This design comes from an exercise in tuning for small area on the open sky130 flow, not from production work.
RTL that was checked went through simulation tests only; none was proved equivalent to the original.
The series may have gaps, and a smaller design here may also do less where the tests do not look.
For runs 7, 8 and 13, only the layout was checked, not whether the RTL still works.
The clock cells of runs 5 to 13 come from the design's own scripts or RTL, not from TritonCTS.
The clock input has no modelled driver; a real chip could not lean on it and would need a root buffer or a full tree.
No activity file was given, so power comes from the tool's default toggle rates.

File: flow/design.v
 `timescale 1ns / 1ps
module i2c_sniffer (
    input wire clk,
    input wire rst,
    input wire i2c_sda,
    input wire i2c_scl,
    output reg debug_led,
    output reg [7:0] address,
    output reg [7:0] reg_address,
    output reg [7:0] reg_data,
    output reg       address_ready,
    output reg       reg_address_ready,
    output reg       reg_data_ready,   
    output reg       sniff_success
);
    reg [1:0] scl_sync, sda_sync;
    reg scl_clean, sda_clean;
    reg scl_prev_clean, sda_prev_clean;   
    reg [4:0] wait_counter;   
    reg [25:0] led_counter;   
    wire i2c_scl_in = i2c_scl;
    wire i2c_sda_in = i2c_sda;
    reg stop_flag;
    always @(posedge clk) begin
        scl_sync <= {scl_sync[0], i2c_scl_in};
        sda_sync <= {sda_sync[0], i2c_sda_in};
        scl_prev_clean <= scl_clean;
        sda_prev_clean <= sda_clean;
        scl_clean <= scl_sync[1];
        sda_clean <= sda_sync[1];
    end
        wire start_cond = scl_clean && scl_prev_clean && sda_prev_clean && !sda_clean;
        wire stop_cond  = scl_clean && scl_prev_clean && !sda_prev_clean && sda_clean;
        localparam IDLE         = 0;
        localparam RECV_ADDR    = 1;
        localparam RECV_REG     = 2;
        localparam WAIT_NEXT    = 3;
        localparam RECV_WRITE   = 4;
        localparam RECV_READ    = 5;
        localparam ACK_ADDR     = 6;
        localparam ACK_REG      = 7;
        localparam WAIT_RESTART = 8;
        localparam REPEATED_START=9;
        localparam ACK_DATA     = 10;
        localparam ACK_RDATA    =11;
        localparam STATE_STOP =12;
        reg [3:0] state;
        reg [7:0] captured_data;
        reg [2:0] bit_counter;
        wire sda_posedge = sda_clean & !sda_prev_clean;
        wire sda_negedge = !sda_clean & sda_prev_clean;
        wire scl_posedge = scl_clean & !scl_prev_clean;
        wire scl_negedge = !scl_clean & scl_prev_clean;
        always @(posedge clk or posedge rst) begin
            if (rst) begin
                state <= IDLE;
                bit_counter <= 0;
                captured_data <= 0;
                address <= 0;
                reg_address <= 0;
                reg_data <= 0;
                address_ready <= 0;
                reg_address_ready <= 0;
                reg_data_ready <= 0;
                wait_counter <= 0;         
                sniff_success <= 0;
                stop_flag <= 1;   
                led_counter <= 0;
                debug_led <= 0;
            end else begin
                address_ready <= 0;
                reg_address_ready <= 0;
                reg_data_ready <= 0;
                    if (start_cond && !stop_flag && state != IDLE) begin    
                      bit_counter <=0;                
                        state <= RECV_ADDR;   
                    end
                    if (stop_cond)
                        stop_flag <= 1;        
                    else if (start_cond)
                        stop_flag <= 0;        
                case (state)
                    IDLE: begin
                        if (start_cond && stop_flag) begin
                            state <= RECV_ADDR;
                            bit_counter <= 0;
                        end
                    end
                    RECV_ADDR: begin
                        if (scl_posedge) begin
                            if (bit_counter == 0)
                                captured_data <= 8'b0;
                            captured_data[7 - bit_counter] <= sda_clean;
                            if (bit_counter == 7) begin
                                bit_counter <= 0;
                                address <= {captured_data[7:1], sda_clean};
                                address_ready <= 1;
                                state <= ACK_ADDR;
                            end else begin
                                bit_counter <= bit_counter + 1;
                            end
                        end
                    end
                       ACK_ADDR: begin
                         address_ready <= 0;     
                        if (scl_posedge) begin   
                            if (address[0] == 0) begin
                                state <= RECV_REG;
                            end else begin
                                state <= RECV_READ;
                            end
                        end
                    end
                   RECV_REG: begin               
                        if (scl_posedge) begin
                            if (bit_counter == 0)
                                captured_data <= 8'b0;
                            captured_data[7 - bit_counter] <= sda_clean;
                            if (bit_counter == 7) begin
                                reg_address <= {captured_data[7:1], sda_clean};
                                reg_address_ready <= 1;  
                                bit_counter <= 0;
                                state <= ACK_REG;
                            end else begin
                                bit_counter <= bit_counter + 1;
                            end
                        end
                    end
                   ACK_REG: begin
                  reg_address_ready <= 0;
                if (scl_posedge) begin
                    if (sda_clean == 1'b0) begin
                         state <= RECV_WRITE;
                    end
                  end
                end
            RECV_WRITE: begin    
                if (scl_clean && !scl_prev_clean) begin
                    if (bit_counter == 0)
                        captured_data <= 8'b0;
                        captured_data[7 - bit_counter] <= sda_clean;
                            if (bit_counter == 7) begin
                                reg_data <=  {captured_data[7:1], sda_clean};    
                                reg_data_ready <= 1;
                                bit_counter <= 0;
                                state <= ACK_DATA;
                            end else begin
                                bit_counter <= bit_counter + 1;
                                end
                    end
                end
            ACK_DATA: begin
                reg_data_ready <= 0;   
                if (scl_clean && !scl_prev_clean) begin
                    state <= IDLE;
                end
            end
            RECV_READ: begin
                if (scl_clean && !scl_prev_clean) begin
                    if (bit_counter == 0)
                        captured_data <= 8'b0;
                    captured_data[7 - bit_counter] <= sda_clean;
                    if (bit_counter == 7) begin
                        reg_data <= {captured_data[7:1], sda_clean};
                        reg_data_ready<=1;
                        bit_counter <= 0;
                        state <= ACK_RDATA;
                    end else begin
                        bit_counter <= bit_counter + 1;
                    end
                end
            end
            ACK_RDATA: begin
             sniff_success <= 1;
                reg_data_ready <= 0;   
                if (scl_clean && !scl_prev_clean) begin
                    if (stop_cond) begin
                        state <= STATE_STOP;
                    end else begin
                    sniff_success <= 1;
                        state <= RECV_READ;
                    end
                end
            end
        endcase
         if (stop_cond) begin
            state <= IDLE;
        end
                if (sniff_success) begin
                    led_counter <= 26'd50_000_000;  
                    debug_led <= 1;
                end else if (led_counter != 0) begin
                    led_counter <= led_counter - 1;
                    if (led_counter == 1)
                        debug_led <= 0;
                end
    end
end
endmodule
`timescale 1ns / 1ps
    module uart_send_sequencer (
        input        clk,
        input        rst,
        input        address_ready,
        input        reg_address_ready,
        input        reg_data_ready,
        input  [7:0] address,
        input  [7:0] reg_address,
        input  [7:0] reg_data,
         output reg        uart_tx_en,
        input  wire      uart_tx_done,
        output reg [7:0] uart_tx_data,
        input tx_busy,
        output reg      sniff_success,
         output reg debug_led
    );
    reg [4:0] wait_counter;   
    reg [25:0] led_counter;   
        localparam UART_IDLE       = 4'd0;
        localparam UART_SEND_ADDR  = 4'd1;
        localparam UART_WAIT_ADDR  = 4'd2;
        localparam UART_IDLE_ADDR  = 4'd3;
        localparam UART_SEND_REG   = 4'd4;
        localparam UART_WAIT_REG   = 4'd5;
        localparam UART_IDLE_REG   = 4'd6;
        localparam UART_SEND_DATA  = 4'd7;
        localparam UART_WAIT_DATA  = 4'd8;
        reg [3:0] uart_state;
        always @(posedge clk or posedge rst) begin
            if (rst) begin
                uart_state       <= UART_IDLE;
         sniff_success <= 0;
                uart_tx_en  <= 0;
                uart_tx_data     <= 0;
            end else begin
           uart_tx_en  <= 0;
            case (uart_state)
              UART_IDLE: begin
                 if (address_ready) begin
                         uart_state <= UART_SEND_ADDR;
                    end else if (reg_address_ready) begin
                         uart_state <= UART_SEND_REG;
                    end else if (reg_data_ready) begin
                         uart_state <= UART_SEND_DATA;
                    end
            end
           UART_SEND_ADDR: begin
            uart_tx_data <= address;          
            uart_state <= UART_WAIT_ADDR;     
            end
        UART_WAIT_ADDR: begin
            uart_tx_en  <= 1;
            if (uart_tx_done)begin
            uart_tx_en  <= 0;
                uart_state <= UART_IDLE_ADDR;  
        end 
        end
          UART_IDLE_ADDR: begin       
                     if (address_ready) begin
                         uart_state <= UART_SEND_ADDR;
                    end else if (reg_address_ready) begin
                         uart_state <= UART_SEND_REG;
                    end else if (reg_data_ready) begin
                         uart_state <= UART_SEND_DATA;
                    end
                end
        UART_SEND_REG: begin    
                    uart_tx_data <= reg_address;              
                    uart_state <= UART_WAIT_REG;              
                end
           UART_WAIT_REG: begin
                  uart_tx_en  <= 1;
                    if (uart_tx_done)begin    
                        uart_tx_en  <= 0;            
                        uart_state <= UART_IDLE_REG;          
                end
                end
                UART_IDLE_REG: begin
                    if (address_ready) begin
                         uart_state <= UART_SEND_ADDR;                      
                    end else if (reg_address_ready) begin
                         uart_state <= UART_SEND_REG;
                    end else if (reg_data_ready) begin
                         uart_state <= UART_SEND_DATA;
                    end
                 end
                UART_SEND_DATA: begin
                    uart_tx_data <= reg_data;
                    uart_state <= UART_WAIT_DATA;
                end
                UART_WAIT_DATA: begin
                   uart_tx_en  <= 1;
                    if (uart_tx_done) begin
                        uart_tx_en  <= 0;
                        uart_state <= UART_IDLE;
                end
                end
            endcase
        end
    end
    endmodule
`timescale 1ns / 1ps
module uart_tx #(
    parameter BAUD_RATE  = 115200,
    parameter CLK_FREQ   =100_000_000
)(
    input        clk,
    input        rst,
    input  [7:0] tx_data,
    input        tx_start,
    output reg      tx_busy,
    output reg   tx_serial,
    output reg   tx_done,
     output reg      sniff_success,
     output reg debug_led
);
    localparam CLOCK_DIV = 868; 
    localparam STATE_IDLE   = 3'b000;
    localparam STATE_START  = 3'b001;
    localparam STATE_DATA   = 3'b010;
    localparam STATE_STOP   = 3'b011;
    localparam STATE_DONE   = 3'b100;
    reg [2:0]  state;
    reg [15:0]  baud_counter;     
    reg [2:0]  bit_index;
    reg [4:0] wait_counter;   
reg [25:0] led_counter;   
    always @(posedge clk or posedge rst) begin
        if (rst) begin
            state        <= STATE_IDLE;
            baud_counter <= 0;
            bit_index    <= 0;
            tx_serial    <= 1'b1;
            tx_done      <= 1'b0;
            tx_busy      <= 1'b0;
        end else begin
        case (state)
            STATE_IDLE: begin
                baud_counter <= 0;
                bit_index    <= 0;
                tx_serial    <= 1'b1;   
                tx_done      <= 1'b0;
                if (tx_start) begin
                    tx_busy      <= 1'b1;
                    state     <= STATE_START;
                end
            end
            STATE_START: begin
                tx_serial <= 1'b0;   
                if (baud_counter < CLOCK_DIV - 1) begin
                    baud_counter <= baud_counter + 1;
               end else begin
                    baud_counter <= 0;
                    state        <= STATE_DATA;
                end
            end
            STATE_DATA: begin
                tx_serial <= tx_data[bit_index];
                if (baud_counter < CLOCK_DIV - 1)
                    baud_counter <= baud_counter + 1;
                else begin
                    baud_counter <= 0;
                    if (bit_index == 7)begin
                        state <= STATE_STOP;
                  end  else
                        bit_index <= bit_index + 1;
                end
            end
            STATE_STOP: begin
                tx_serial <= 1'b1;
                if (baud_counter < CLOCK_DIV - 1)
                    baud_counter <= baud_counter + 1;
                else begin
                    baud_counter <= 0;
                   tx_busy         <= 0;
                    tx_done         <= 1;
                    state        <= STATE_DONE;
                end
            end
            STATE_DONE: begin
                tx_done <= 1;
                state   <= STATE_IDLE;
            end
            default: state <= STATE_IDLE;
        endcase
        end
    end
endmodule
`timescale 1ns / 1ps
module top (
    input        clk,           
    input        rst,           
    input        i2c_sda,       
    input        i2c_scl,       
    output  debug_led,
    output       tx             
);
    wire [7:0] address;
    wire [7:0] reg_address;
    wire [7:0] reg_data;
    wire       address_ready;
    wire       reg_address_ready;
    wire       reg_data_ready;
    wire sda_clean_dbg, scl_clean_dbg;
    wire [7:0] uart_tx_data;
    wire       tx_start;
    wire       tx_done;
    wire       tx_busy;
    i2c_sniffer i2c_sniffer_inst (
        .clk(clk),
        .rst(rst),
        .i2c_sda(i2c_sda),
        .i2c_scl(i2c_scl),
        .address(address),
        .reg_address(reg_address),
        .reg_data(reg_data),
        .address_ready(address_ready),
        .reg_address_ready(reg_address_ready),
        .reg_data_ready(reg_data_ready),
        .sniff_success(),
        .debug_led(debug_led)
    );
    uart_send_sequencer sequencer (
        .clk(clk),
        .rst(rst),
        .address_ready(address_ready),
        .reg_address_ready(reg_address_ready),
        .reg_data_ready(reg_data_ready),
        .address(address),
        .reg_address(reg_address),
        .reg_data(reg_data),
        .uart_tx_data(uart_tx_data),
        .uart_tx_en(tx_start),
        .uart_tx_done(tx_done),
        .tx_busy(tx_busy),
        .sniff_success(),
        .debug_led()
    );
    uart_tx #(
        .BAUD_RATE(115200),
        .CLK_FREQ(100_000_000)
    ) uart_tx_inst (
        .clk(clk),
        .rst(rst),
        .tx_data(uart_tx_data),
        .tx_start(tx_start),
        .tx_busy(tx_busy),
        .tx_serial(tx),
        .sniff_success(),
        .debug_led(),
        .tx_done(tx_done)
    );
endmodule
File: flow/run.sh
#!/bin/bash
# synth_recipe.tcl (not shown) runs the flow's synth.tcl, then flattens the netlist and writes it again
# the make line also repeats each setting of config.mk as NAME=value (left out here)
make -C /OpenROAD-flow-scripts/flow DESIGN_CONFIG=/design/flow/config.mk WORK_HOME=/design/flow/orfs CLKGATE_MAP_FILE= SYNTH_SCRIPT=/design/flow/synth_recipe.tcl finish
File: flow/config.mk
export PLATFORM = sky130hd
export DESIGN_NAME = top
export DESIGN_NICKNAME = top
export VERILOG_FILES = /design/flow/design.v
export SDC_FILE = /design/flow/constraint.sdc
export NUM_CORES = 4
export LEC_CHECK = 0
export CAP_MARGIN = 20
export CORE_MARGIN = 2
export CORE_UTILIZATION = 40
export SLEW_MARGIN = 20
File: flow/constraint.sdc
create_clock -name core_clock -period 10.0 [get_ports {clk}]
set_input_delay 2.0000 -clock core_clock [delete_from_list [all_inputs] [get_ports {clk}]]
set_output_delay 2.0000 -clock core_clock [all_outputs]
set_load 0.01 [all_outputs]
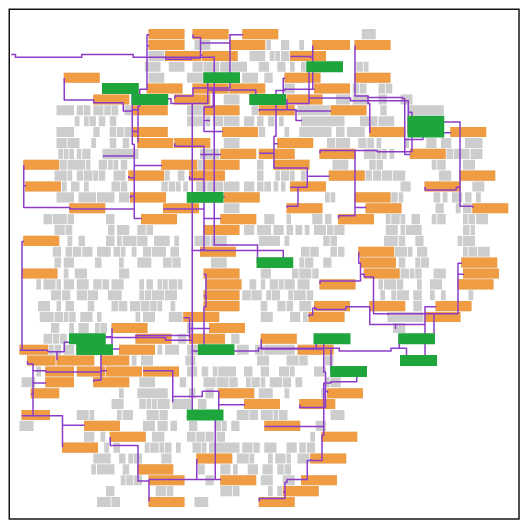
Fig. 1. Clock wires, drivers and flops (run 1).
Drawn at 4 px/micron.
[clock wires] purple | length: 1550 microns
[flip-flops] orange | count: 115
[clock drivers] green | count: 17
routed clock nets: 18
clock network latency to the later pin of the worst-skew pair: 0.41 ns
Clk power: 613 uW

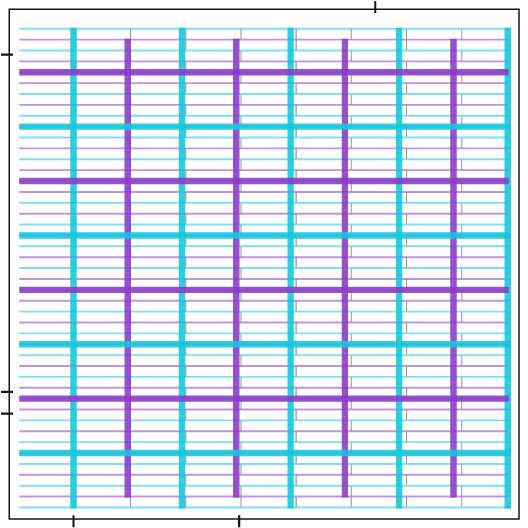
Fig. 2. PDN straps and rails (run 1).
Drawn at 4 px/micron. Pins as bars on the die edge. Tap cells in grey.
[VDD] purple
[VSS] cyan
met4 straps: 9
signal pins: 6
rows: 44
standard cell core area: 14600 sq um
height of the die: 127 microns
chip width: 127 microns
highest ir drop seen on vdd: 0.158 mV

==> metrics list, run 1 <==
- In the routed layout, each cell is associated on average with a via count of 5.71.
* Proportion of register bits with asynchronous set or reset after synthesis: 93.0%
- In this run the top signal layer used is met4.
- Multi-input logic gates represent a cell area share of 44.1%.
- In this run, synthesis produced a sequential element count of 115.
- Ranked by flip-flop count, first place goes to i2c_sniffer_inst.led_counter.
- Fin Setup TNS: 0 ns
- After Yosys synthesis, XOR and XNOR cells account for 4.34% of the synthesized area.
- Count of multi-input combinational gates: 457
* Clock-pin slew on the worst setup and hold paths: 0.05 ns
* Crit path time final: 3.45 ns
* Count of hold-fix buffers inserted at cts: 0
* Adder-cell share of the synthesized area: 2.27%
* Outcome: timing/DRC/antenna clean
- Largest class: multi-input gates
- The most critical setup path has its endpoint at tx.
- Post-route design area: 6860 sq um
- Dominant cell by count in the synthesized netlist: sky130_fd_sc_hd__dfrtp_1
- Number of levels the H-tree was split into: 4
- STA puts the critical path data required time at 8.00 ns.
- Summing every instance area after synthesis gives 6060 sq um.
* Share of total power consumed by net switching: 29.8%
- The filler cells instantiated in the layout total 1381.
- The worst register-to-register path ends at i2c_sniffer_inst.state[0].
- In this design, the stage delay of the slowest critical-path cell is 0.53 ns.
- Library cell with the largest summed area after synthesis: sky130_fd_sc_hd__dfrtp_1
* Total DRC errors in the routed layout: 0
- The most used flip-flop cell after synthesis is sky130_fd_sc_hd__dfrtp_1.
* Non-clock buffering overhead: 0.949%
* Setup violations, final: 0
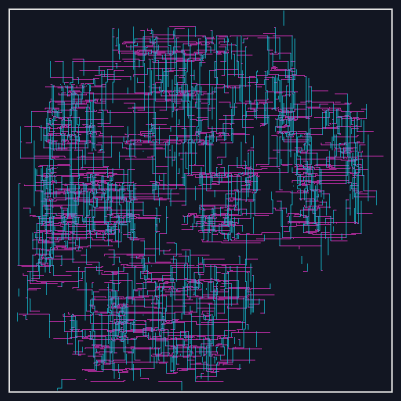
Fig. 3. Routed metal, one colour a layer (run 1).
Drawn at 3 px/micron. Only two layers are drawn.
[metal 1] magenta | wire length: 5840 microns
[metal 2] cyan | wire length: 5700 microns
total wire length: 12200 microns
number of vias after detailed routing: 4660

## run 1: layout by cell type (no fill, tap or decap), drive strengths merged, types with 4 or more instances in the layout
cell	instances
clkinv	4
dfrtp	105
nand2b	14
inv	22
mux2i	5
and2	5
a31oi	8
and3	10
xnor2	12
or4	8
nand2	42
clkbuf	23
nor2	66
ha	11
nand4	10
xor2	18
a21oi	25
nand3	19
nand3b	8
o21ai	43
o31ai	8
nor2b	14
nor4	16
or3	6
mux2	24
dfxtp	8
o211ai	8
clkdlybuf4s50	5
a22oi	11
nor3	18
## run 1: per-stage QoR
| step | hold WS, ns | worst slack [ns] |
|---|---|---|
| 5_1_grt | 0.329 | 6.50 |
| 3_3_place_gp | 0.314 | 6.30 |
| 3_5_place_dp | 0.315 | 6.25 |
| 4_1_cts | 0.328 | 6.52 |
| 2_1_floorplan | 0.310 | 5.19 |
| 6_report | 0.325 | 6.55 |
## run 1: power groups by stage
| stage | sequential [uW] | clock (uW) | combinational, uW |
|---|---|---|---|
| after floorplan | 554 | 0 | 260 |
| after global placement | 593 | 0 | 267 |
| after detailed placement | 597 | 0 | 280 |
| after CTS | 589 | 631 | 281 |
| after global routing | 601 | 651 | 319 |
| final | 589 | 613 | 278 |
Fig. 4: run 1, sequential cells coloured by netlist name
Drawn at 4 px/micron.
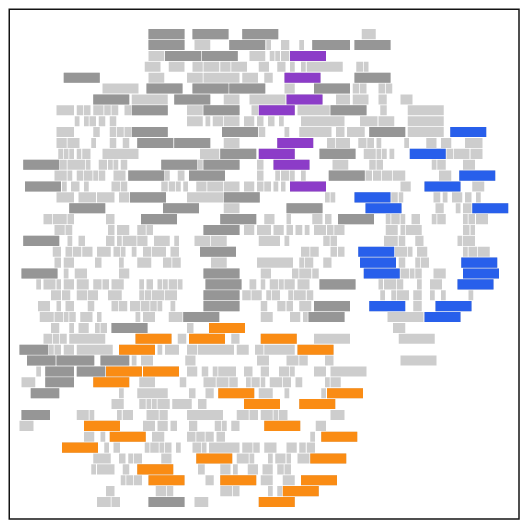

--- run 2 (diff from run 1) ---
==> flow/design.v (replaced) <==
`timescale 1ns / 1ps
module i2c_sniffer (
    input  wire       clk,
    input  wire       rst,
    input  wire       i2c_sda,
    input  wire       i2c_scl,
    output reg        debug_led,
    output wire       byte_valid,    
    output wire [7:0] byte_data
);
    reg [1:0] scl_sync, sda_sync;
    reg scl_clean, sda_clean, scl_prev_clean, sda_prev_clean;
    always @(posedge clk) begin
        scl_sync <= {scl_sync[0], i2c_scl};
        sda_sync <= {sda_sync[0], i2c_sda};
        scl_clean <= scl_sync[1];
        sda_clean <= sda_sync[1];
        scl_prev_clean <= scl_clean;
        sda_prev_clean <= sda_clean;
    end
    wire start_cond  = scl_clean & scl_prev_clean & sda_prev_clean & ~sda_clean;
    wire stop_cond   = scl_clean & scl_prev_clean & ~sda_prev_clean & sda_clean;
    wire scl_posedge = scl_clean & ~scl_prev_clean;
    localparam [2:0] IDLE_STOP = 3'b000,   
                     IDLE_DATA = 3'b001,   
                     ADDR      = 3'b100,
                     REG       = 3'b101,
                     WRITE     = 3'b110,
                     READ      = 3'b111;
    reg [2:0] phase;
    reg [8:0] cap;
    reg       sniff_success;
    wire active = phase[2];
    wire ack    = cap[8];
    assign byte_valid = active & scl_posedge & ~ack & cap[7];
    assign byte_data  = {cap[6:0], sda_clean};
    always @(posedge clk) begin
        if (start_cond | (scl_posedge & ack & ~(phase == REG & sda_clean)))
            cap <= 9'd1;
        else if (scl_posedge & ~ack)
            cap <= {cap[7:0], sda_clean};
    end
    always @(posedge clk or posedge rst) begin
        if (rst) begin
            phase <= IDLE_STOP;
        end else if (stop_cond) begin
            phase <= IDLE_STOP;
        end else if (start_cond) begin
            if (phase != IDLE_DATA)
                phase <= ADDR;
        end else if (scl_posedge & ack & active) begin
            case (phase)
                ADDR:    phase <= cap[0] ? READ : REG;
                REG:     if (~sda_clean) phase <= WRITE;
                WRITE:   phase <= IDLE_DATA;
                default: phase <= READ;
            endcase
        end
    end
    always @(posedge clk or posedge rst) begin
        if (rst) begin
            sniff_success <= 1'b0;
            debug_led <= 1'b0;
        end else begin
            if (phase == READ & ack)
                sniff_success <= 1'b1;
            debug_led <= sniff_success;
        end
    end
endmodule
`timescale 1ns / 1ps
`timescale 1ns / 1ps
module uart_tx (
    input        clk,
    input        rst,
    input        tx_start,
    input  [7:0] tx_data,
    output       tx_serial
);
    reg [10:0] shreg;
    reg [1:0]  cj;
    reg [2:0]  ca;
    reg [4:0]  cb;
    wire tick = ~|{cj, ca[1:0], cb[3:0]};      
    wire idle = ~|shreg[10:1];
    wire load = tx_start & idle & (~shreg[0] | tick);
    assign tx_serial = shreg[0] | idle;
    always @(posedge clk or posedge rst) begin
        if (rst)
            shreg <= 11'd0;
        else
            shreg <= (tick ? {1'b0, shreg[10:1]} : shreg)
                   | ({11{load}} & {1'b1, tx_data, 1'b0, 1'b1});
    end
    always @(posedge clk) begin
        if (load) begin
            cj <= 2'b00;
            ca <= 3'b101;
            cb <= 5'b10101;
        end else begin
            cj <= {cj[0], ~cj[1]};
            ca <= {ca[1:0], ca[2] ^ ca[1]};
            cb <= {cb[3:0], cb[4] ^ cb[2]};
        end
    end
endmodule
`timescale 1ns / 1ps
module top (
    input  clk,         
    input  rst,         
    input  i2c_sda,     
    input  i2c_scl,     
    output debug_led,   
    output tx           
);
    wire       byte_valid;
    wire [7:0] byte_data;
    i2c_sniffer i2c_sniffer_inst (
        .clk(clk),
        .rst(rst),
        .i2c_sda(i2c_sda),
        .i2c_scl(i2c_scl),
        .debug_led(debug_led),
        .byte_valid(byte_valid),
        .byte_data(byte_data)
    );
    uart_tx uart_tx_inst (
        .clk(clk),
        .rst(rst),
        .tx_start(byte_valid),
        .tx_data(byte_data),
        .tx_serial(tx)
    );
endmodule
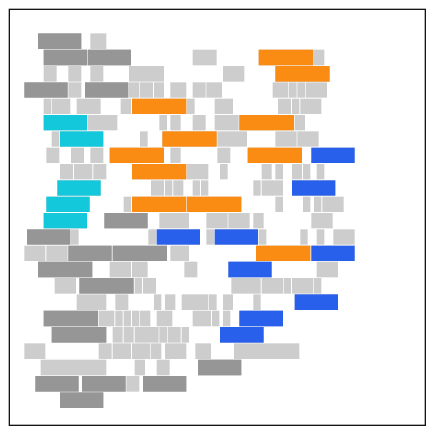
Fig. 5. Sequential cells coloured by netlist name (run 2).
Drawn at 6 px/micron.
[uart_tx_inst.cb] cyan | sequential cells: 5 | where: west
[i2c_sniffer_inst.cap] blue | sequential cells: 9
[uart_tx_inst.shreg] orange | sequential cells: 11
not coloured: 18
reported sequential group power: 281 uW
sequential cell area share: 49.2%
fin util: 47.5%

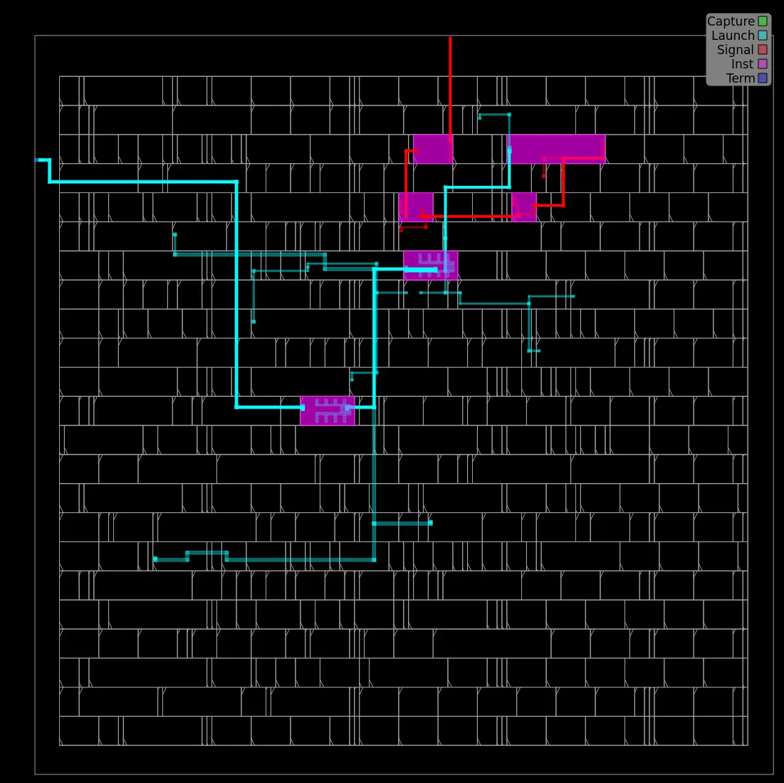
Fig. 6. Worst path highlighted (run 2).
worst path setup slack after routing: 6.16 ns
final standard cell count with taps included and fillers excluded: 221

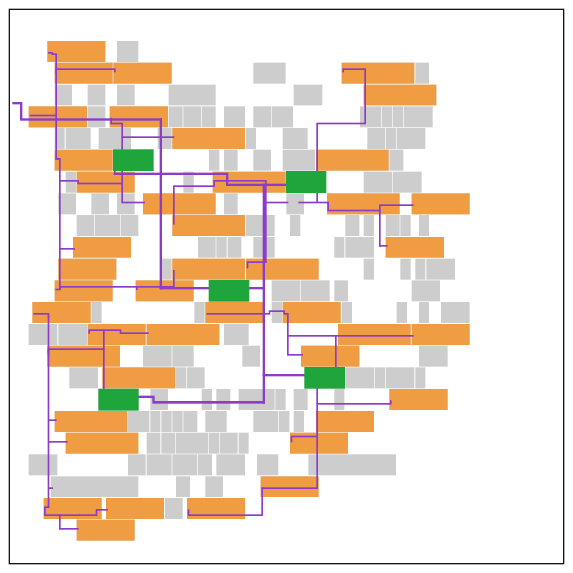
Fig. 7. Clock wires, drivers and flops (run 2).
Drawn at 8 px/micron.
[clock wires] purple | length: 469 microns
[flip-flops] orange | count: 43
[clock drivers] green | count: 5
routed clock nets: 6
clock network latency to the later pin of the worst-skew pair: 0.30 ns
Final Skew: 0.00646 ns
Clk power: 159 uW
share of power burned in the clock network: 28.1%

==> run 2 against run 1 <==
Still clean; clock power decreased by 74%; critical path depth increased by 2; routed wire length decreased by 75%; register-to-register slack improved by 0.15 ns; non-clock buffer count decreased by 2; hold slack about the same; sequential share of layout area increased by 7.8 points; maximum frequency decreased by 10%; clock skew decreased by 0.0022 ns.
==> metrics list, run 2 <==
- Per report_power, the top consumer among the power groups is registers.
- Crit path time final: 3.84 ns
* Adder-cell share of the synthesized area: 0%
- Yosys instantiated no cell more often than sky130_fd_sc_hd__dfxtp_1.
- The floorplan step defined a core boundary enclosing 4030 sq um.
* Number of vias after detailed routing: 1160
- Top layer reached by signal wires: met4
- Outcome: timing/DRC/antenna clean
- Fin Setup TNS: 0 ns
* Post-route design area: 1910 sq um
- The synthesized netlist devotes 1.03% of its cell area to XOR and XNOR gates.
- For this run, design rule violations remaining after detail routing come to 0.
- Clock-pin slew on the worst setup and hold paths: 0.08 ns
- Highest ir drop seen on vdd: 0.162 mV
- Across all hold checks on the routed design, the worst slack comes to 0.325 ns.
- Summed over all instances, the cell type with the most area after synthesis is sky130_fd_sc_hd__dfxtp_1.
- The die is 69.1 microns wide.
- P_comb: 125 uW
- The synthesized design contains 43 register bits.
- Largest register by flop count: uart_tx_inst.shreg
- Top flip-flop cell by instance count after synthesis: sky130_fd_sc_hd__dfxtp_1
- Total wire length: 3080 microns
* Area of the mapped netlist: 1700 sq um
- Share of total power consumed by net switching: 30.0%
- Number of vias per cell after detailed routing: 5.25
- Counting flops with an async set or reset pin after synthesis yields a share of 37.2%.
==> run 2: changes by cell type after synthesis, sizes merged, moves of 11 or more <==
cell    delta
dfrtp     -89
nor2      -48
o21ai     -40
nand2     -25
mux2      -23
dfxtp     +19
xor2      -18
nand3     -17
nor3      -17
clkbuf    -16
inv       -16
nor4      -12
a21oi     -11
ha        -11
==> run 2: worst paths after layout <==
| kind | start | to | slack [ns] |
|---|---|---|---|
| min reg2reg | i2c_sniffer_inst.sda_sync[1] | i2c_sniffer_inst.sda_clean | 0.33 |
| min | i2c_sniffer_inst.sda_sync[1] | i2c_sniffer_inst.sda_clean | 0.33 |
| max | uart_tx_inst.shreg[6] | tx | 6.16 |
| max reg2reg | i2c_sniffer_inst.scl_clean | uart_tx_inst.cb[1] | 7.84 |
| max in group asynchronous | rst | i2c_sniffer_inst.phase[1] | 7.54 |
| min in group asynchronous | rst | uart_tx_inst.shreg[1] | 2.07 |
==> run 2: area by class of cell <==
class                      count  area, sq um
fill                         392         2120
inverter                       5         18.8
tap                           50         62.6
clock buffer                   5         68.8
timing repair buffer           5         50.0
sequential                    43          941
multi-input combinational    110          704
clock inverter                 3         66.3
--- run 3 (diff from run 2) ---
--- a/flow/config.mk
+++ b/flow/config.mk
@@ -10,2 +10,4 @@
 export CORE_UTILIZATION = 40
+export CTS_CLUSTER_DIAMETER = 500
+export CTS_CLUSTER_SIZE = 60
 export SLEW_MARGIN = 20
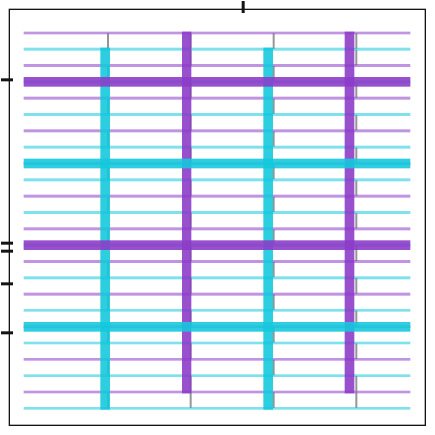
Fig. 8. PDN straps and rails (run 3).
Drawn at 6 px/micron. Pins as bars on the die edge. Tap cells in grey.
[VDD] purple
[VSS] cyan
met1 rails: 24
rows: 23
met5 straps: 4
met4 straps: 4
standard cell core area: 4030 sq um
height of the die: 69.1 microns
chip width: 69.1 microns

==> run 3 against run 2 <==
Still clean; synthesized cell count unchanged; critical path depth is the same; cell area did not move; hold slack did not move.
==> metrics list, run 3 <==
- The run finished with no timing, DRC or antenna violations.
- The clock period could shrink to 3.84 ns.
- Largest power group: registers
- Number of vias per cell after detailed routing: 5.25
- After Yosys synthesis, XOR and XNOR cells account for 1.03% of the synthesized area.
* Kind of capture point of the worst setup path: output pin
- After synthesis the cells add up to 1700 sq um.
* Vias in the first global route: 1151
- Standard cell area after detailed placement: 1780 sq um
- Per report_power, the Clock row totals 159 uW.
- Data required time of the critical path: 8.00 ns
- Endpoint of the most critical register-to-register path: uart_tx_inst.cb[1]
- Switch Pwr: 169 uW
* Number of antenna cells inserted: 0
* Final Skew: 0.00646 ns
* # rows: 23
- For this run, the leading register cell type out of synthesis is sky130_fd_sc_hd__dfxtp_1.
* Total DRC errors in the routed layout: 0
* Dominant cells by area after synthesis: sky130_fd_sc_hd__dfxtp_1, sky130_fd_sc_hd__dfrtp_1, sky130_fd_sc_hd__mux2i_1
* Clock-pin slew on the worst setup and hold paths: 0.08 ns
- Share of total power consumed by net switching: 30.0%
- Counting flops with an async set or reset pin after synthesis yields a share of 37.2%.
* Clock network latency to the later pin of the worst-skew pair: 0.30 ns
- The filler cells instantiated in the layout total 392.
- The most critical setup path has its endpoint at tx.
- After routing, the total negative slack on setup checks comes to 0 ns.
- Setup violations, final: 0
* Area growth from synthesis to layout: 12.8%
* Count of different cell masters after synthesis: 40
- The average instance in the mapped netlist occupies 10.5 sq um.
* Reported sequential group power: 281 uW
- The H-tree generated during clock tree synthesis spans 2 levels.
- Adder-cell share of the synthesized area: 0%
- First-pass GRT wire length: 5260 microns
* Library cell with the largest summed area after synthesis: sky130_fd_sc_hd__dfxtp_1
- The highest metal layer carrying signal wires in the routed design is met4.
- For this block, the routed nets add up to 3080 microns of wire.
- Delay of the slowest cell on the worst path: 0.52 ns
- Origin of the worst setup path: uart_tx_inst.shreg[6]
- Hold endpoint: i2c_sniffer_inst.sda_clean
- Share of power burned in the clock network: 28.1%
* Highest ir drop seen on vdd: 0.162 mV
* Count of hold-fix buffers inserted at cts: 0
* Largest register by flop count: uart_tx_inst.shreg
- Post-Synthesis Cells: 162
* R2R Setup Slk: 7.84 ns
* R2R Path Start: i2c_sniffer_inst.scl_clean
- CP Cell Sequence: nor4_1 > a31o_2 > clkdlybuf4s50_1
- Most frequent standard cell in the layout excluding fill and tap cells: sky130_fd_sc_hd__dfxtp_1
- In this run the most critical hold path is launched from i2c_sniffer_inst.sda_sync[1].
- Dominant cell by count in the synthesized netlist: sky130_fd_sc_hd__dfxtp_1
- The synthesized design contains 43 register bits.
* Routability congestion estimate: 0.757
* P_comb: 125 uW
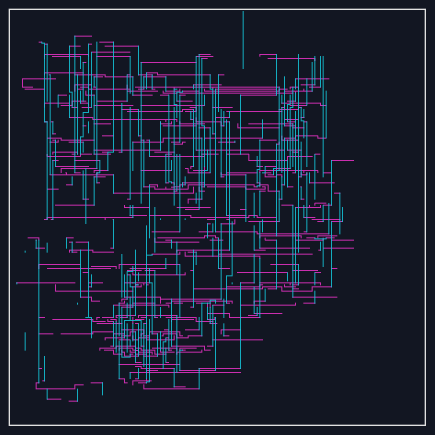
Fig. 9. Routed metal, one colour a layer (run 3).
Drawn at 6 px/micron. Only two layers are drawn.
[metal 2] cyan | wire length: 1470 microns
[metal 1] magenta | wire length: 1470 microns
number of vias after detailed routing: 1160
total global routing track utilization: 14.0%
WL per Instance: 13.9 microns

-- run 3: cell type report --
cell class / count / area, sq um / share of cell area, %
multi-input combinational: 110 / 704 / 36.8
sequential: 43 / 941 / 49.2
timing repair buffer: 5 / 50.0 / 2.62
clock buffer: 5 / 68.8 / 3.60
tap: 50 / 62.6 / 3.27
inverter: 5 / 18.8 / 0.982
clock inverter: 3 / 66.3 / 3.47
-- run 3: per-stage QoR --
step | std cells | total power (uW) | hold WS (ns) | setup slack (ns) | util [%]
after floorplan | 162 | 368 | 0.310 | 7.07 | -
after global routing | 221 | 601 | 0.332 | 6.05 | 47.5
final | 221 | 564 | 0.325 | 6.16 | 47.5
after CTS | 221 | 569 | 0.332 | 6.15 | 47.5
after detailed placement | 213 | 408 | 0.315 | 6.48 | 44.1
after global placement | 213 | 402 | 0.311 | 6.50 | 44.1
-- run 3: per-layer routing --
| layer | track usage, % | vias up |
|---|---|---|
| met1 | 17.0 | 555 |
| met2 | 22.5 | 12 |
| li1 | - | 587 |
| met3 | 4.82 | 6 |
| met4 | 5.88 | 0 |
| met5 | 0 | - |
--- run 4 (diff from run 3) ---
==> flow/flow/run.sh (new file) <==
#!/bin/bash
# Own flow: the standard layout, with a smaller clock tree (one cluster,
# no dummy loads) and the smallest buffer on the ports.
set -euo pipefail
CTS="-sink_clustering_enable -sink_clustering_size 60 -sink_clustering_max_diameter 500 -root_buf sky130_fd_sc_hd__clkbuf_8 -buf_list sky130_fd_sc_hd__clkbuf_8 -dont_use_dummy_load -repair_clock_nets"
bash standard.sh "CTS_ARGS=$CTS" "BUFFER_PORTS_ARGS=-buffer_cell sky130_fd_sc_hd__buf_1" finish > standard_flow.log 2>&1
==> flow/standard.sh (new file) <==
#!/bin/bash
# synth_recipe.tcl (not shown) runs the flow's synth.tcl, then flattens the netlist and writes it again
# the make line also repeats each setting of config.mk as NAME=value (left out here)
make -C /OpenROAD-flow-scripts/flow DESIGN_CONFIG=/design/flow/config.mk WORK_HOME=/design/flow/orfs CLKGATE_MAP_FILE= SYNTH_SCRIPT=/design/flow/synth_recipe.tcl "${@:-finish}"
--- a/flow/config.mk
+++ b/flow/config.mk
@@ -10,4 +10,2 @@
 export CORE_UTILIZATION = 40
-export CTS_CLUSTER_DIAMETER = 500
-export CTS_CLUSTER_SIZE = 60
 export SLEW_MARGIN = 20
removed: flow/run.sh
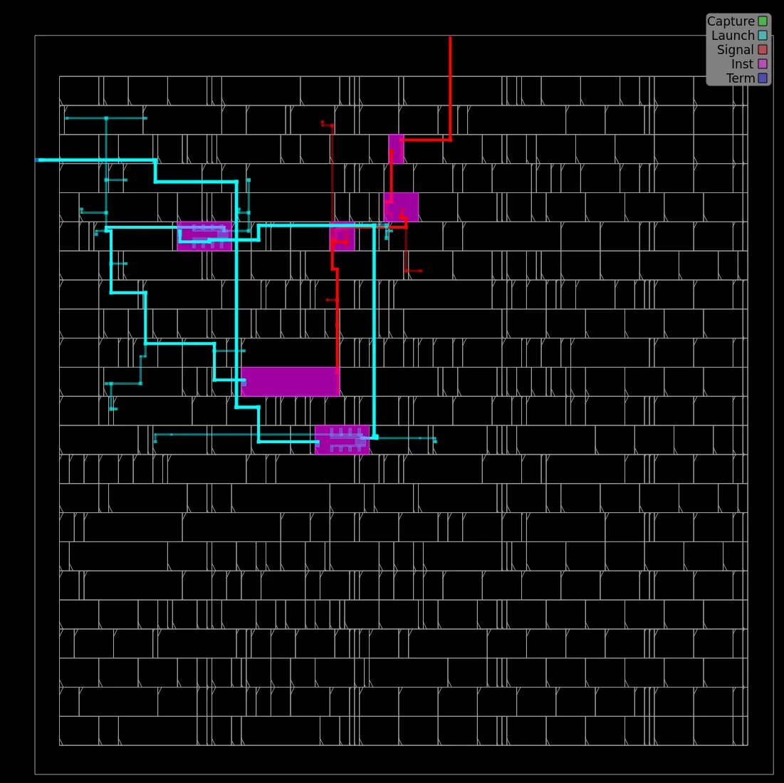
Fig. 10. Worst path highlighted (run 4).
fin util: 45.0%
final standard cell count with taps included and fillers excluded: 218
worst path setup slack after routing: 6.54 ns

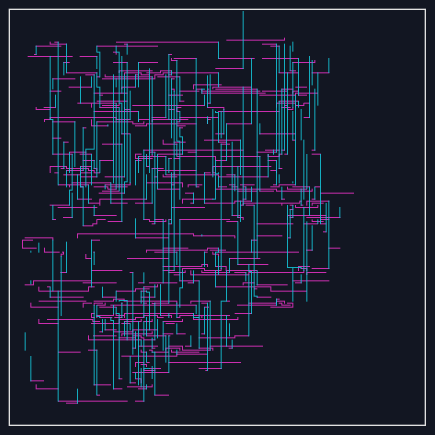
Fig. 11. Routed metal, one colour a layer (run 4).
Drawn at 6 px/micron. Only two layers are drawn.
[metal 2] cyan | wire length: 1430 microns
[metal 1] magenta | wire length: 1400 microns
total wire length: 2960 microns
WL per Instance: 13.6 microns
number of vias after detailed routing: 1164
total global routing track utilization: 13.7%

==> run 4 against run 3 <==
Clock skew increased by 0.0067 ns; largest power group unchanged; setup slack improved by 0.38 ns; clock power decreased by about 40%; hold slack improved by 0.0048 ns; critical path type unchanged; register-to-register slack improved by 0.03 ns; still clean.
==> metrics list, run 4 <==
- For flop-to-flop paths, the worst setup slack is 7.87 ns.
- Standard cell area after detailed placement: 1750 sq um
- Fin Setup TNS: 0 ns
- The worst hold path terminates at i2c_sniffer_inst.sda_clean.
* Final Skew: 0.0132 ns
* Post-route design area: 1810 sq um
- Share of power burned in the clock network: 19.3%
* Count of different cell masters after synthesis: 40
- Delay of the slowest cell on the worst path: 0.41 ns
- Reported sequential group power: 281 uW
- Combinational cells consume a total of 116 uW.
- Share of total power consumed by net switching: 32.5%
- Traced cell by cell, the critical path runs through nor4_1 > a31o_2 > buf_1.
* Number of synthesized register bits: 43
* Proportion of register bits with asynchronous set or reset after synthesis: 37.2%
- R2R Path Start: i2c_sniffer_inst.scl_clean
- Outcome: timing/DRC/antenna clean
- Timing analysis after detailed placement gives a worst setup slack of 6.86 ns.
- Vias in the first global route: 1129
- Counting tap cells, the placed design contains a total of 213 instances.
* Synthesized area per cell: 10.5 sq um
- In the post-synthesis netlist, the cell with the most instances is sky130_fd_sc_hd__dfxtp_1.
* Warnings, synthesis: 2
- Hold is met by 0.330 ns.
- Clock-pin slew on the worst setup and hold paths: 0.08 ns
- Measured along the x axis, the die boundary spans 69.1 microns.
- Sequential power share: 57.1%
* Buffer count from post-CTS setup fixing: 0
* Switch Pwr: 160 uW
- Count of hold-fix buffers inserted at cts: 0
* Endpoint of the most critical register-to-register path: uart_tx_inst.cj[1]
* Final Total Pwr: 492 uW
* Total DRC errors in the routed layout: 0
- The first global-routing pass estimated 5200 microns of wire.
* Area growth from synthesis to layout: 7.01%
- Clock network latency to the later pin of the worst-skew pair: 0.29 ns
- The synthesized design spends more area on one cell type than any other, namely sky130_fd_sc_hd__dfxtp_1.
- Dominant cells by area after synthesis: sky130_fd_sc_hd__dfxtp_1, sky130_fd_sc_hd__dfrtp_1, sky130_fd_sc_hd__mux2i_1
- Worst hold start: i2c_sniffer_inst.sda_sync[1]
* Adder-cell share of the synthesized area: 0%
- The largest part of the power goes to registers.
* Top layer reached by signal wires: met4
* Height of the die: 69.1 microns
* Clk power: 95.2 uW
- Among all flip-flop cells after synthesis, the most frequent one is sky130_fd_sc_hd__dfxtp_1.
- For the worst setup path, the data required time is 8.00 ns.
- In the layout the commonest cells are sky130_fd_sc_hd__dfxtp_1, sky130_fd_sc_hd__nor2_1, sky130_fd_sc_hd__nand2_1, sky130_fd_sc_hd__dfrtp_1.
- Number of antenna cells inserted: 0
- Highest ir drop seen on vdd: 0.152 mV
* Kind of start point of the critical path: flip-flop
- Setup violations, final: 0
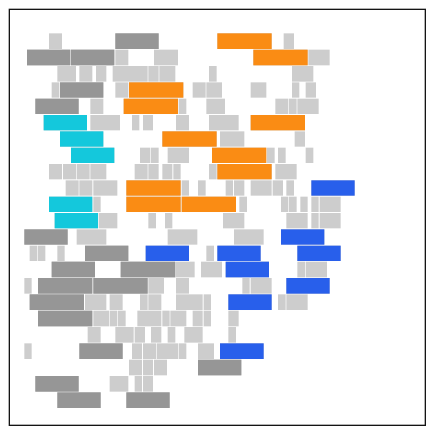
Fig. 12. Sequential cells coloured by netlist name (run 4).
Drawn at 6 px/micron.
[i2c_sniffer_inst.cap] blue | sequential cells: 9 | where: centre
[uart_tx_inst.shreg] orange | sequential cells: 11
[uart_tx_inst.cb] cyan | sequential cells: 5
not coloured: 18
Reg area: 941 sq um
sequential cell area share: 51.9%

[run 4: layer usage]
metal | global-route usage, % | vias up
li1 | - | 585
met1 | 16.6 | 561
met2 | 22.5 | 12
met3 | 4.39 | 6
met4 | 5.45 | 0
met5 | 0 | -
[run 4: worst max path at each step]
stage | slack, ns | to | cells after the start | from
after CTS | 6.53 | tx | 3 | uart_tx_inst.shreg[2]
after global routing | 6.42 | tx | 3 | uart_tx_inst.shreg[2]
after detailed placement | 6.86 | tx | 3 | uart_tx_inst.shreg[6]
after global placement | 6.88 | tx | 3 | uart_tx_inst.shreg[2]
final | 6.54 | tx | 3 | uart_tx_inst.shreg[2]
after floorplan | 7.07 | tx | 2 | uart_tx_inst.shreg[6]
[run 4: logic make-up (layout without fill, tap and decap cells)]
group / Yosys count / in the layout
flops: 43 / 43
simple gates: 64 / 64
compound gates: 30 / 30
mux: 14 / 14
xor+xnor: 2 / 2
buf+inv: 9 / 15
[run 4: area by class of cell]
class                   instances  area (sq um)
well taps                      50          62.6
flip-flops and latches         43           941
fillers                       410          2210
inverters                       5          18.8
repair buffers                  5          18.8
clock buffers                   5          68.8
multi-input cells             110           704
Fig. 13: run 4, clock wires, drivers and flops
Drawn at 8 px/micron.
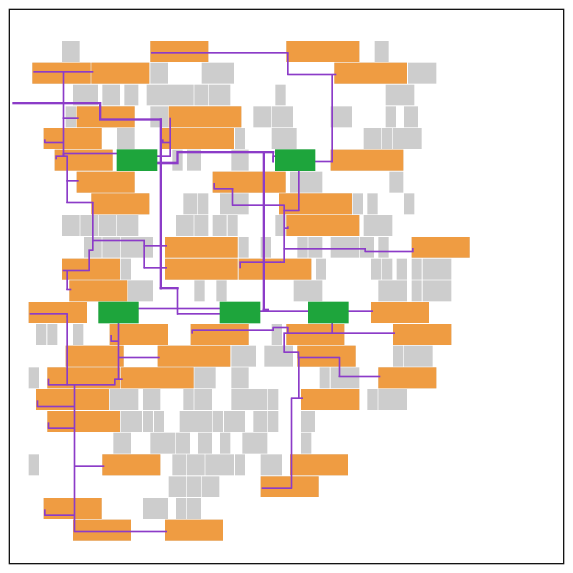

--- run 5 (diff from run 4) ---
==> flow/flow/run.sh (replaced) <==
#!/bin/bash
# Own flow: the standard layout (standard.sh) with two changes:
#  - the clock is buffered by a few buffers placed at register clusters
#    (flow/pre_cts.tcl) instead of TritonCTS's H-tree with dummy loads;
#  - port buffers use the smallest buffer cell.
set -euo pipefail
export CLOCK_BUFFER_CELL=${CLOCK_BUFFER_CELL:-sky130_fd_sc_hd__clkbuf_8}
export CLOCK_BUFFER_COUNT=${CLOCK_BUFFER_COUNT:-3}
bash standard.sh \
  "BUFFER_PORTS_ARGS=-buffer_cell sky130_fd_sc_hd__buf_1" \
  "PRE_CTS_TCL=$PWD/flow/pre_cts.tcl" \
  finish > standard_flow.log 2>&1
==> flow/flow/clock_buffers.tcl (new file) <==
# Clock buffering without a tree: the clock port drives K buffers, each
# placed at the centre of a group of nearby registers and driving that group.
proc insert_clock_buffers { cell k } {
  set block [ord::get_db_block]
  set master [[ord::get_db] findMaster $cell]
  set clknet [$block findNet clk]
  set pins {}
  foreach it [$clknet getITerms] {
    set loc [[$it getInst] getLocation]
    lappend pins [list $it [lindex $loc 0] [lindex $loc 1]]
  }
  # k-means on register locations, seeded by spreading along x
  set pins [lsort -real -index 1 $pins]
  set n [llength $pins]
  set cents {}
  for {set g 0} {$g < $k} {incr g} {
    set p [lindex $pins [expr {int(($g + 0.5) * $n / $k)}]]
    lappend cents [list [lindex $p 1] [lindex $p 2]]
  }
  for {set iter 0} {$iter < 20} {incr iter} {
    set assign {}
    foreach p $pins {
      set best 0; set bd 1e30
      for {set g 0} {$g < $k} {incr g} {
        set c [lindex $cents $g]
        set d [expr {abs([lindex $p 1] - [lindex $c 0]) + abs([lindex $p 2] - [lindex $c 1])}]
        if {$d < $bd} { set bd $d; set best $g }
      }
      lappend assign $best
    }
    set newc {}
    for {set g 0} {$g < $k} {incr g} {
      set sx 0; set sy 0; set m 0
      foreach p $pins a $assign { if {$a == $g} { set sx [expr {$sx + [lindex $p 1]}]; set sy [expr {$sy + [lindex $p 2]}]; incr m } }
      if {$m > 0} { lappend newc [list [expr {$sx / $m}] [expr {$sy / $m}]] } else { lappend newc [lindex $cents $g] }
    }
    set cents $newc
  }
  for {set g 0} {$g < $k} {incr g} {
    set net [odb::dbNet_create $block "clk_g$g"]
    $net setSigType CLOCK
    set inst [odb::dbInst_create $block $master "clkbuf_g$g"]
    set m 0
    foreach p $pins a $assign {
      if {$a == $g} { set it [lindex $p 0]; $it disconnect; $it connect $net; incr m }
    }
    [$inst findITerm A] connect $clknet
    [$inst findITerm X] connect $net
    set c [lindex $cents $g]
    $inst setLocation [expr {int([lindex $c 0])}] [expr {int([lindex $c 1])}]
    $inst setPlacementStatus PLACED
    puts "clock buffer clkbuf_g$g ($cell) drives $m register clock pins"
  }
}
==> flow/flow/pre_cts.tcl (new file) <==
# PRE_CTS hook: buffer the clock by hand (see clock_buffers.tcl) in place of
# TritonCTS's H-tree, then make the step's clock_tree_synthesis call only
# switch the clock to propagated mode. The rest of the CTS step
# (legalisation, hold repair) runs as usual.
source [file join [file dirname [info script]] clock_buffers.tcl]
insert_clock_buffers $::env(CLOCK_BUFFER_CELL) $::env(CLOCK_BUFFER_COUNT)
rename clock_tree_synthesis tritoncts_clock_tree_synthesis
proc clock_tree_synthesis { args } {
  puts "clock buffered by hand; TritonCTS not run"
  set_propagated_clock [all_clocks]
}
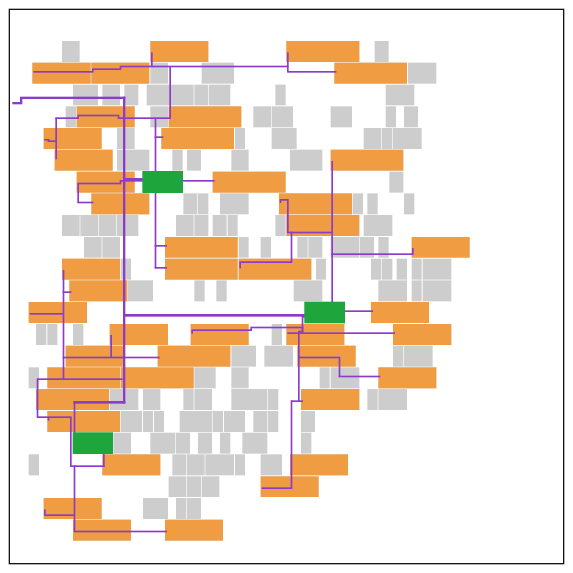
Fig. 14. Clock wires, drivers and flops (run 5).
Drawn at 8 px/micron.
[clock wires] purple | length: 422 microns
[clock drivers] green | count: 3
[flip-flops] orange | count: 43
routed clock nets: 4
Final Skew: 0.0121 ns
share of power burned in the clock network: 14.8%

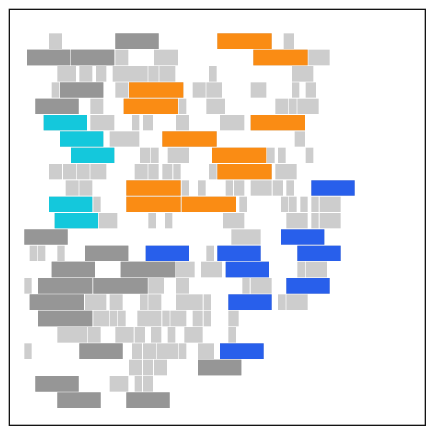
Fig. 15. Sequential cells coloured by netlist name (run 5).
Drawn at 6 px/micron.
[uart_tx_inst.shreg] orange | sequential cells: 11
[uart_tx_inst.cb] cyan | sequential cells: 5
[i2c_sniffer_inst.cap] blue | sequential cells: 9 | where: centre
not coloured: 18
sequential cell area share: 52.7%
fin util: 44.3%
reported sequential group power: 279 uW

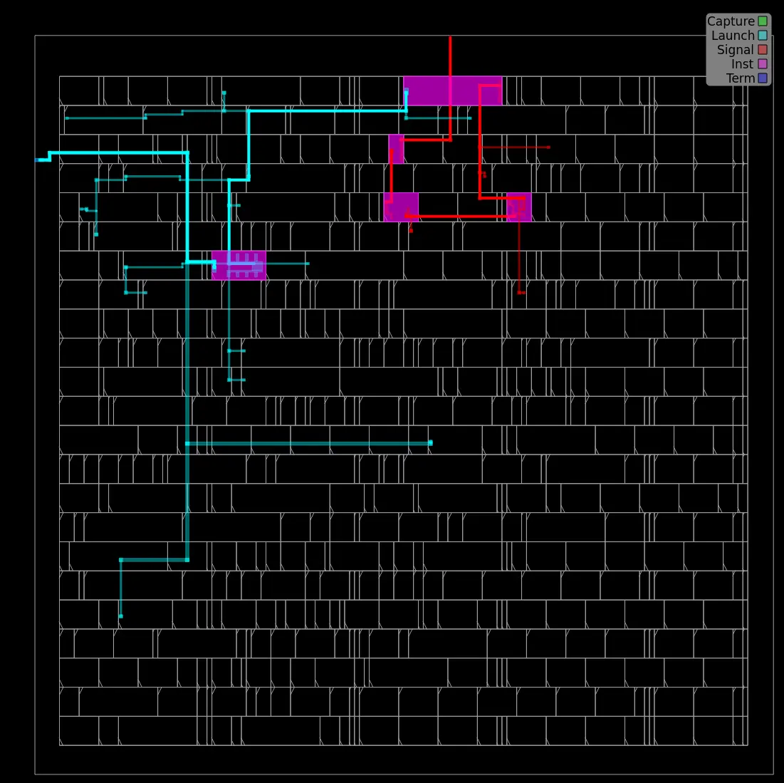
Fig. 16. Worst path highlighted (run 5).
Fin Setup TNS: 0 ns
crit path time final: 3.31 ns
worst path setup slack after routing: 6.69 ns

==> run 5 against run 4 <==
Sequential share of layout area up 0.80 points; register-to-register slack about the same; sequential power about the same; hold slack barely moved; clock skew decreased by 0.0010 ns; die area stayed put; via count down 0.60%; global-route usage is 1.6 points lower; critical path depth is the same; final cell count is 0.92% lower; utilization down 0.68 points.
==> metrics list, run 5 <==
- Kind of capture point of the worst setup path: output pin
- Setup violations remaining at the end of the flow were counted as 0.
* Reg area: 941 sq um
* Height of the die: 69.1 microns
- The run finished with no timing, DRC or antenna violations.
- Among all flip-flop cells after synthesis, the most frequent one is sky130_fd_sc_hd__dfxtp_1.
- The library cell used most frequently in the layout, excluding fill and tap cells, is sky130_fd_sc_hd__dfxtp_1.
- Routability-driven placement finished with a final weighted congestion of 0.788.
- Simple-gate area share of the yosys netlist: 20.2%
- Total wire length: 2850 microns
- Kind of start point of the critical path: flip-flop
- VDD sags by at most 0.147 mV.
* First-pass GRT wire length: 5010 microns
- Endpoint of the most critical register-to-register path: uart_tx_inst.cb[3]
* Post-synthesis sequential area ratio: 55.5%
- Delay of the slowest cell on the worst path: 0.42 ns
* Adder-cell share of the synthesized area: 0%
- By area the synthesized netlist is led by sky130_fd_sc_hd__dfxtp_1, sky130_fd_sc_hd__dfrtp_1, sky130_fd_sc_hd__mux2i_1.
- Counting every instance in the synthesized netlist gives 162.
- In this run the number of cells on the critical path is 3.
- Origin of the worst setup path: uart_tx_inst.shreg[5]
- Warnings, synthesis: 2
- In the routed design, unresolved DRC markers number 0.
* R2R Path Start: i2c_sniffer_inst.scl_clean
- Number of antenna cells inserted: 0
- Standard cell core area: 4030 sq um
- After legalization and detailed placement, the total HPWL measured 2120 microns.
- Clock-pin slew on the worst setup and hold paths: 0.09 ns
* Area of the mapped netlist: 1700 sq um
* Most used cells in the layout excluding fill and tap cells: sky130_fd_sc_hd__dfxtp_1, sky130_fd_sc_hd__nor2_1, sky130_fd_sc_hd__nand2_1, sky130_fd_sc_hd__dfrtp_1
- At the worst endpoint, the required time is 8.00 ns.
* Antenna violations before repair: 0
- Largest registers: uart_tx_inst.shreg (11), i2c_sniffer_inst.cap (9), uart_tx_inst.cb (5)
- Worst setup path endpoint: tx
- Clock latency on the worst-skew pair, taken at its later pin, is 0.15 ns.
- The initialized floorplan defines 23 standard-cell rows.
- Averaged over all synthesized cells, the footprint is 10.5 sq um.
- Dividing the detail-routed via count by the number of cells gives 5.36.
- Hold endpoint: i2c_sniffer_inst.sda_clean
- In this run the most critical hold path is launched from i2c_sniffer_inst.sda_sync[1].
- Library cell with the largest summed area after synthesis: sky130_fd_sc_hd__dfxtp_1
- WL per Instance: 13.2 microns
- Number of synthesized register bits: 43
* Count of different cell masters after synthesis: 40
* Number of vias after detailed routing: 1157
- After synthesis, the share of flip-flops with an asynchronous set or reset is 37.2%.
* Largest register by flop count: uart_tx_inst.shreg
- Count of hold-fix buffers inserted at cts: 0
* Vias in the first global route: 1116
* Area growth from synthesis to layout: 5.39%
* Total global routing track utilization: 12.1%
- Fill cells in the final layout number 404.
## run 5: cell counts after synthesis
No cell type changed its count.
## run 5: through the flow
stage / cell area [sq um] / hold slack [ns] / worst slack (ns) / std cells / total power [uW]
CTS: 1790 / 0.334 / 6.68 / 216 / 467
floorplan: 1700 / 0.310 / 7.07 / 162 / 368
global route: 1790 / 0.340 / 6.60 / 216 / 499
detailed placement: 1750 / 0.314 / 6.86 / 213 / 399
finish: 1790 / 0.330 / 6.69 / 216 / 463
global placement: 1750 / 0.312 / 6.88 / 213 / 394
## run 5: routing by layer
metal / GRT usage [%] / routed length, microns
met5: 0 / 0
met4: 2.40 / 59
met3: 1.02 / 95
met1: 15.9 / 1310
met2: 21.8 / 1380
## run 5: cell type report
| cell class | count | area share [%] |
|---|---|---|
| Timing Repair Buffer | 5 | 1.05 |
| Inverter | 5 | 1.05 |
| Multi-Input combinational cell | 110 | 39.4 |
| Tap cell | 50 | 3.50 |
| Buffer | 3 | 2.31 |
| Sequential cell | 43 | 52.7 |
## run 5: where the power goes
part           total, uW  internal [uW]  switching (uW)
clock network       68.7           27.6            41.0
registers            279            228            51.3
logic                115           59.2            56.2
total                463            315             149
Fig. 17: run 5, routed metal, one colour a layer
Drawn at 6 px/micron. Only two layers are drawn.
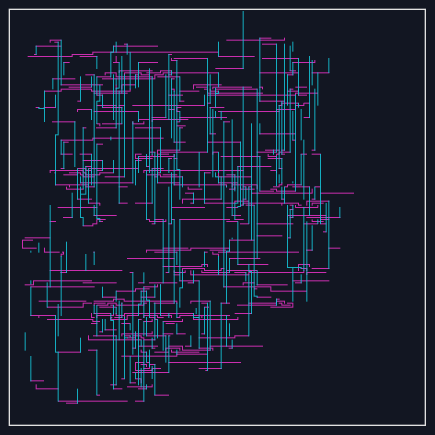

--- run 6 (diff from run 5) ---
--- a/flow/design.v
+++ b/flow/design.v
@@ -77,3 +77,3 @@
     input  [7:0] tx_data,
-    output       tx_serial
+    output reg   tx_serial
 );
@@ -84,5 +84,6 @@
     wire tick = ~|{cj, ca[1:0], cb[3:0]};      
-    wire idle = ~|shreg[10:1];
-    wire load = tx_start & idle & (~shreg[0] | tick);
-    assign tx_serial = shreg[0] | idle;
+    wire idle = ~|shreg;
+    wire load = tx_start & idle;
+    always @(posedge clk)
+        tx_serial <= shreg[0] | idle;
     always @(posedge clk or posedge rst) begin
@@ -96,5 +97,5 @@
         if (load) begin
-            cj <= 2'b00;
-            ca <= 3'b101;
-            cb <= 5'b10101;
+            cj <= 2'b01;
+            ca <= 3'b011;
+            cb <= 5'b01010;
         end else begin
==> flow/flow/run.sh (replaced) <==
#!/bin/bash
# Own flow: the standard layout (standard.sh) with three changes:
#  - synthesis maps the logic with an area-oriented ABC script
#    (flow/synth.tcl, flow/area.abc); registers are mapped as in the
#    standard synthesis;
#  - the clock is buffered by a few buffers placed at register clusters
#    (flow/pre_cts.tcl, flow/clock_buffers.tcl) instead of TritonCTS's
#    H-tree with dummy loads;
#  - port buffers use the smallest buffer cell.
# The full output of the ORFS make run is in standard_flow.log; each step's
# log is under orfs/logs/.
set -euo pipefail
export OWN_ABC_SCRIPT=$PWD/flow/area.abc
export FLOW_SYNTH_TCL=$PWD/synth_recipe.tcl
export CLOCK_BUFFER_CELL=sky130_fd_sc_hd__clkbuf_8
export CLOCK_BUFFER_COUNT=3
bash standard.sh \
  "SYNTH_SCRIPT=$PWD/flow/synth.tcl" \
  "BUFFER_PORTS_ARGS=-buffer_cell sky130_fd_sc_hd__buf_1" \
  "PRE_CTS_TCL=$PWD/flow/pre_cts.tcl" \
  finish > standard_flow.log 2>&1
==> flow/flow/area.abc (new file) <==
strash
&get -n
&st
&deepsyn -T 20
&put
amap
topo
==> flow/flow/synth.tcl (new file) <==
# The standard synthesis (synth_recipe.tcl, which sources ORFS's
# synth.tcl) with one change: the combinational logic is mapped by ABC with
# an area-oriented script (flow/area.abc) instead of ORFS's speed script.
# Registers are mapped before ABC runs, so they are the same as in the
# standard synthesis.
proc abc { args } {
  set i [lsearch -exact $args -script]
  if { $i >= 0 } {
    lset args [expr { $i + 1 }] $::env(OWN_ABC_SCRIPT)
  }
  yosys abc {*}$args
}
source $::env(FLOW_SYNTH_TCL)
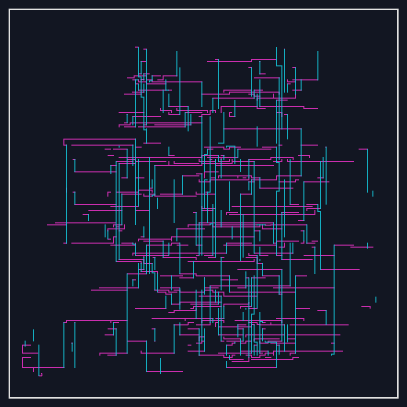
Fig. 18. Routed metal, one colour a layer (run 6).
Drawn at 6 px/micron. Only two layers are drawn.
[metal 2] cyan | wire length: 895 microns
[metal 1] magenta | wire length: 1130 microns
WL per Instance: 11.1 microns
total global routing track utilization: 10.9%
total wire length: 2160 microns
number of vias after detailed routing: 969

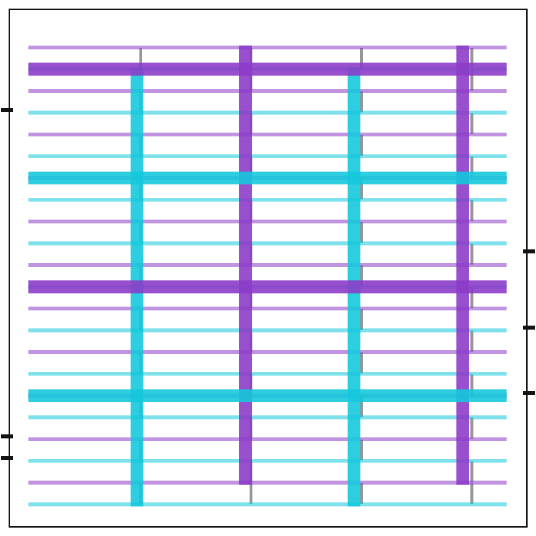
Fig. 19. PDN straps and rails (run 6).
Drawn at 8 px/micron. Pins as bars on the die edge. Tap cells in grey.
[VDD] purple
[VSS] cyan
met1 rails: 22
met5 straps: 4
standard cell core area: 3420 sq um
height of the die: 64.5 microns
chip width: 64.5 microns

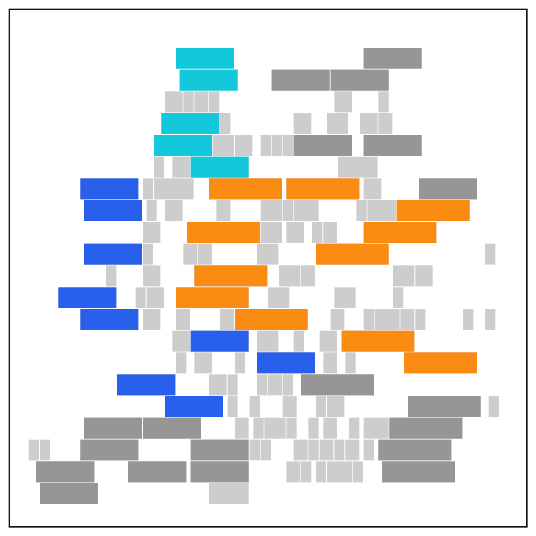
Fig. 20. Sequential cells coloured by netlist name (run 6).
Drawn at 8 px/micron.
[uart_tx_inst.cb] cyan | sequential cells: 5
[uart_tx_inst.shreg] orange | sequential cells: 11
[i2c_sniffer_inst.cap] blue | sequential cells: 9
reported sequential group power: 223 uW
sequential cell area share: 60.7%
Reg area: 961 sq um
fin util: 46.3%

==> run 6 against run 5 <==
Largest power group unchanged; maximum frequency rose by 25%; final cell count down 9.7%; setup slack better by 0.67 ns; clock skew rose by 0.015 ns; largest cell class unchanged; sequential cell count increased by 1; critical path type unchanged; routed wire length down 24%; hold slack improved by 0.0060 ns; first-iteration DRC count grew 43%.
==> metrics list, run 6 <==
- After clock tree synthesis, the clock-pin slew on the worst setup and hold paths is 0.10 ns.
* Routed length on met3: 86 microns
- Final Skew: 0.0272 ns
- Worst hold start: i2c_sniffer_inst.scl_sync[0]
- Post-DP HPWL: 1640 microns
- For the final routed database, the setup TNS stands at 0 ns.
- For the worst-skew pair, the clock arrives at the later sink with an insertion delay of 0.16 ns.
* Routability congestion estimate: 0.720
* Crit path time final: 2.65 ns
- Yosys mapped the design onto 21 distinct sky130hd cell types.
- Ranked by total area, the top cell class in this layout is flip-flops and latches.
- Global Route met3 Usage: 0.868%
- Leaving out the clock tree, the finished layout contains an inverter count of 22.
- Worst path setup slack after routing: 7.35 ns
* Top layer reached by signal wires: met4
- The design has 44 sequential cells.
- Number of synthesized register bits: 44
- Multi-input gates account for 26.6% of the area.
* Data required time of the critical path: 8.00 ns
- The first global-routing pass estimated 3770 microns of wire.
- Fillcell total: 333
- In the final layout, the registers with the most flip-flops are uart_tx_inst.shreg (11), i2c_sniffer_inst.cap (9), uart_tx_inst.cb (5).
- Count of hold-fix buffers inserted at cts: 0
- Switch Pwr: 78.5 uW
- Outcome: timing/DRC/antenna clean
- Minimum hold slack: 0.336 ns
* Delay of the slowest cell on the worst path: 0.37 ns
- Of all flip-flops after synthesis, the portion carrying an async set or reset was 36.4%.
- Count of multi-input combinational gates: 75
- In this run switching power makes up 23.4% of total power.
- The Yosys step of the flow raised 2 warnings.
* CP Cell Sequence: buf_1
- Antenna violations before repair: 0
- Highest ir drop seen on vdd: 0.107 mV
- Sequential cells account for 66.4% of the total power.
* Post-place setup slack: 7.55 ns
* Global-route layer with the greatest usage: met2
- The critical path starts at i2c_sniffer_inst.debug_led.
- For met1 alone, demand over resource in global routing was 16.5%.
- Total placed cells including tap cells: 192
* Standard cell area after detailed placement: 1540 sq um
- The most used flip-flop cell after synthesis is sky130_fd_sc_hd__dfxtp_1.
- Leaving out fill and tap cells, the most frequent cell in the layout is sky130_fd_sc_hd__dfxtp_1.
==> run 6: cell count changes after synthesis, sizes merged, moves of 7 or more <==
| cell | delta |
|---|---|
| clkinv | +22 |
| mux2i | -13 |
| a21oi | -10 |
| nand2 | -9 |
| o21ai | +8 |
| o22ai | +7 |
==> run 6: power groups by stage <==
stage	clock network (uW)	logic, uW	registers (uW)
after floorplan	0	36.9	223
after global placement	0	44.6	225
after detailed placement	0	47.0	227
after CTS	69.9	47.1	224
after global routing	78.5	52.8	228
final	66.6	46.3	223
==> run 6: worst min-delay path by stage <==
| stage | cells past startpoint | endpoint |
|---|---|---|
| floorplan | 0 | i2c_sniffer_inst.scl_clean |
| global placement | 0 | i2c_sniffer_inst.scl_clean |
| detailed placement | 0 | i2c_sniffer_inst.scl_sync[1] |
| CTS | 0 | i2c_sniffer_inst.scl_sync[1] |
| global route | 0 | i2c_sniffer_inst.scl_clean |
| finish | 0 | i2c_sniffer_inst.scl_sync[1] |
==> run 6: cells by family after synthesis <==
family          after synthesis  share of synthesized area (%)
flops                        44                           65.6
compound gates               35                           15.2
buf+inv                      22                           5.64
simple gates                 40                           13.6
Fig. 21: run 6, clock wires, drivers and flops
Drawn at 10 px/micron.
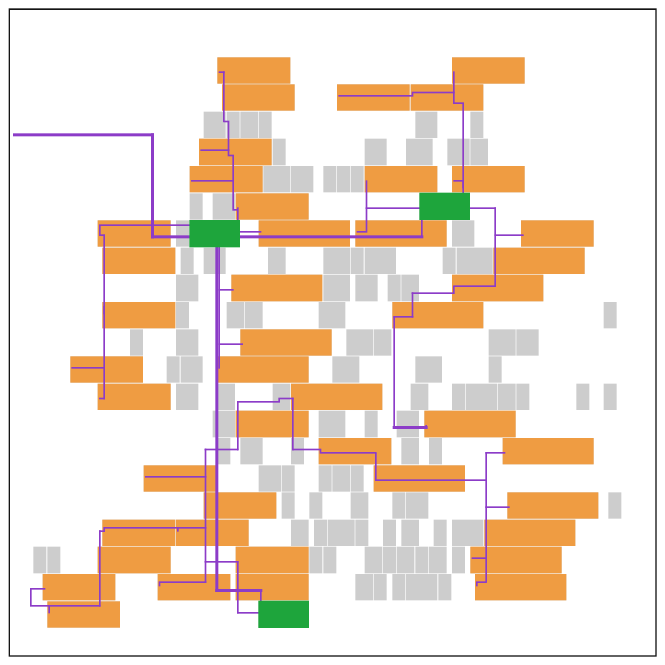

--- run 7 (diff from run 6) ---
--- a/flow/design.v
+++ b/flow/design.v
@@ -30,3 +30,4 @@
     reg [2:0] phase;
-    reg [8:0] cap;
+    reg [8:0] cap_n;           
+    wire [8:0] cap = ~cap_n;
     reg       sniff_success;
@@ -38,7 +39,7 @@
         if (start_cond | (scl_posedge & ack & ~(phase == REG & sda_clean)))
-            cap <= 9'd1;
+            cap_n <= ~9'd1;
         else if (scl_posedge & ~ack)
-            cap <= {cap[7:0], sda_clean};
+            cap_n <= ~{cap[7:0], sda_clean};
     end
-    always @(posedge clk or posedge rst) begin
+    always @(posedge clk) begin
         if (rst) begin
@@ -59,11 +60,8 @@
     end
-    always @(posedge clk or posedge rst) begin
-        if (rst) begin
+    always @(posedge clk) begin
+        if (rst)
             sniff_success <= 1'b0;
-            debug_led <= 1'b0;
-        end else begin
-            if (phase == READ & ack)
-                sniff_success <= 1'b1;
-            debug_led <= sniff_success;
-        end
+        else if (phase == READ & ack)
+            sniff_success <= 1'b1;
+        debug_led <= sniff_success;
     end
@@ -77,3 +75,3 @@
     input  [7:0] tx_data,
-    output reg   tx_serial
+    output       tx_serial
 );
@@ -83,8 +81,7 @@
     reg [4:0]  cb;
-    wire tick = ~|{cj, ca[1:0], cb[3:0]};      
-    wire idle = ~|shreg;
-    wire load = tx_start & idle;
-    always @(posedge clk)
-        tx_serial <= shreg[0] | idle;
-    always @(posedge clk or posedge rst) begin
+    wire tick = ~|{cj[0], ~cj[1], ca[0], ca[2], cb[0], cb[2], ~cb[3], cb[4]};
+    wire idle = ~|shreg[10:1];
+    wire load = tx_start & idle & (~shreg[0] | tick);
+    assign tx_serial = shreg[0] | idle;
+    always @(posedge clk) begin
         if (rst)
@@ -97,9 +94,9 @@
         if (load) begin
-            cj <= 2'b01;
-            ca <= 3'b011;
-            cb <= 5'b01010;
+            cj <= 2'b10;
+            ca <= 3'b101;
+            cb <= 5'b11110;
         end else begin
-            cj <= {cj[0], ~cj[1]};
-            ca <= {ca[1:0], ca[2] ^ ca[1]};
-            cb <= {cb[3:0], cb[4] ^ cb[2]};
+            cj <= {~cj[0], cj[1]};
+            ca <= {~ca[1], ~ca[0], ~(ca[2] ^ ca[1])};
+            cb <= {~cb[3], ~cb[2], ~cb[1], ~cb[0], cb[4] ^ cb[2]};
         end
--- a/flow/flow/run.sh
+++ b/flow/flow/run.sh
@@ -14,4 +14,4 @@
 export FLOW_SYNTH_TCL=$PWD/synth_recipe.tcl
-export CLOCK_BUFFER_CELL=sky130_fd_sc_hd__clkbuf_8
-export CLOCK_BUFFER_COUNT=3
+export CLOCK_BUFFER_CELL=sky130_fd_sc_hd__clkbuf_4
+export CLOCK_BUFFER_COUNT=4
 bash standard.sh \
--- a/flow/config.mk
+++ b/flow/config.mk
@@ -9,3 +9,3 @@
 export CORE_MARGIN = 2
-export CORE_UTILIZATION = 40
+export CORE_UTILIZATION = 60
 export SLEW_MARGIN = 20
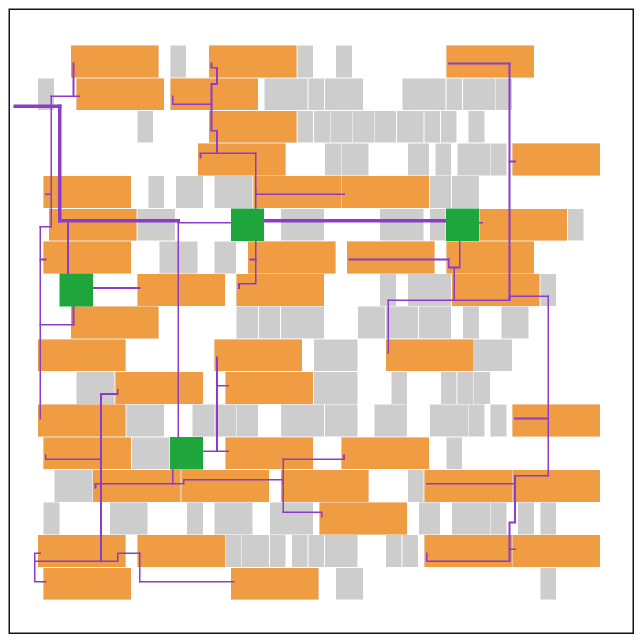
Fig. 22. Clock wires, drivers and flops (run 7).
Drawn at 12 px/micron.
[clock wires] purple | length: 343 microns
[flip-flops] orange | count: 43
[clock drivers] green | count: 4
routed clock nets: 5
flops lie: spread over the die
Clk power: 57.6 uW
clock network latency to the later pin of the worst-skew pair: 0.18 ns
Final Skew: 0.0378 ns
share of power burned in the clock network: 18.7%

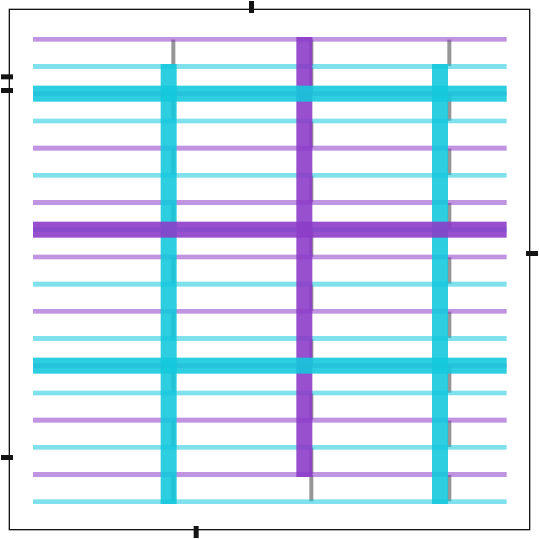
Fig. 23. PDN straps and rails (run 7).
Drawn at 10 px/micron. Pins as bars on the die edge. Tap cells in grey.
[VSS] cyan
[VDD] purple
signal pins: 6
met4 straps: 3
tap cells: 28
met1 rails: 18
highest ir drop seen on vdd: 0.159 mV
height of the die: 51.9 microns
chip width: 51.9 microns

==> run 7 against run 6 <==
Sequential cell count is 1 lower; area after synthesis is 6.1% lower; synthesized cell count is 7.8% lower; via count is 0.10% higher; routed wire length is 8.3% higher; first-iteration DRC count is 68% lower; critical endpoint is now tx; highest routed layer unchanged; sequential power is 4% lower; hold slack worse by 0.00065 ns; still clean; critical path type unchanged; utilization is 20 points higher; critical path depth is 3 higher; combinational power is 24% lower.
==> metrics list, run 7 <==
- Largest power group: registers
- Tracing the worst setup path back leads to its startpoint at uart_tx_inst.shreg[3].
- STA classifies the critical path endpoint as an output pin.
* Post-Synthesis Cells: 130
* Reported sequential group power: 215 uW
- Outcome: timing/DRC/antenna clean
* Final standard cell count with taps included and fillers excluded: 167
* Delay of the slowest cell on the worst path: 0.51 ns
- Setup violations remaining at the end of the flow were counted as 0.
- The first global-routing pass estimated 4040 microns of wire.
* Count of hold-fix buffers inserted at cts: 0
- Total DRC errors in the routed layout: 0
* Standard cell core area: 2190 sq um
* Routability congestion estimate: 0.783
* Antenna violations before repair: 0
- Most frequent standard cell in the layout excluding fill and tap cells: sky130_fd_sc_hd__dfxtp_1
- R2R Path Start: uart_tx_inst.cb[4]
* Warnings, synthesis: 2
- Proportion of register bits with asynchronous set or reset after synthesis: 0%
* Post-DP HPWL: 1800 microns
* Fillcell total: 176
- Averaged over all synthesized cells, the footprint is 10.6 sq um.
- In the post-synthesis netlist, the cell with the most instances is sky130_fd_sc_hd__dfxtp_1.
* Worst setup path endpoint: tx
* Share of total power consumed by net switching: 23.6%
* Post-place setup slack: 6.45 ns
- The path with the worst hold slack has its endpoint at i2c_sniffer_inst.scl_clean.
* Top flip-flop cell by instance count after synthesis: sky130_fd_sc_hd__dfxtp_1
* Count of different cell masters after synthesis: 25
- Post-route design area: 1460 sq um
- Largest registers: uart_tx_inst.shreg (11), i2c_sniffer_inst.cap_n (9), uart_tx_inst.cb (5)
- Synthesis inferred 43 register bits.
- The cell area that synthesis handed to floorplanning was 1380 sq um.
- Worst hold start: i2c_sniffer_inst.scl_sync[1]
* Area growth from synthesis to layout: 6.09%
- For the worst setup path, the data required time is 8.00 ns.
* Kind of start point of the critical path: flip-flop
- Cell internal power was estimated by the tool at 235 uW.
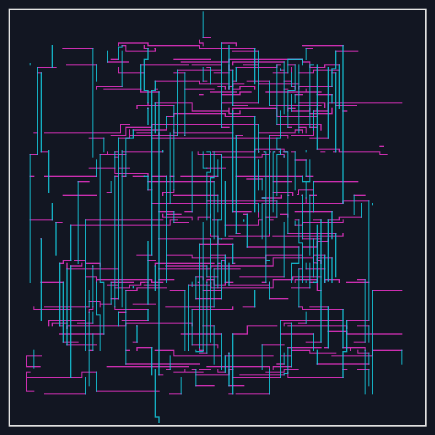
Fig. 24. Routed metal, one colour a layer (run 7).
Drawn at 8 px/micron. Only two layers are drawn.
[metal 1] magenta | wire length: 1140 microns
[metal 2] cyan | wire length: 1120 microns
number of vias after detailed routing: 970
total global routing track utilization: 19.2%
WL per Instance: 14.0 microns
total wire length: 2340 microns

-- run 7: cell type report --
cell class / instances / area (sq um) / area share, %
Tap cell: 28 / 35.0 / 2.40
Sequential cell: 43 / 861 / 59.0
Multi-Input combinational cell: 75 / 470 / 32.2
Inverter: 12 / 45.0 / 3.08
Buffer: 4 / 30.0 / 2.06
Timing Repair Buffer: 5 / 18.8 / 1.29
-- run 7: logic make-up (layout without fill, tap and decap cells) --
| group | Yosys count | in the layout | synth area share [%] |
|---|---|---|---|
| buffers and inverters | 12 | 21 | 3.27 |
| AOI/OAI and AO/OA | 28 | 28 | 17.5 |
| DFF | 43 | 43 | 62.5 |
| xor gates and xnor gates | 1 | 1 | 0.636 |
| and+or+nand+nor | 46 | 46 | 16.1 |
-- run 7: layer usage --
metal | GRT usage [%] | share of wire (%) | up-vias
met3 | 1.44 | 2.7 | 2
met5 | 0 | 0 | -
met4 | 1.75 | 0.39 | 0
met1 | 28.4 | 49 | 452
li1 | - | - | 499
met2 | 31.9 | 48 | 17
-- run 7: worst max-delay path: cells and delay by family (launching register included) --
family	cells	cell delay (ns)
and+or+nand+nor	3	1.08
DFF	1	0.34
buffers and inverters	1	0.15
Fig. 25: run 7, sequential cells coloured by netlist name
Drawn at 10 px/micron.
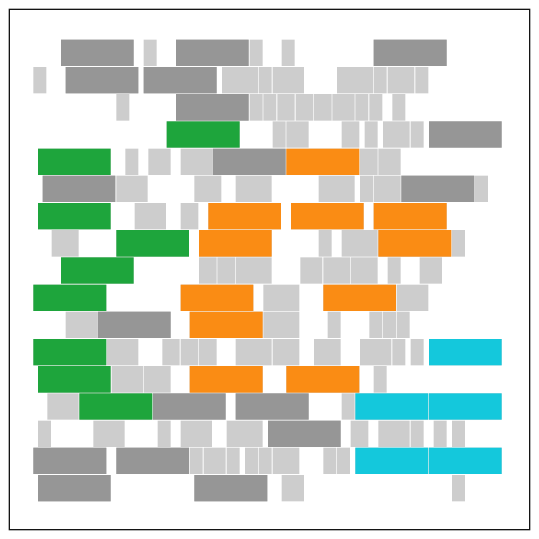

--- run 8 (diff from run 7) ---
--- a/flow/flow/run.sh
+++ b/flow/flow/run.sh
@@ -14,4 +14,4 @@
 export FLOW_SYNTH_TCL=$PWD/synth_recipe.tcl
-export CLOCK_BUFFER_CELL=sky130_fd_sc_hd__clkbuf_4
-export CLOCK_BUFFER_COUNT=4
+export CLOCK_BUFFER_CELL=sky130_fd_sc_hd__clkbuf_8
+export CLOCK_BUFFER_COUNT=3
 bash standard.sh \
--- a/flow/config.mk
+++ b/flow/config.mk
@@ -9,3 +9,3 @@
 export CORE_MARGIN = 2
-export CORE_UTILIZATION = 60
+export CORE_UTILIZATION = 40
 export SLEW_MARGIN = 20
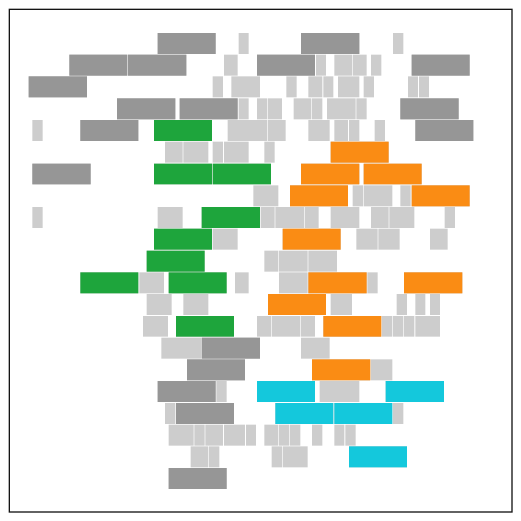
Fig. 26. Sequential cells coloured by netlist name (run 8).
Drawn at 8 px/micron.
[uart_tx_inst.shreg] orange | sequential cells: 11
[uart_tx_inst.cb] cyan | sequential cells: 5
[i2c_sniffer_inst.cap_n] green | sequential cells: 9
reported sequential group power: 214 uW
sequential cell area share: 57.6%
Reg area: 861 sq um
fin util: 45.1%

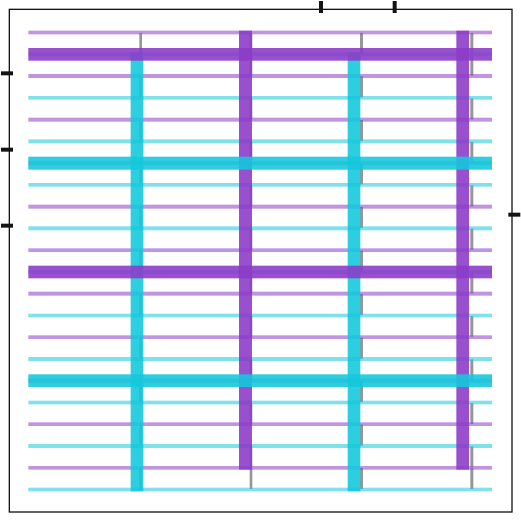
Fig. 27. PDN straps and rails (run 8).
Drawn at 8 px/micron. Pins as bars on the die edge. Tap cells in grey.
[VDD] purple
[VSS] cyan
met1 rails: 22
signal pins: 6
met4 straps: 4
tap cells: 46
highest ir drop seen on vdd: 0.0780 mV
standard cell core area: 3310 sq um

==> run 8 against run 7 <==
Cell area is 2.3% higher; final cell count rose by 10%; largest power group unchanged; via count shrank 2.0%; total power grew 2.8%; register-to-register slack barely moved; sequential share of layout area fell by 1.3 points; highest routed layer unchanged.
==> metrics list, run 8 <==
- The first global-routing pass estimated 4110 microns of wire.
* Post-Synthesis Cells: 130
- The count of cells in the finished layout, fillers not included, comes to 184.
- Chip width: 62.7 microns
* Fin Setup TNS: 0 ns
- Routed length on met3: 92 microns
- For this run, design rule violations remaining after detail routing come to 0.
- Met2 track demand over resource: 19.4%
* Clock-pin slew on the worst setup and hold paths: 0.13 ns
* Global-route track usage on met1: 18.6%
- Endpoint of the most critical register-to-register path: uart_tx_inst.shreg[2]
- Routability congestion estimate: 0.800
* Crit path time final: 3.77 ns
- The critical path crosses 4 cells after its start point.
- Synthesis instantiated 25 different standard cells from the library.
- Minimum hold slack: 0.343 ns
* Most frequent standard cell in the layout excluding fill and tap cells: sky130_fd_sc_hd__dfxtp_1
- Buffer count from post-CTS setup fixing: 0
* Cell class contributing the biggest share of worst-path delay: simple AND/OR/NAND/NOR gates
* Height of the die: 62.7 microns
- Across all register-to-register paths, the minimum setup slack is 7.38 ns.
* Total placed cells including tap cells: 181
- Count of hold-fix buffers inserted at cts: 0
- Final Total Pwr: 316 uW
* Warnings, synthesis: 2
* Number of vias after detailed routing: 951
* Number of antenna cells inserted: 0
- Final Skew: 0.0516 ns
* Clock network latency to the later pin of the worst-skew pair: 0.18 ns
* Hold endpoint: i2c_sniffer_inst.scl_sync[1]
- Library cell with the largest summed area after synthesis: sky130_fd_sc_hd__dfxtp_1
* Largest register by flop count: uart_tx_inst.shreg
- The flow ran to the end and the layout has no timing, DRC or antenna violations.
- The signal on the critical path passes through or4_1 > or4_1 > nand2b_1 > buf_1.
- Post-synthesis sequential area ratio: 62.5%
* Number of vias per cell after detailed routing: 5.17
- Largest registers: uart_tx_inst.shreg (11), i2c_sniffer_inst.cap_n (9), uart_tx_inst.cb (5)
* Worst path setup slack after routing: 6.23 ns
- Hold path depth: 0
- The via count of the first global-routing pass was 926.
* Area of the mapped netlist: 1380 sq um
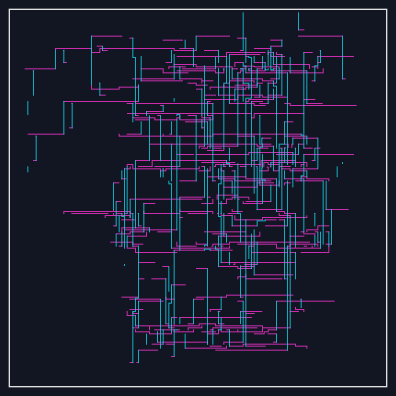
Fig. 28. Routed metal, one colour a layer (run 8).
Drawn at 6 px/micron. Only two layers are drawn.
[metal 1] magenta | wire length: 1200 microns
[metal 2] cyan | wire length: 951 microns
total wire length: 2280 microns
total global routing track utilization: 12.2%

[run 8: cell type report]
class / instances / area share, %
sequential: 43 / 57.6
tap: 46 / 3.85
timing repair buffer: 5 / 1.26
inverter: 12 / 3.02
multi-input combinational: 75 / 31.5
buffer: 3 / 2.76
[run 8: cells by family after synthesis]
group	synth area share (%)
and+or+nand+nor	16.1
AOI/OAI and AO/OA	17.5
DFF	62.5
buffers and inverters	3.27
xor gates and xnor gates	0.636
[run 8: stage by stage]
stage	utilization [%]	cell area, sq um
2_1_floorplan	-	1380
3_3_place_gp	43.9	1450
3_5_place_dp	43.9	1450
4_1_cts	45.1	1490
5_1_grt	45.1	1490
6_report	45.1	1490
[run 8: where the power goes]
| group | switching [uW] | total, uW | internal [uW] | leakage, uW |
|---|---|---|---|---|
| Combinational | 17.2 | 34.6 | 17.4 | 0.000184 |
| Sequential | 15.8 | 214 | 199 | 0.000356 |
| Clock | 39.6 | 67.2 | 27.6 | 0.0000216 |
| Total | 72.6 | 316 | 243 | 0.000561 |
Fig. 29: run 8, worst path highlighted
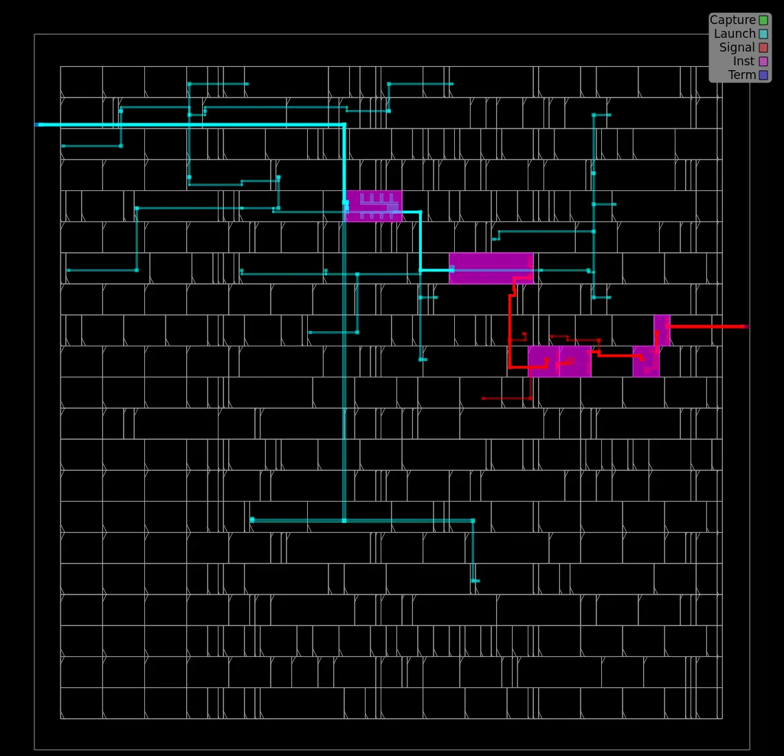

--- run 9 (diff from run 8) ---
--- a/flow/design.v
+++ b/flow/design.v
@@ -25,6 +25,6 @@
                      IDLE_DATA = 3'b001,   
-                     ADDR      = 3'b100,
-                     REG       = 3'b101,
-                     WRITE     = 3'b110,
-                     READ      = 3'b111;
+                     ADDR      = 3'b111,
+                     REG       = 3'b100,
+                     WRITE     = 3'b101,
+                     READ      = 3'b110;
     reg [2:0] phase;
--- a/flow/flow/run.sh
+++ b/flow/flow/run.sh
@@ -14,4 +14,4 @@
 export FLOW_SYNTH_TCL=$PWD/synth_recipe.tcl
-export CLOCK_BUFFER_CELL=sky130_fd_sc_hd__clkbuf_8
-export CLOCK_BUFFER_COUNT=3
+export CLOCK_BUFFER_CELL=sky130_fd_sc_hd__clkbuf_4
+export CLOCK_BUFFER_COUNT=4
 bash standard.sh \
==> flow/flow/area.abc (replaced) <==
strash
&get -n
&st
&deepsyn -T 20
&put
amap -F 4 -A 8
topo
==> flow/flow/clock_buffers.tcl (replaced) <==
# Clock buffering without a tree: the clock port drives K buffers, each
# placed at the centre of a group of nearby registers and driving that
# group. Groups are found by k-means on the placed register locations,
# with each group holding at most ceil(N/K) registers.
proc insert_clock_buffers { cell k } {
  set block [ord::get_db_block]
  set master [[ord::get_db] findMaster $cell]
  set clknet [$block findNet clk]
  set pins {}
  foreach it [$clknet getITerms] {
    set loc [[$it getInst] getLocation]
    lappend pins [list $it [lindex $loc 0] [lindex $loc 1]]
  }
  set n [llength $pins]
  set cap [expr { ($n + $k - 1) / $k }]
  # seed the centres along x
  set sorted [lsort -real -index 1 $pins]
  set cents {}
  for { set g 0 } { $g < $k } { incr g } {
    set p [lindex $sorted [expr { int(($g + 0.5) * $n / $k) }]]
    lappend cents [list [lindex $p 1] [lindex $p 2]]
  }
  for { set iter 0 } { $iter < 30 } { incr iter } {
    # capacity-limited assignment: closest (pin, centre) pairs first
    set pairs {}
    for { set i 0 } { $i < $n } { incr i } {
      set p [lindex $pins $i]
      for { set g 0 } { $g < $k } { incr g } {
        set c [lindex $cents $g]
        set d [expr { abs([lindex $p 1] - [lindex $c 0]) + abs([lindex $p 2] - [lindex $c 1]) }]
        lappend pairs [list $d $i $g]
      }
    }
    set assign [lrepeat $n -1]
    set fill [lrepeat $k 0]
    foreach pr [lsort -real -index 0 $pairs] {
      lassign $pr d i g
      if { [lindex $assign $i] >= 0 || [lindex $fill $g] >= $cap } { continue }
      lset assign $i $g
      lset fill $g [expr { [lindex $fill $g] + 1 }]
    }
    set newc {}
    for { set g 0 } { $g < $k } { incr g } {
      set sx 0.0; set sy 0.0; set m 0
      foreach p $pins a $assign {
        if { $a == $g } {
          set sx [expr { $sx + [lindex $p 1] }]
          set sy [expr { $sy + [lindex $p 2] }]
          incr m
        }
      }
      if { $m > 0 } {
        lappend newc [list [expr { $sx / $m }] [expr { $sy / $m }]]
      } else {
        lappend newc [lindex $cents $g]
      }
    }
    set cents $newc
  }
  for { set g 0 } { $g < $k } { incr g } {
    set net [odb::dbNet_create $block "clk_g$g"]
    $net setSigType CLOCK
    set inst [odb::dbInst_create $block $master "clkbuf_g$g"]
    set m 0
    foreach p $pins a $assign {
      if { $a == $g } {
        set it [lindex $p 0]
        $it disconnect
        $it connect $net
        incr m
      }
    }
    [$inst findITerm A] connect $clknet
    [$inst findITerm X] connect $net
    set c [lindex $cents $g]
    $inst setLocation [expr { int([lindex $c 0]) }] [expr { int([lindex $c 1]) }]
    $inst setPlacementStatus PLACED
    puts "clock buffer clkbuf_g$g ($cell) drives $m register clock pins"
  }
}
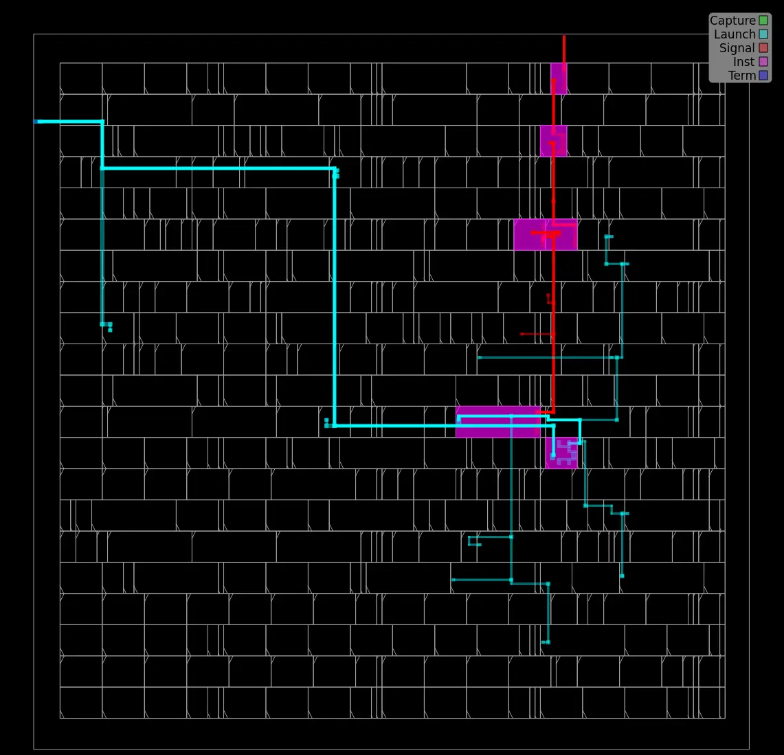
Fig. 30. Worst path highlighted (run 9).
final standard cell count with taps included and fillers excluded: 186
crit path time final: 3.75 ns

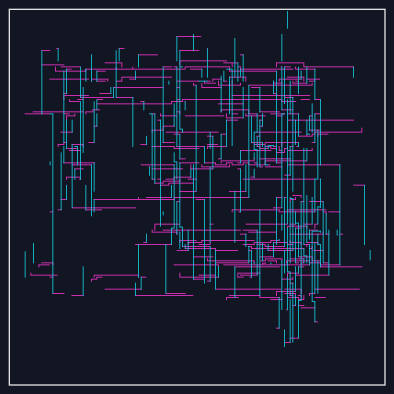
Fig. 31. Routed metal, one colour a layer (run 9).
Drawn at 6 px/micron. Only two layers are drawn.
[metal 1] magenta | wire length: 983 microns
[metal 2] cyan | wire length: 1080 microns
total wire length: 2180 microns
total global routing track utilization: 11.4%
WL per Instance: 11.7 microns

==> run 9 against run 8 <==
Still clean; sequential share of layout area rose by 0.98 points; first-iteration DRC count grew 43%; hold slack got worse by 0.034 ns; routed wire length shrank 4.2%; sequential power increased by 7%; clock skew fell by 0.029 ns; largest cell class unchanged.
==> metrics list, run 9 <==
- The worst hold path was traced through 0 stages.
* Chip width: 62.4 microns
- Counting flops with an async set or reset pin after synthesis yields a share of 0%.
* Number of vias after detailed routing: 948
* Footprint of the multi-input gates: 457 sq um
- Across all hold checks on the routed design, the worst slack comes to 0.309 ns.
- Hold endpoint: i2c_sniffer_inst.scl_sync[1]
- In the layout the tool counted multi-input logic cells amounting to 76.
* Most frequent standard cell in the layout excluding fill and tap cells: sky130_fd_sc_hd__dfxtp_1
* CP Cell Sequence: or4_1 > or4_1 > nand2b_1 > buf_1
* Most used cells in the layout excluding fill and tap cells: sky130_fd_sc_hd__dfxtp_1, sky130_fd_sc_hd__clkinv_1, sky130_fd_sc_hd__nand2_1, sky130_fd_sc_hd__nor2_1, sky130_fd_sc_hd__o21ai_0
* Post-route design area: 1470 sq um
* Outcome: timing/DRC/antenna clean
* Number of synthesized register bits: 43
- Wire segments on met2 add up to 1080 microns in the final route.
- Power comes to 326 uW.
- Ranked by total cell area, the synthesized netlist is headed by sky130_fd_sc_hd__dfxtp_1, sky130_fd_sc_hd__a22oi_1, sky130_fd_sc_hd__o22a_1.
* Area of the mapped netlist: 1360 sq um
* Highest ir drop seen on vdd: 0.105 mV
- After filler insertion, the fill cell instance count of the layout stands at 319.
* Buffer count from post-CTS setup fixing: 0
- The Yosys step of the flow raised 2 warnings.
- In this run the vertical extent of the chip is 62.4 microns.
* Worst setup path endpoint: tx
- In the routed design, unresolved DRC markers number 0.
- Synthesized area per cell: 10.4 sq um
- Post-synthesis sequential area ratio: 63.2%
- The initial antenna violation count is 0.
- Worst path setup slack after routing: 6.25 ns
- In this design, the stage delay of the slowest critical-path cell is 0.50 ns.
- For met2 alone, demand over resource in global routing was 20.8%.
* Global Route met3 Usage: 1.27%
- Among all flip-flop cells after synthesis, the most frequent one is sky130_fd_sc_hd__dfxtp_1.
- Between clock sinks in the finished design, the worst skew comes to 0.0223 ns.
* Number of antenna cells inserted: 0
- Post-DP HPWL: 1650 microns
- In this run the critical register-to-register path is captured at uart_tx_inst.shreg[8].
* Kind of capture point of the worst setup path: output pin
* Non-clock inverter count: 12
- The worst setup path is launched from a flip-flop.
* Clock-pin slew on the worst setup and hold paths: 0.12 ns
* Post-place setup slack: 6.46 ns
- Together, buffers and inverters on the worst path number 1.
* Multi-input logic portion of the cell area: 31.1%
- Standard cell core area: 3310 sq um
- Counting buffers and inverters, the worst setup path is 4 cells deep.
- At the end of routability-driven placement, the weighted congestion stood at 0.823.
* Setup violations, final: 0
- Fin Setup TNS: 0 ns
* Cell class contributing the biggest share of worst-path delay: simple AND/OR/NAND/NOR gates
- Cells fill 44.4% of the core in the end.
* # rows: 21
* First-pass GRT wire length: 3800 microns
- Largest class: flip-flops and latches
* R2R Path Start: uart_tx_inst.ca[0]
- Met1 routed wirelength after detailed routing: 982 microns
- Largest registers: uart_tx_inst.shreg (11), i2c_sniffer_inst.cap_n (9), uart_tx_inst.cb (5)
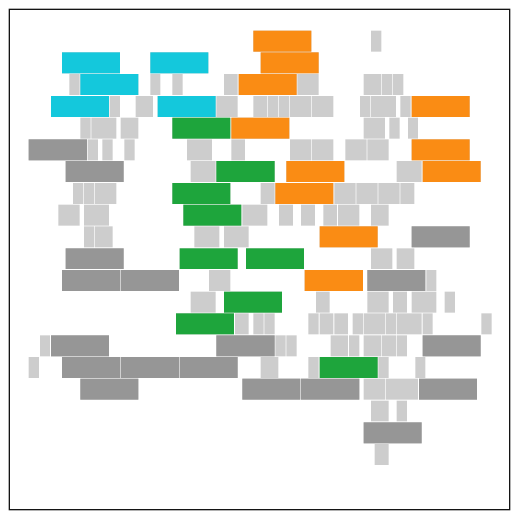
Fig. 32. Sequential cells coloured by netlist name (run 9).
Drawn at 8 px/micron.
[uart_tx_inst.cb] cyan | sequential cells: 5 | where: north-west
[i2c_sniffer_inst.cap_n] green | sequential cells: 9 | where: centre
[uart_tx_inst.shreg] orange | sequential cells: 11
not coloured: 18
sequential cell area share: 58.6%
reported sequential group power: 228 uW

[run 9: changes by cell type in the layout (fill, tap and decap cells not counted), moves of 2 or more]
cell,previous run,this run
sky130_fd_sc_hd__o22a_1,9,6
sky130_fd_sc_hd__nor2_1,13,10
sky130_fd_sc_hd__a222oi_1,2,0
sky130_fd_sc_hd__clkbuf_8,3,0
sky130_fd_sc_hd__o31ai_1,0,3
sky130_fd_sc_hd__nor3_1,9,2
sky130_fd_sc_hd__a31oi_1,0,2
sky130_fd_sc_hd__o21ai_0,1,10
sky130_fd_sc_hd__a22oi_1,1,8
sky130_fd_sc_hd__nand2b_1,1,3
sky130_fd_sc_hd__a221o_1,6,0
sky130_fd_sc_hd__clkbuf_4,0,4
[run 9: logic make-up after synthesis]
kind of cell              count (synthesis)  synth area share [%]
DFF                                      43                  63.2
AOI/OAI and AO/OA                        38                  19.5
and+or+nand+nor                          36                  12.8
buffers and inverters                    12                  3.31
xor gates and xnor gates                  2                  1.29
[run 9: power by group]
part           internal [uW]  switching, uW  leakage [uW]
clock network           19.2           40.4     0.0000184
logic                   21.9           16.8      0.000166
registers                206           21.7      0.000355
total                    247           78.8      0.000540
Fig. 33: run 9, PDN straps and rails
Drawn at 8 px/micron. Pins as bars on the die edge. Tap cells in grey.
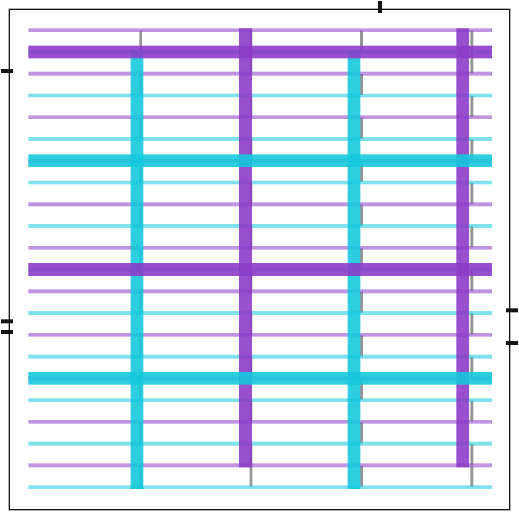

--- run 10 (diff from run 9) ---
--- a/flow/config.mk
+++ b/flow/config.mk
@@ -8,4 +8,4 @@
 export CAP_MARGIN = 20
-export CORE_MARGIN = 2
-export CORE_UTILIZATION = 40
+export CORE_AREA = 2 2 60 60
+export DIE_AREA = 0 0 62 62
 export SLEW_MARGIN = 20
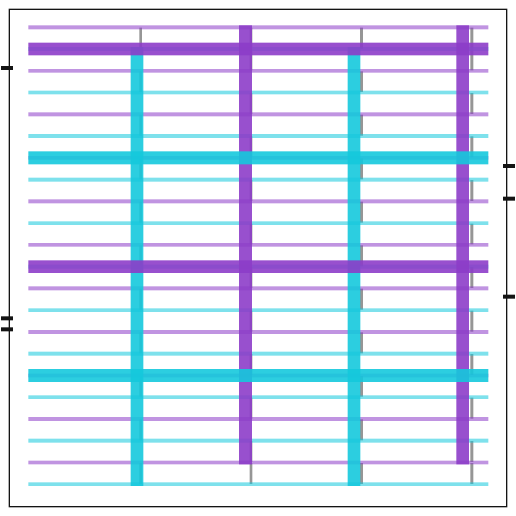
Fig. 34. PDN straps and rails (run 10).
Drawn at 8 px/micron. Pins as bars on the die edge. Tap cells in grey.
[VDD] purple
[VSS] cyan
tap cells: 46
met4 straps: 4
signal pins: 6
met1 rails: 22
met5 straps: 4
chip width: 62 microns
height of the die: 62 microns
highest ir drop seen on vdd: 0.108 mV
standard cell core area: 3280 sq um

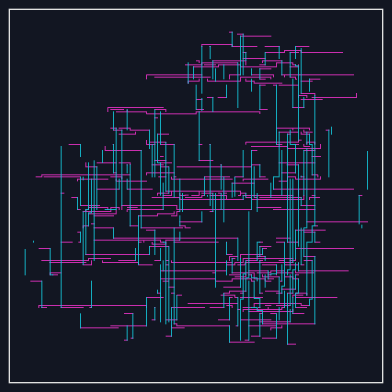
Fig. 35. Routed metal, one colour a layer (run 10).
Drawn at 6 px/micron. Only two layers are drawn.
[metal 1] magenta | wire length: 1060 microns
[metal 2] cyan | wire length: 932 microns
WL per Instance: 11.4 microns
total global routing track utilization: 11.7%

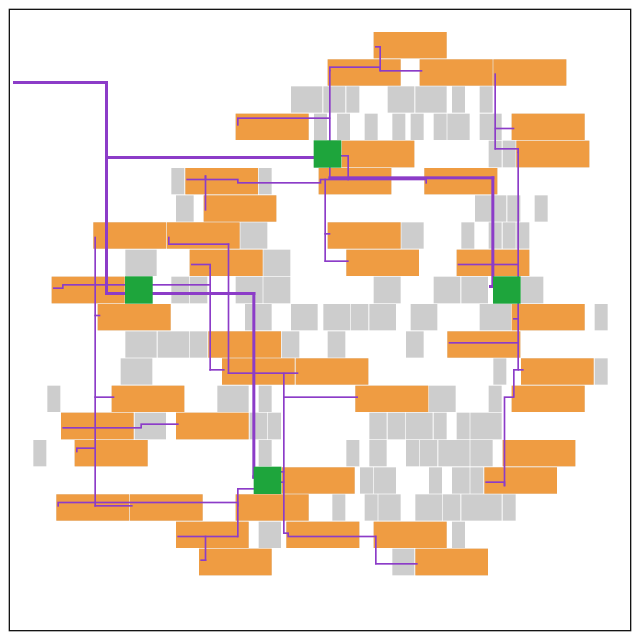
Fig. 36. Clock wires, drivers and flops (run 10).
Drawn at 10 px/micron.
[clock wires] purple | length: 434 microns
[flip-flops] orange | count: 43
[clock drivers] green | count: 4
flops lie: spread over the die
clock network latency to the later pin of the worst-skew pair: 0.17 ns
Final Skew: 0.0142 ns
Clk power: 59.0 uW

==> run 10 against run 9 <==
Largest cell class unchanged; first-iteration DRC count rose by 41%; area after synthesis unchanged; sequential share of layout area did not move; routed wire length decreased by 2.6%; critical endpoint unchanged; cell area unchanged; critical path type unchanged.
==> metrics list, run 10 <==
- The flow ran to the end and the layout has no timing, DRC or antenna violations.
- For this design, the CTS-stage hold fixing added 0 buffers.
* P_comb: 38.6 uW
* Reported sequential group power: 228 uW
- Count of different cell masters after synthesis: 24
- The initial antenna violation count was 0.
* Met2 WL post-DR: 931 microns
- In this run the most critical hold path is launched from i2c_sniffer_inst.sda_sync[1].
* Internal Power: 247 uW
* R2R Setup Slk: 7.52 ns
* Kind of start point of the critical path: flip-flop
- Cell class contributing the biggest share of worst-path delay: simple AND/OR/NAND/NOR gates
- Switch Pwr: 77.9 uW
- Post-DP HPWL: 1570 microns
- Number of vias per cell after detailed routing: 4.98
- Worst setup path endpoint: tx
* Setup violations, final: 0
- After clock tree synthesis, the clock-pin slew on the worst setup and hold paths is 0.11 ns.
* Origin of the worst setup path: uart_tx_inst.shreg[4]
- Ranked by total cell area, the synthesized netlist is headed by sky130_fd_sc_hd__dfxtp_1, sky130_fd_sc_hd__a22oi_1, sky130_fd_sc_hd__o22a_1.
* Most used cells in the layout excluding fill and tap cells: sky130_fd_sc_hd__dfxtp_1, sky130_fd_sc_hd__clkinv_1, sky130_fd_sc_hd__nand2_1, sky130_fd_sc_hd__nor2_1, sky130_fd_sc_hd__o21ai_0
- Data required time of the critical path: 8.00 ns
- Delay of the slowest cell on the worst path: 0.50 ns
* Top layer reached by signal wires: met4
- Minimum hold slack: 0.333 ns
- Proportion of register bits with asynchronous set or reset after synthesis: 0%
* Met1 routed wirelength after detailed routing: 1060 microns
- For the final routed database, the setup TNS stands at 0 ns.
* Kind of capture point of the worst setup path: output pin
- The synthesized design contains 43 register bits.
- Synthesized area per cell: 10.4 sq um
- Number of vias after detailed routing: 926
* R2R Path Start: uart_tx_inst.shreg[4]
* Post-synthesis sequential area ratio: 63.2%
* Largest register by flop count: uart_tx_inst.shreg
* Endpoint of the most critical register-to-register path: uart_tx_inst.shreg[4]
- Number of buffers and inverters on the critical path: 1
- Net switching is 24.0% of the power.
- Largest registers: uart_tx_inst.shreg (11), i2c_sniffer_inst.cap_n (9), uart_tx_inst.cb (5)
- Area growth from synthesis to layout: 7.81%
* Most frequent standard cell in the layout excluding fill and tap cells: sky130_fd_sc_hd__dfxtp_1
* Buffer count from post-CTS setup fixing: 0
- Synthesis produced 131 cells.
- During synthesis, Yosys emitted a total of 2 warnings.
- The repair_antennas step left the layout with diodes totalling 0.
- Crit path time final: 3.74 ns
- Area of the mapped netlist: 1360 sq um
- Share of power burned in the clock network: 18.1%
- The final layout contains routed wiring with a total length of 2120 microns.
- Total DRC errors in the routed layout: 0
* First-pass GRT wire length: 3520 microns
- Largest power group: registers
- Top cells by instance count after synthesis: sky130_fd_sc_hd__dfxtp_1, sky130_fd_sc_hd__clkinv_1, sky130_fd_sc_hd__nand2_1
- CP Cell Sequence: or4_1 > or4_1 > nand2b_1 > buf_1
* Sequential power share: 70.0%
* Vias in the first global route: 809
* Library cell with the largest summed area after synthesis: sky130_fd_sc_hd__dfxtp_1
* Hold path depth: 0
* Routability congestion estimate: 0.823
-- run 10: cell counts after synthesis --
No cell type changed its count.
-- run 10: through the flow --
stage                     instances  worst slack [ns]  instance area (sq um)  util, %  power (uW)
after CTS                       186              6.24                   1470     44.7         329
after global routing            186              6.14                   1470     44.7         345
after floorplan                 131              6.60                   1360        -         259
after detailed placement        182              6.45                   1440     43.8         271
final                           186              6.26                   1470     44.7         325
after global placement          182              6.46                   1440     43.8         269
-- run 10: area by class of cell --
cell class / instances / area [sq um] / share of cell area [%]
timing repair buffer: 5 / 18.8 / 1.28
inverter: 12 / 45.0 / 3.07
multi-input combinational: 76 / 457 / 31.1
buffer: 4 / 30.0 / 2.04
sequential: 43 / 861 / 58.6
tap: 46 / 57.6 / 3.92
-- run 10: cell families after synthesis --
group	count (synthesis)	synth area share (%)
AO/OA/AOI/OAI	38	19.5
XOR/XNOR	2	1.29
AND/OR/NAND/NOR	36	12.8
buffers and inverters	12	3.31
flip-flops	43	63.2
-- run 10: per-layer routing --
| layer | up-vias | GRT usage, % |
|---|---|---|
| met4 | 0 | 2.13 |
| li1 | 491 | - |
| met5 | - | 0 |
| met3 | 7 | 1.86 |
| met2 | 12 | 19.5 |
| met1 | 416 | 16.1 |
Fig. 37: run 10, sequential cells coloured by netlist name
Drawn at 8 px/micron.
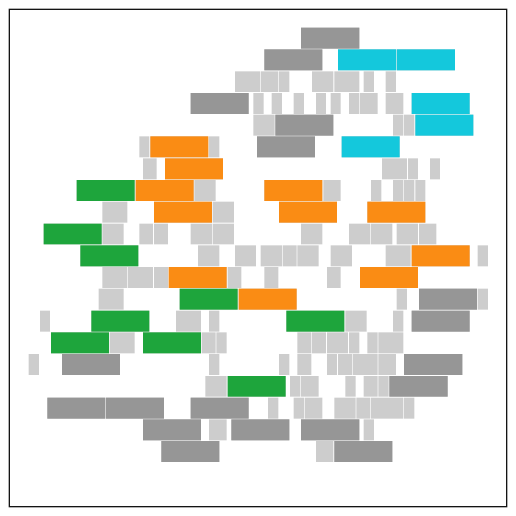

--- run 11 (diff from run 10) ---
==> flow/flow/area.abc (replaced) <==
strash
&get -n
&st
&deepsyn -T 20
&put
amap
topo
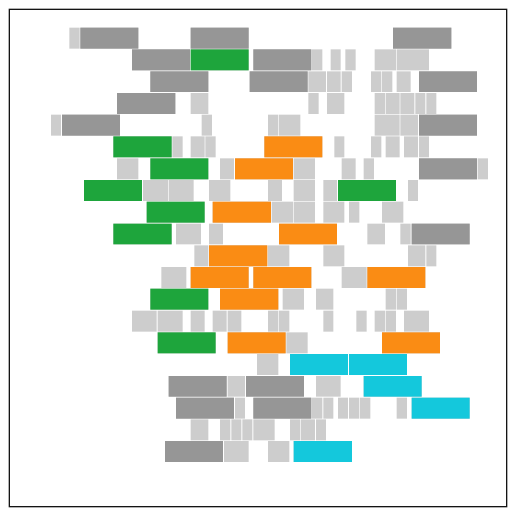
Fig. 38. Sequential cells coloured by netlist name (run 11).
Drawn at 8 px/micron.
[uart_tx_inst.shreg] orange | sequential cells: 11 | where: centre
[i2c_sniffer_inst.cap_n] green | sequential cells: 9
[uart_tx_inst.cb] cyan | sequential cells: 5 | where: south-east
fin util: 44.6%
sequential cell area share: 58.8%
reported sequential group power: 231 uW

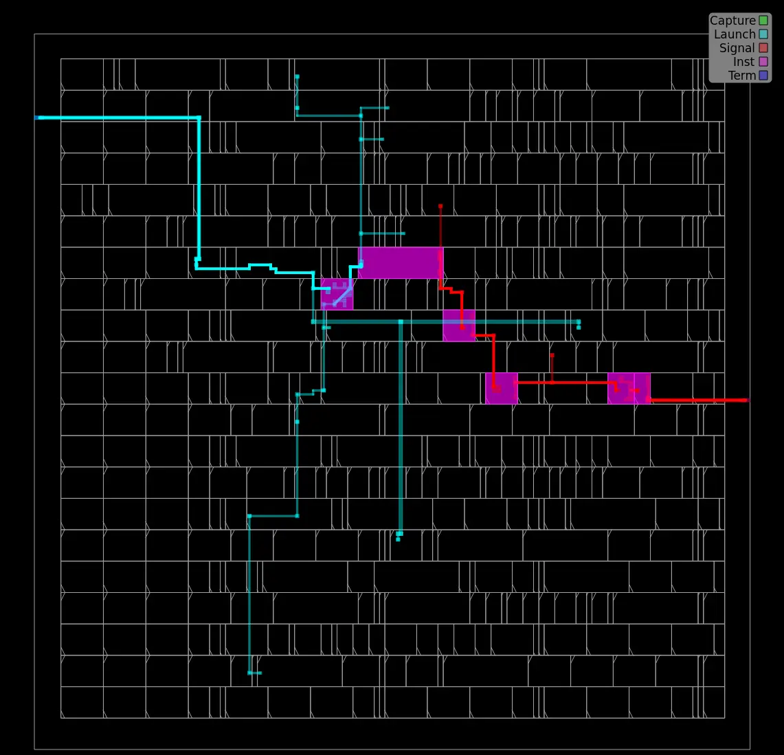
Fig. 39. Worst path highlighted (run 11).
final standard cell count with taps included and fillers excluded: 189
worst path setup slack after routing: 6.25 ns

==> run 11 against run 10 <==
Critical path depth unchanged; synthesized cell count increased by 2.3%; still clean on timing, DRC and antenna; via count increased by 1.8%; utilization decreased by 0.15 points; critical path type unchanged; global-route usage increased by 0.87 points; critical endpoint unchanged.
==> metrics list, run 11 <==
* R2R Path Start: uart_tx_inst.shreg[4]
* First-pass GRT wire length: 3820 microns
- Once placement completed, the tool counted placed cells totaling 185.
* Highest ir drop seen on vdd: 0.102 mV
- After detailed routing, the number of remaining DRC violations is 0.
* Area of the mapped netlist: 1360 sq um
* Count of multi-input combinational gates: 81
- The startpoint identified for the worst hold timing path is i2c_sniffer_inst.scl_sync[1].
* Height of the die: 62 microns
- Top cells by instance count after synthesis: sky130_fd_sc_hd__dfxtp_1, sky130_fd_sc_hd__nand2_1, sky130_fd_sc_hd__nor2_1
- Chip width: 62 microns
- The critical path goes through or4_1 > or4_1 > nand2b_1 > buf_1.
- Routed length on met3: 58 microns
- The sequential cells in the finished layout cover a total of 861 sq um.
- Post-DP HPWL: 1630 microns
- In the final routing, the length of wire on met1 measures 1060 microns.
- In the post-synthesis netlist, the cell with the most instances is sky130_fd_sc_hd__dfxtp_1.
- Count of hold-fix buffers inserted at cts: 0
- On the critical path the largest part of the delay comes from simple AND/OR/NAND/NOR gates.
* Dominant cells by area after synthesis: sky130_fd_sc_hd__dfxtp_1, sky130_fd_sc_hd__a22oi_1, sky130_fd_sc_hd__nand2_1
- After routing the design area is 1460 sq um.
- Outcome: timing/DRC/antenna clean
* Routability congestion estimate: 0.718
- Multi-input logic portion of the cell area: 31.4%
- Number of buffers and inverters on the critical path: 1
* Clock-pin slew on the worst setup and hold paths: 0.10 ns
- After filler insertion, the fill cell instance count of the layout stands at 330.
* Delay of the slowest cell on the worst path: 0.51 ns
- In this run, synthesis produced a sequential element count of 43.
- Clock network latency to the later pin of the worst-skew pair: 0.17 ns
- Between clock sinks in the finished design, the worst skew comes to 0.00739 ns.
* Number of vias per cell after detailed routing: 4.99
* Data required time of the critical path: 8.00 ns
- Among all cell classes, the greatest summed area belongs to flip-flops and latches.
- Counting instances, the worst hold path has a depth of 0.
* Top flip-flop cell by instance count after synthesis: sky130_fd_sc_hd__dfxtp_1
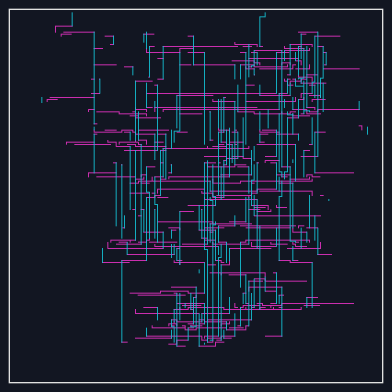
Fig. 40. Routed metal, one colour a layer (run 11).
Drawn at 6 px/micron. Only two layers are drawn.
[metal 2] cyan | wire length: 1010 microns
[metal 1] magenta | wire length: 1060 microns
total wire length: 2170 microns
WL per Instance: 11.5 microns
total global routing track utilization: 12.6%
number of vias after detailed routing: 943

[run 11: power breakdown]
group	leakage, uW	total, uW	switching (uW)	internal, uW
sequential	0.000356	231	22.8	208
combinational	0.000172	48.4	24.7	23.7
clock	0.0000184	58.9	39.7	19.2
total	0.000546	338	87.1	251
[run 11: logic make-up after synthesis]
family	count (synthesis)	synth area share [%]
and+or+nand+nor	43	14.7
DFF	43	63.4
xor gates and xnor gates	1	0.645
buffers and inverters	10	2.77
AOI/OAI and AO/OA	37	18.4
[run 11: layer usage]
layer | GRT usage (%) | vias up
met3 | 1.45 | 6
met1 | 16.8 | 433
met5 | 0 | -
met4 | 2.43 | 0
li1 | - | 495
met2 | 21.9 | 9
[run 11: worst max-delay path by stage]
stage               end  slack (ns)                  start  depth (start not counted)
finish               tx        6.25  uart_tx_inst.shreg[4]                          4
global route         tx        6.20  uart_tx_inst.shreg[4]                          4
CTS                  tx        6.23  uart_tx_inst.shreg[4]                          4
detailed placement   tx        6.44  uart_tx_inst.shreg[4]                          4
global placement     tx        6.45  uart_tx_inst.shreg[4]                          4
floorplan            tx        6.60  uart_tx_inst.shreg[4]                          3
Fig. 41: run 11, PDN straps and rails
Drawn at 8 px/micron. Pins as bars on the die edge. Tap cells in grey.
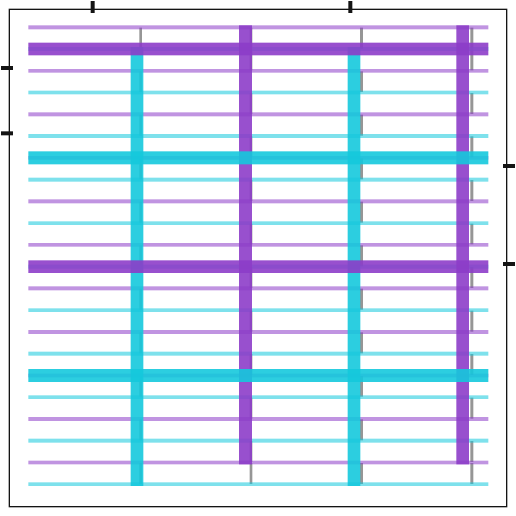

--- run 12 (diff from run 11) ---
--- a/flow/config.mk
+++ b/flow/config.mk
@@ -8,4 +8,4 @@
 export CAP_MARGIN = 20
-export CORE_AREA = 2 2 60 60
-export DIE_AREA = 0 0 62 62
+export CORE_MARGIN = 2
+export CORE_UTILIZATION = 75
 export SLEW_MARGIN = 20
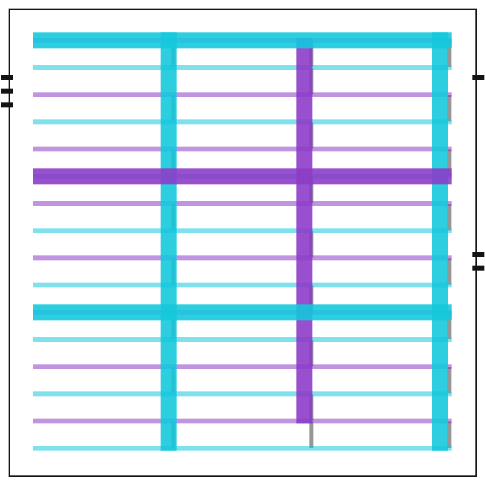
Fig. 42. PDN straps and rails (run 12).
Drawn at 10 px/micron. Pins as bars on the die edge. Tap cells in grey.
[VSS] cyan
[VDD] purple
met5 straps: 3
rows: 15
height of the die: 46.5 microns
standard cell core area: 1710 sq um
highest ir drop seen on vdd: 0.207 mV

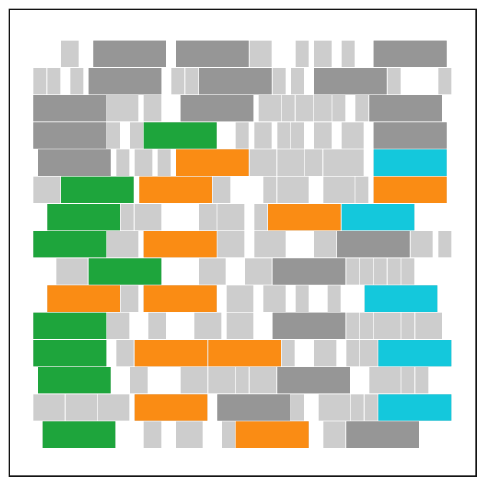
Fig. 43. Sequential cells coloured by netlist name (run 12).
Drawn at 10 px/micron.
[uart_tx_inst.cb] cyan | sequential cells: 5
[uart_tx_inst.shreg] orange | sequential cells: 11
[i2c_sniffer_inst.cap_n] green | sequential cells: 9
sequential cell area share: 59.9%
fin util: 84.2%
reported sequential group power: 232 uW

==> run 12 against run 11 <==
Still clean on timing, DRC and antenna; cell area decreased by 1.8%; setup slack lost 0.022 ns; final cell count fell by 11%; die area is 44% lower; combinational power grew 2%; routed wire length rose by 5.9%; hold slack got worse by 0.016 ns; via count increased by 2.1%; sequential power about the same; largest cell class unchanged; highest routed layer unchanged.
==> metrics list, run 12 <==
- Counting flops per register, the top entry is uart_tx_inst.shreg.
* Count of hold-fix buffers inserted at cts: 0
- Row generation in the floorplan step produced 15 rows.
- Buffer count from post-CTS setup fixing: 0
- For this run, the slowest stage of the critical path takes 0.52 ns.
- The run finished with no timing, DRC or antenna violations.
- In this run the top signal layer used is met4.
- The library cell used most frequently in the layout, excluding fill and tap cells, is sky130_fd_sc_hd__dfxtp_1.
- In the routed design, unresolved DRC markers number 0.
- After filler insertion, the fill cell instance count of the layout stands at 105.
- Using the TritonRoute via totals, the vias-per-cell ratio works out to 5.73.
* Synthesized area per cell: 10.1 sq um
- Xor/xnor share of the synthesized area: 0.645%
- Worst setup path endpoint: tx
- The wire-length estimate of the detail-placed layout is 1770 microns.
- sky130_fd_sc_hd__dfxtp_1 is the most common cell in the netlist.
- From synthesis to final layout, the design area changed by 5.90%.
- Leaving out fill and tap cells, the most frequent cells in the layout are sky130_fd_sc_hd__dfxtp_1, sky130_fd_sc_hd__nand2_1, sky130_fd_sc_hd__nor2_1, sky130_fd_sc_hd__o21ai_0, sky130_fd_sc_hd__clkinv_1.
- Multiplexer share of the synthesized area: 0%
- For this run, asynchronously set or reset flops after synthesis account for 0%.
- The routed design could run at a clock period as short as 3.77 ns.
* Number of antenna cells inserted: 0
* Number of buffers and inverters on the critical path: 1
- For hold timing, the worst endpoint is i2c_sniffer_inst.sda_clean.
- By area the synthesized netlist is led by sky130_fd_sc_hd__dfxtp_1, sky130_fd_sc_hd__a22oi_1, sky130_fd_sc_hd__nand2_1.
- Post-Synthesis Cells: 134
- The worst register-to-register path ends at uart_tx_inst.shreg[8].
* Met1 routed wirelength after detailed routing: 975 microns
- Kind of start point of the critical path: flip-flop
- The largest total area in the synthesized netlist belongs to sky130_fd_sc_hd__dfxtp_1.
- The via count of the first global-routing pass is 923.
* Simple-gate area share of the yosys netlist: 14.7%
- Dominant combinational cell family by area after synthesis: compound AO/OA/AOI/OAI gates
- Count of different cell masters after synthesis: 24
- Kind of capture point of the worst setup path: output pin
* Critical Path Stages: 4
- In this run the most critical hold path is launched from i2c_sniffer_inst.sda_sync[1].
- Fin Setup TNS: 0 ns
- Global routing consumed, on the met1 layer, 27.7% of the routing resources.
- Met2 WL post-DR: 1200 microns
* Antenna violations before repair: 0
- Routability-driven placement finished with a final weighted congestion of 0.769.
- Clock-pin slew on the worst setup and hold paths: 0.11 ns
* Hold path depth: 0
- After detailed routing, the met3 layer carries 106 microns of wire.
- At the later pin of the worst-skew pair, clock insertion delay measures 0.17 ns.
- For the final database, setup skew stands at 0.0156 ns.
- In the synthesized netlist, the cells that appear most often are sky130_fd_sc_hd__dfxtp_1, sky130_fd_sc_hd__nand2_1, sky130_fd_sc_hd__nor2_1.
- The first global-routing pass estimated 3840 microns of wire.
- Post-synthesis sequential area ratio: 63.4%
* Adder-cell share of the synthesized area: 0%
- The largest registers in the layout are uart_tx_inst.shreg (11), i2c_sniffer_inst.cap_n (9), uart_tx_inst.cb (5).
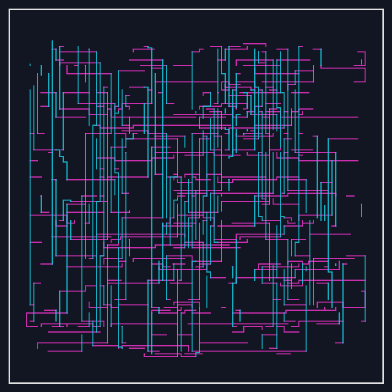
Fig. 44. Routed metal, one colour a layer (run 12).
Drawn at 8 px/micron. Only two layers are drawn.
[metal 1] magenta | wire length: 975 microns
[metal 2] cyan | wire length: 1200 microns
WL per Instance: 13.6 microns
total wire length: 2290 microns

## run 12: cell counts after synthesis
Identical to the previous run, type by type.
## run 12: cell type report
class	count	area (sq um)	area share [%]
Buffer	4	30.0	2.09
Timing Repair Buffer	5	18.8	1.31
Sequential cell	43	861	59.9
Inverter	10	37.5	2.61
Tap cell	25	31.3	2.18
Multi-Input combinational cell	81	459	31.9
## run 12: stage by stage
stage / hold WS (ns) / area (sq um) / worst slack, ns / total power, uW / instances
after floorplan: 0.310 / 1360 / 6.60 / 268 / 134
after detailed placement: 0.313 / 1410 / 6.44 / 286 / 164
after global placement: 0.310 / 1410 / 6.46 / 279 / 164
after CTS: 0.322 / 1440 / 6.23 / 340 / 168
after global routing: 0.330 / 1440 / 6.15 / 358 / 168
final: 0.316 / 1440 / 6.23 / 338 / 168
## run 12: cells by family after synthesis
group / count (synthesis)
XOR/XNOR: 1
buffers and inverters: 10
AO/OA/AOI/OAI: 37
flip-flops: 43
AND/OR/NAND/NOR: 43
## run 12: report_power, final
| part | internal [uW] | switching (uW) | total (uW) |
|---|---|---|---|
| clock | 19.2 | 37.2 | 56.3 |
| sequential | 208 | 23.8 | 232 |
| combinational | 23.7 | 25.7 | 49.4 |
| total | 251 | 86.7 | 338 |
Fig. 45: run 12, clock wires, drivers and flops
Drawn at 12 px/micron.
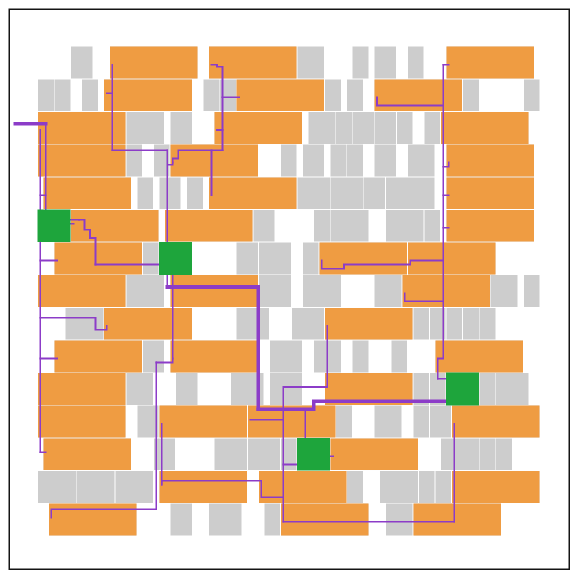

--- run 13 (diff from run 12) ---
--- a/flow/design.v
+++ b/flow/design.v
@@ -25,6 +25,6 @@
                      IDLE_DATA = 3'b001,   
-                     ADDR      = 3'b111,
-                     REG       = 3'b100,
-                     WRITE     = 3'b101,
-                     READ      = 3'b110;
+                     ADDR      = 3'b100,
+                     REG       = 3'b101,
+                     WRITE     = 3'b110,
+                     READ      = 3'b111;
     reg [2:0] phase;
--- a/flow/config.mk
+++ b/flow/config.mk
@@ -9,3 +9,3 @@
 export CORE_MARGIN = 2
-export CORE_UTILIZATION = 75
+export CORE_UTILIZATION = 60
 export SLEW_MARGIN = 20
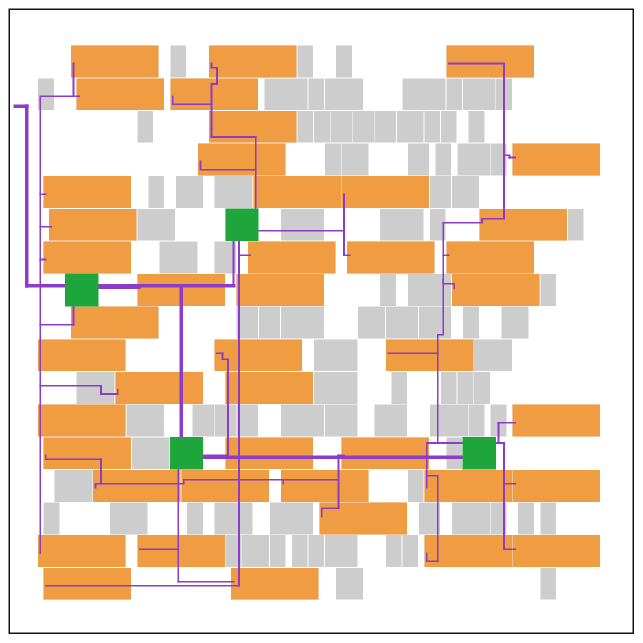
Fig. 46. Clock wires, drivers and flops (run 13).
Drawn at 12 px/micron.
[flip-flops] orange | count: 43
[clock wires] purple | length: 374 microns
[clock drivers] green | count: 4
routed clock nets: 5
flops lie: spread over the die
Final Skew: 0.0123 ns
share of power burned in the clock network: 19.2%
Clk power: 59.2 uW

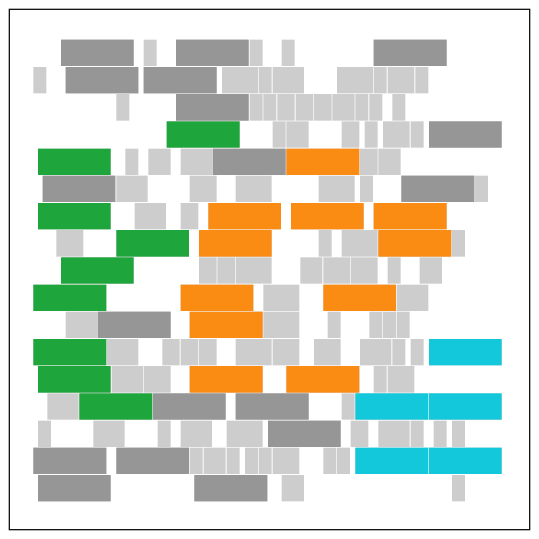
Fig. 47. Sequential cells coloured by netlist name (run 13).
Drawn at 10 px/micron.
[i2c_sniffer_inst.cap_n] green | sequential cells: 9 | where: west
[uart_tx_inst.shreg] orange | sequential cells: 11
[uart_tx_inst.cb] cyan | sequential cells: 5 | where: south-east
reported sequential group power: 214 uW
sequential cell area share: 59.0%
fin util: 66.6%

==> run 13 against run 12 <==
Clock power rose by 5.2%; combinational power fell by 29%; highest routed layer unchanged; still clean on timing, DRC and antenna; die area is 24% higher; sequential cell count unchanged; critical path type unchanged; global-route usage shrank 4.2 points; routed wire length up 3.8%; total power shrank 8.5%; critical path depth did not move; final cell count shrank 0.60%; sequential share of layout area is 0.92 points lower; critical endpoint unchanged; area after synthesis rose by 1.4%.
==> metrics list, run 13 <==
- Num tapcells: 28
- Count of different cell masters after synthesis: 25
- After synthesis the netlist holds a flip-flop and latch count of 43.
* Hold path depth: 0
* Share of total power consumed by net switching: 24.0%
- Adder-cell share of the synthesized area: 0%
- For the worst setup path, the data required time is 8.00 ns.
- Fraction of the mapped netlist area in compound gates: 17.5%
- Outcome: timing/DRC/antenna clean
* Height of the die: 51.9 microns
* Total DRC errors in the routed layout: 0
* CP Cell Sequence: or4_1 > or4_1 > nand2b_1 > buf_1
* Hold endpoint: i2c_sniffer_inst.scl_clean
- Sequential power share: 69.4%
- uart_tx_inst.shreg holds more flip-flops than any other register.
* First-pass GRT wire length: 4110 microns
- Worst hold start: i2c_sniffer_inst.scl_sync[1]
- Of the total synthesized cell area, the portion taken by AND, OR, NAND and NOR gates is 16.1%.
* Kind of capture point of the worst setup path: output pin
- In this run the register-to-register setup slack is 7.42 ns.
- The largest single stage delay on the critical path is 0.51 ns.
* Routability congestion estimate: 0.783
* Post-synthesis sequential area ratio: 62.5%
- OpenSTA, run right after detailed placement, puts the worst setup slack at 6.45 ns.
* Origin of the worst setup path: uart_tx_inst.shreg[4]
- Internal Power: 235 uW
- Switch Pwr: 74.1 uW
- In this run the standard cell core region covers 2190 sq um.
- The worst register-to-register path begins at uart_tx_inst.cb[4].
- Multiplexer share of the synthesized area: 0%
- Antenna violations before repair: 0
* Multi-input logic portion of the cell area: 32.2%
* Post-DP HPWL: 1800 microns
- Top cells by instance count after synthesis: sky130_fd_sc_hd__dfxtp_1, sky130_fd_sc_hd__nor2_1, sky130_fd_sc_hd__clkinv_1, sky130_fd_sc_hd__nand2_1
- The via count of the first global-routing pass came to 908.
* Crit path time final: 3.75 ns
- Footprint of the multi-input gates: 470 sq um
* Most used cells in the layout excluding fill and tap cells: sky130_fd_sc_hd__dfxtp_1, sky130_fd_sc_hd__nor2_1, sky130_fd_sc_hd__clkinv_1, sky130_fd_sc_hd__nand2_1
* Most frequent standard cell in the layout excluding fill and tap cells: sky130_fd_sc_hd__dfxtp_1
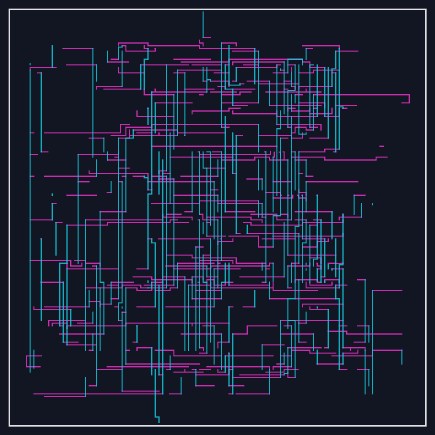
Fig. 48. Routed metal, one colour a layer (run 13).
Drawn at 8 px/micron. Only two layers are drawn.
[metal 1] magenta | wire length: 1120 microns
[metal 2] cyan | wire length: 1150 microns
number of vias after detailed routing: 975
WL per Instance: 14.3 microns
total global routing track utilization: 19.7%
total wire length: 2380 microns

==> run 13: worst max-delay path, delay by kind of cell (launching register included) <==
kind / cells / cell delay (ns)
buffers and inverters: 1 / 0.15
DFF: 1 / 0.34
and+or+nand+nor: 3 / 1.10
==> run 13: metrics by stage <==
stage / cell area, sq um / utilization, % / instances
finish: 1460 / 66.6 / 167
global route: 1460 / 66.6 / 167
CTS: 1460 / 66.6 / 167
detailed placement: 1430 / 65.3 / 163
global placement: 1430 / 65.3 / 163
floorplan: 1380 / - / 130
==> run 13: power by group through the flow <==
| stage | registers (uW) | clock network (uW) | logic [uW] |
|---|---|---|---|
| after floorplan | 213 | 0 | 28.8 |
| after global placement | 217 | 0 | 33.5 |
| after detailed placement | 218 | 0 | 35.7 |
| after CTS | 215 | 61.1 | 35.7 |
| after global routing | 218 | 68.8 | 41.7 |
| final | 214 | 59.2 | 35.3 |
==> run 13: routing by layer <==
| metal | global-route usage (%) | vias up | part of all wire, % |
|---|---|---|---|
| li1 | - | 501 | - |
| met1 | 29.2 | 451 | 47 |
| met2 | 32.7 | 19 | 48 |
| met3 | 1.44 | 4 | 3.3 |
| met4 | 1.75 | 0 | 1.2 |
| met5 | 0 | - | 0 |

Check on run 13: ideal ports give 6.249 ns setup slack; a clkbuf_16 on the clock port and buf_2 on the inputs give 6.212 ns; moving port delays by the midpoint clock arrival (0.198 ns) as well gives 6.410 ns.
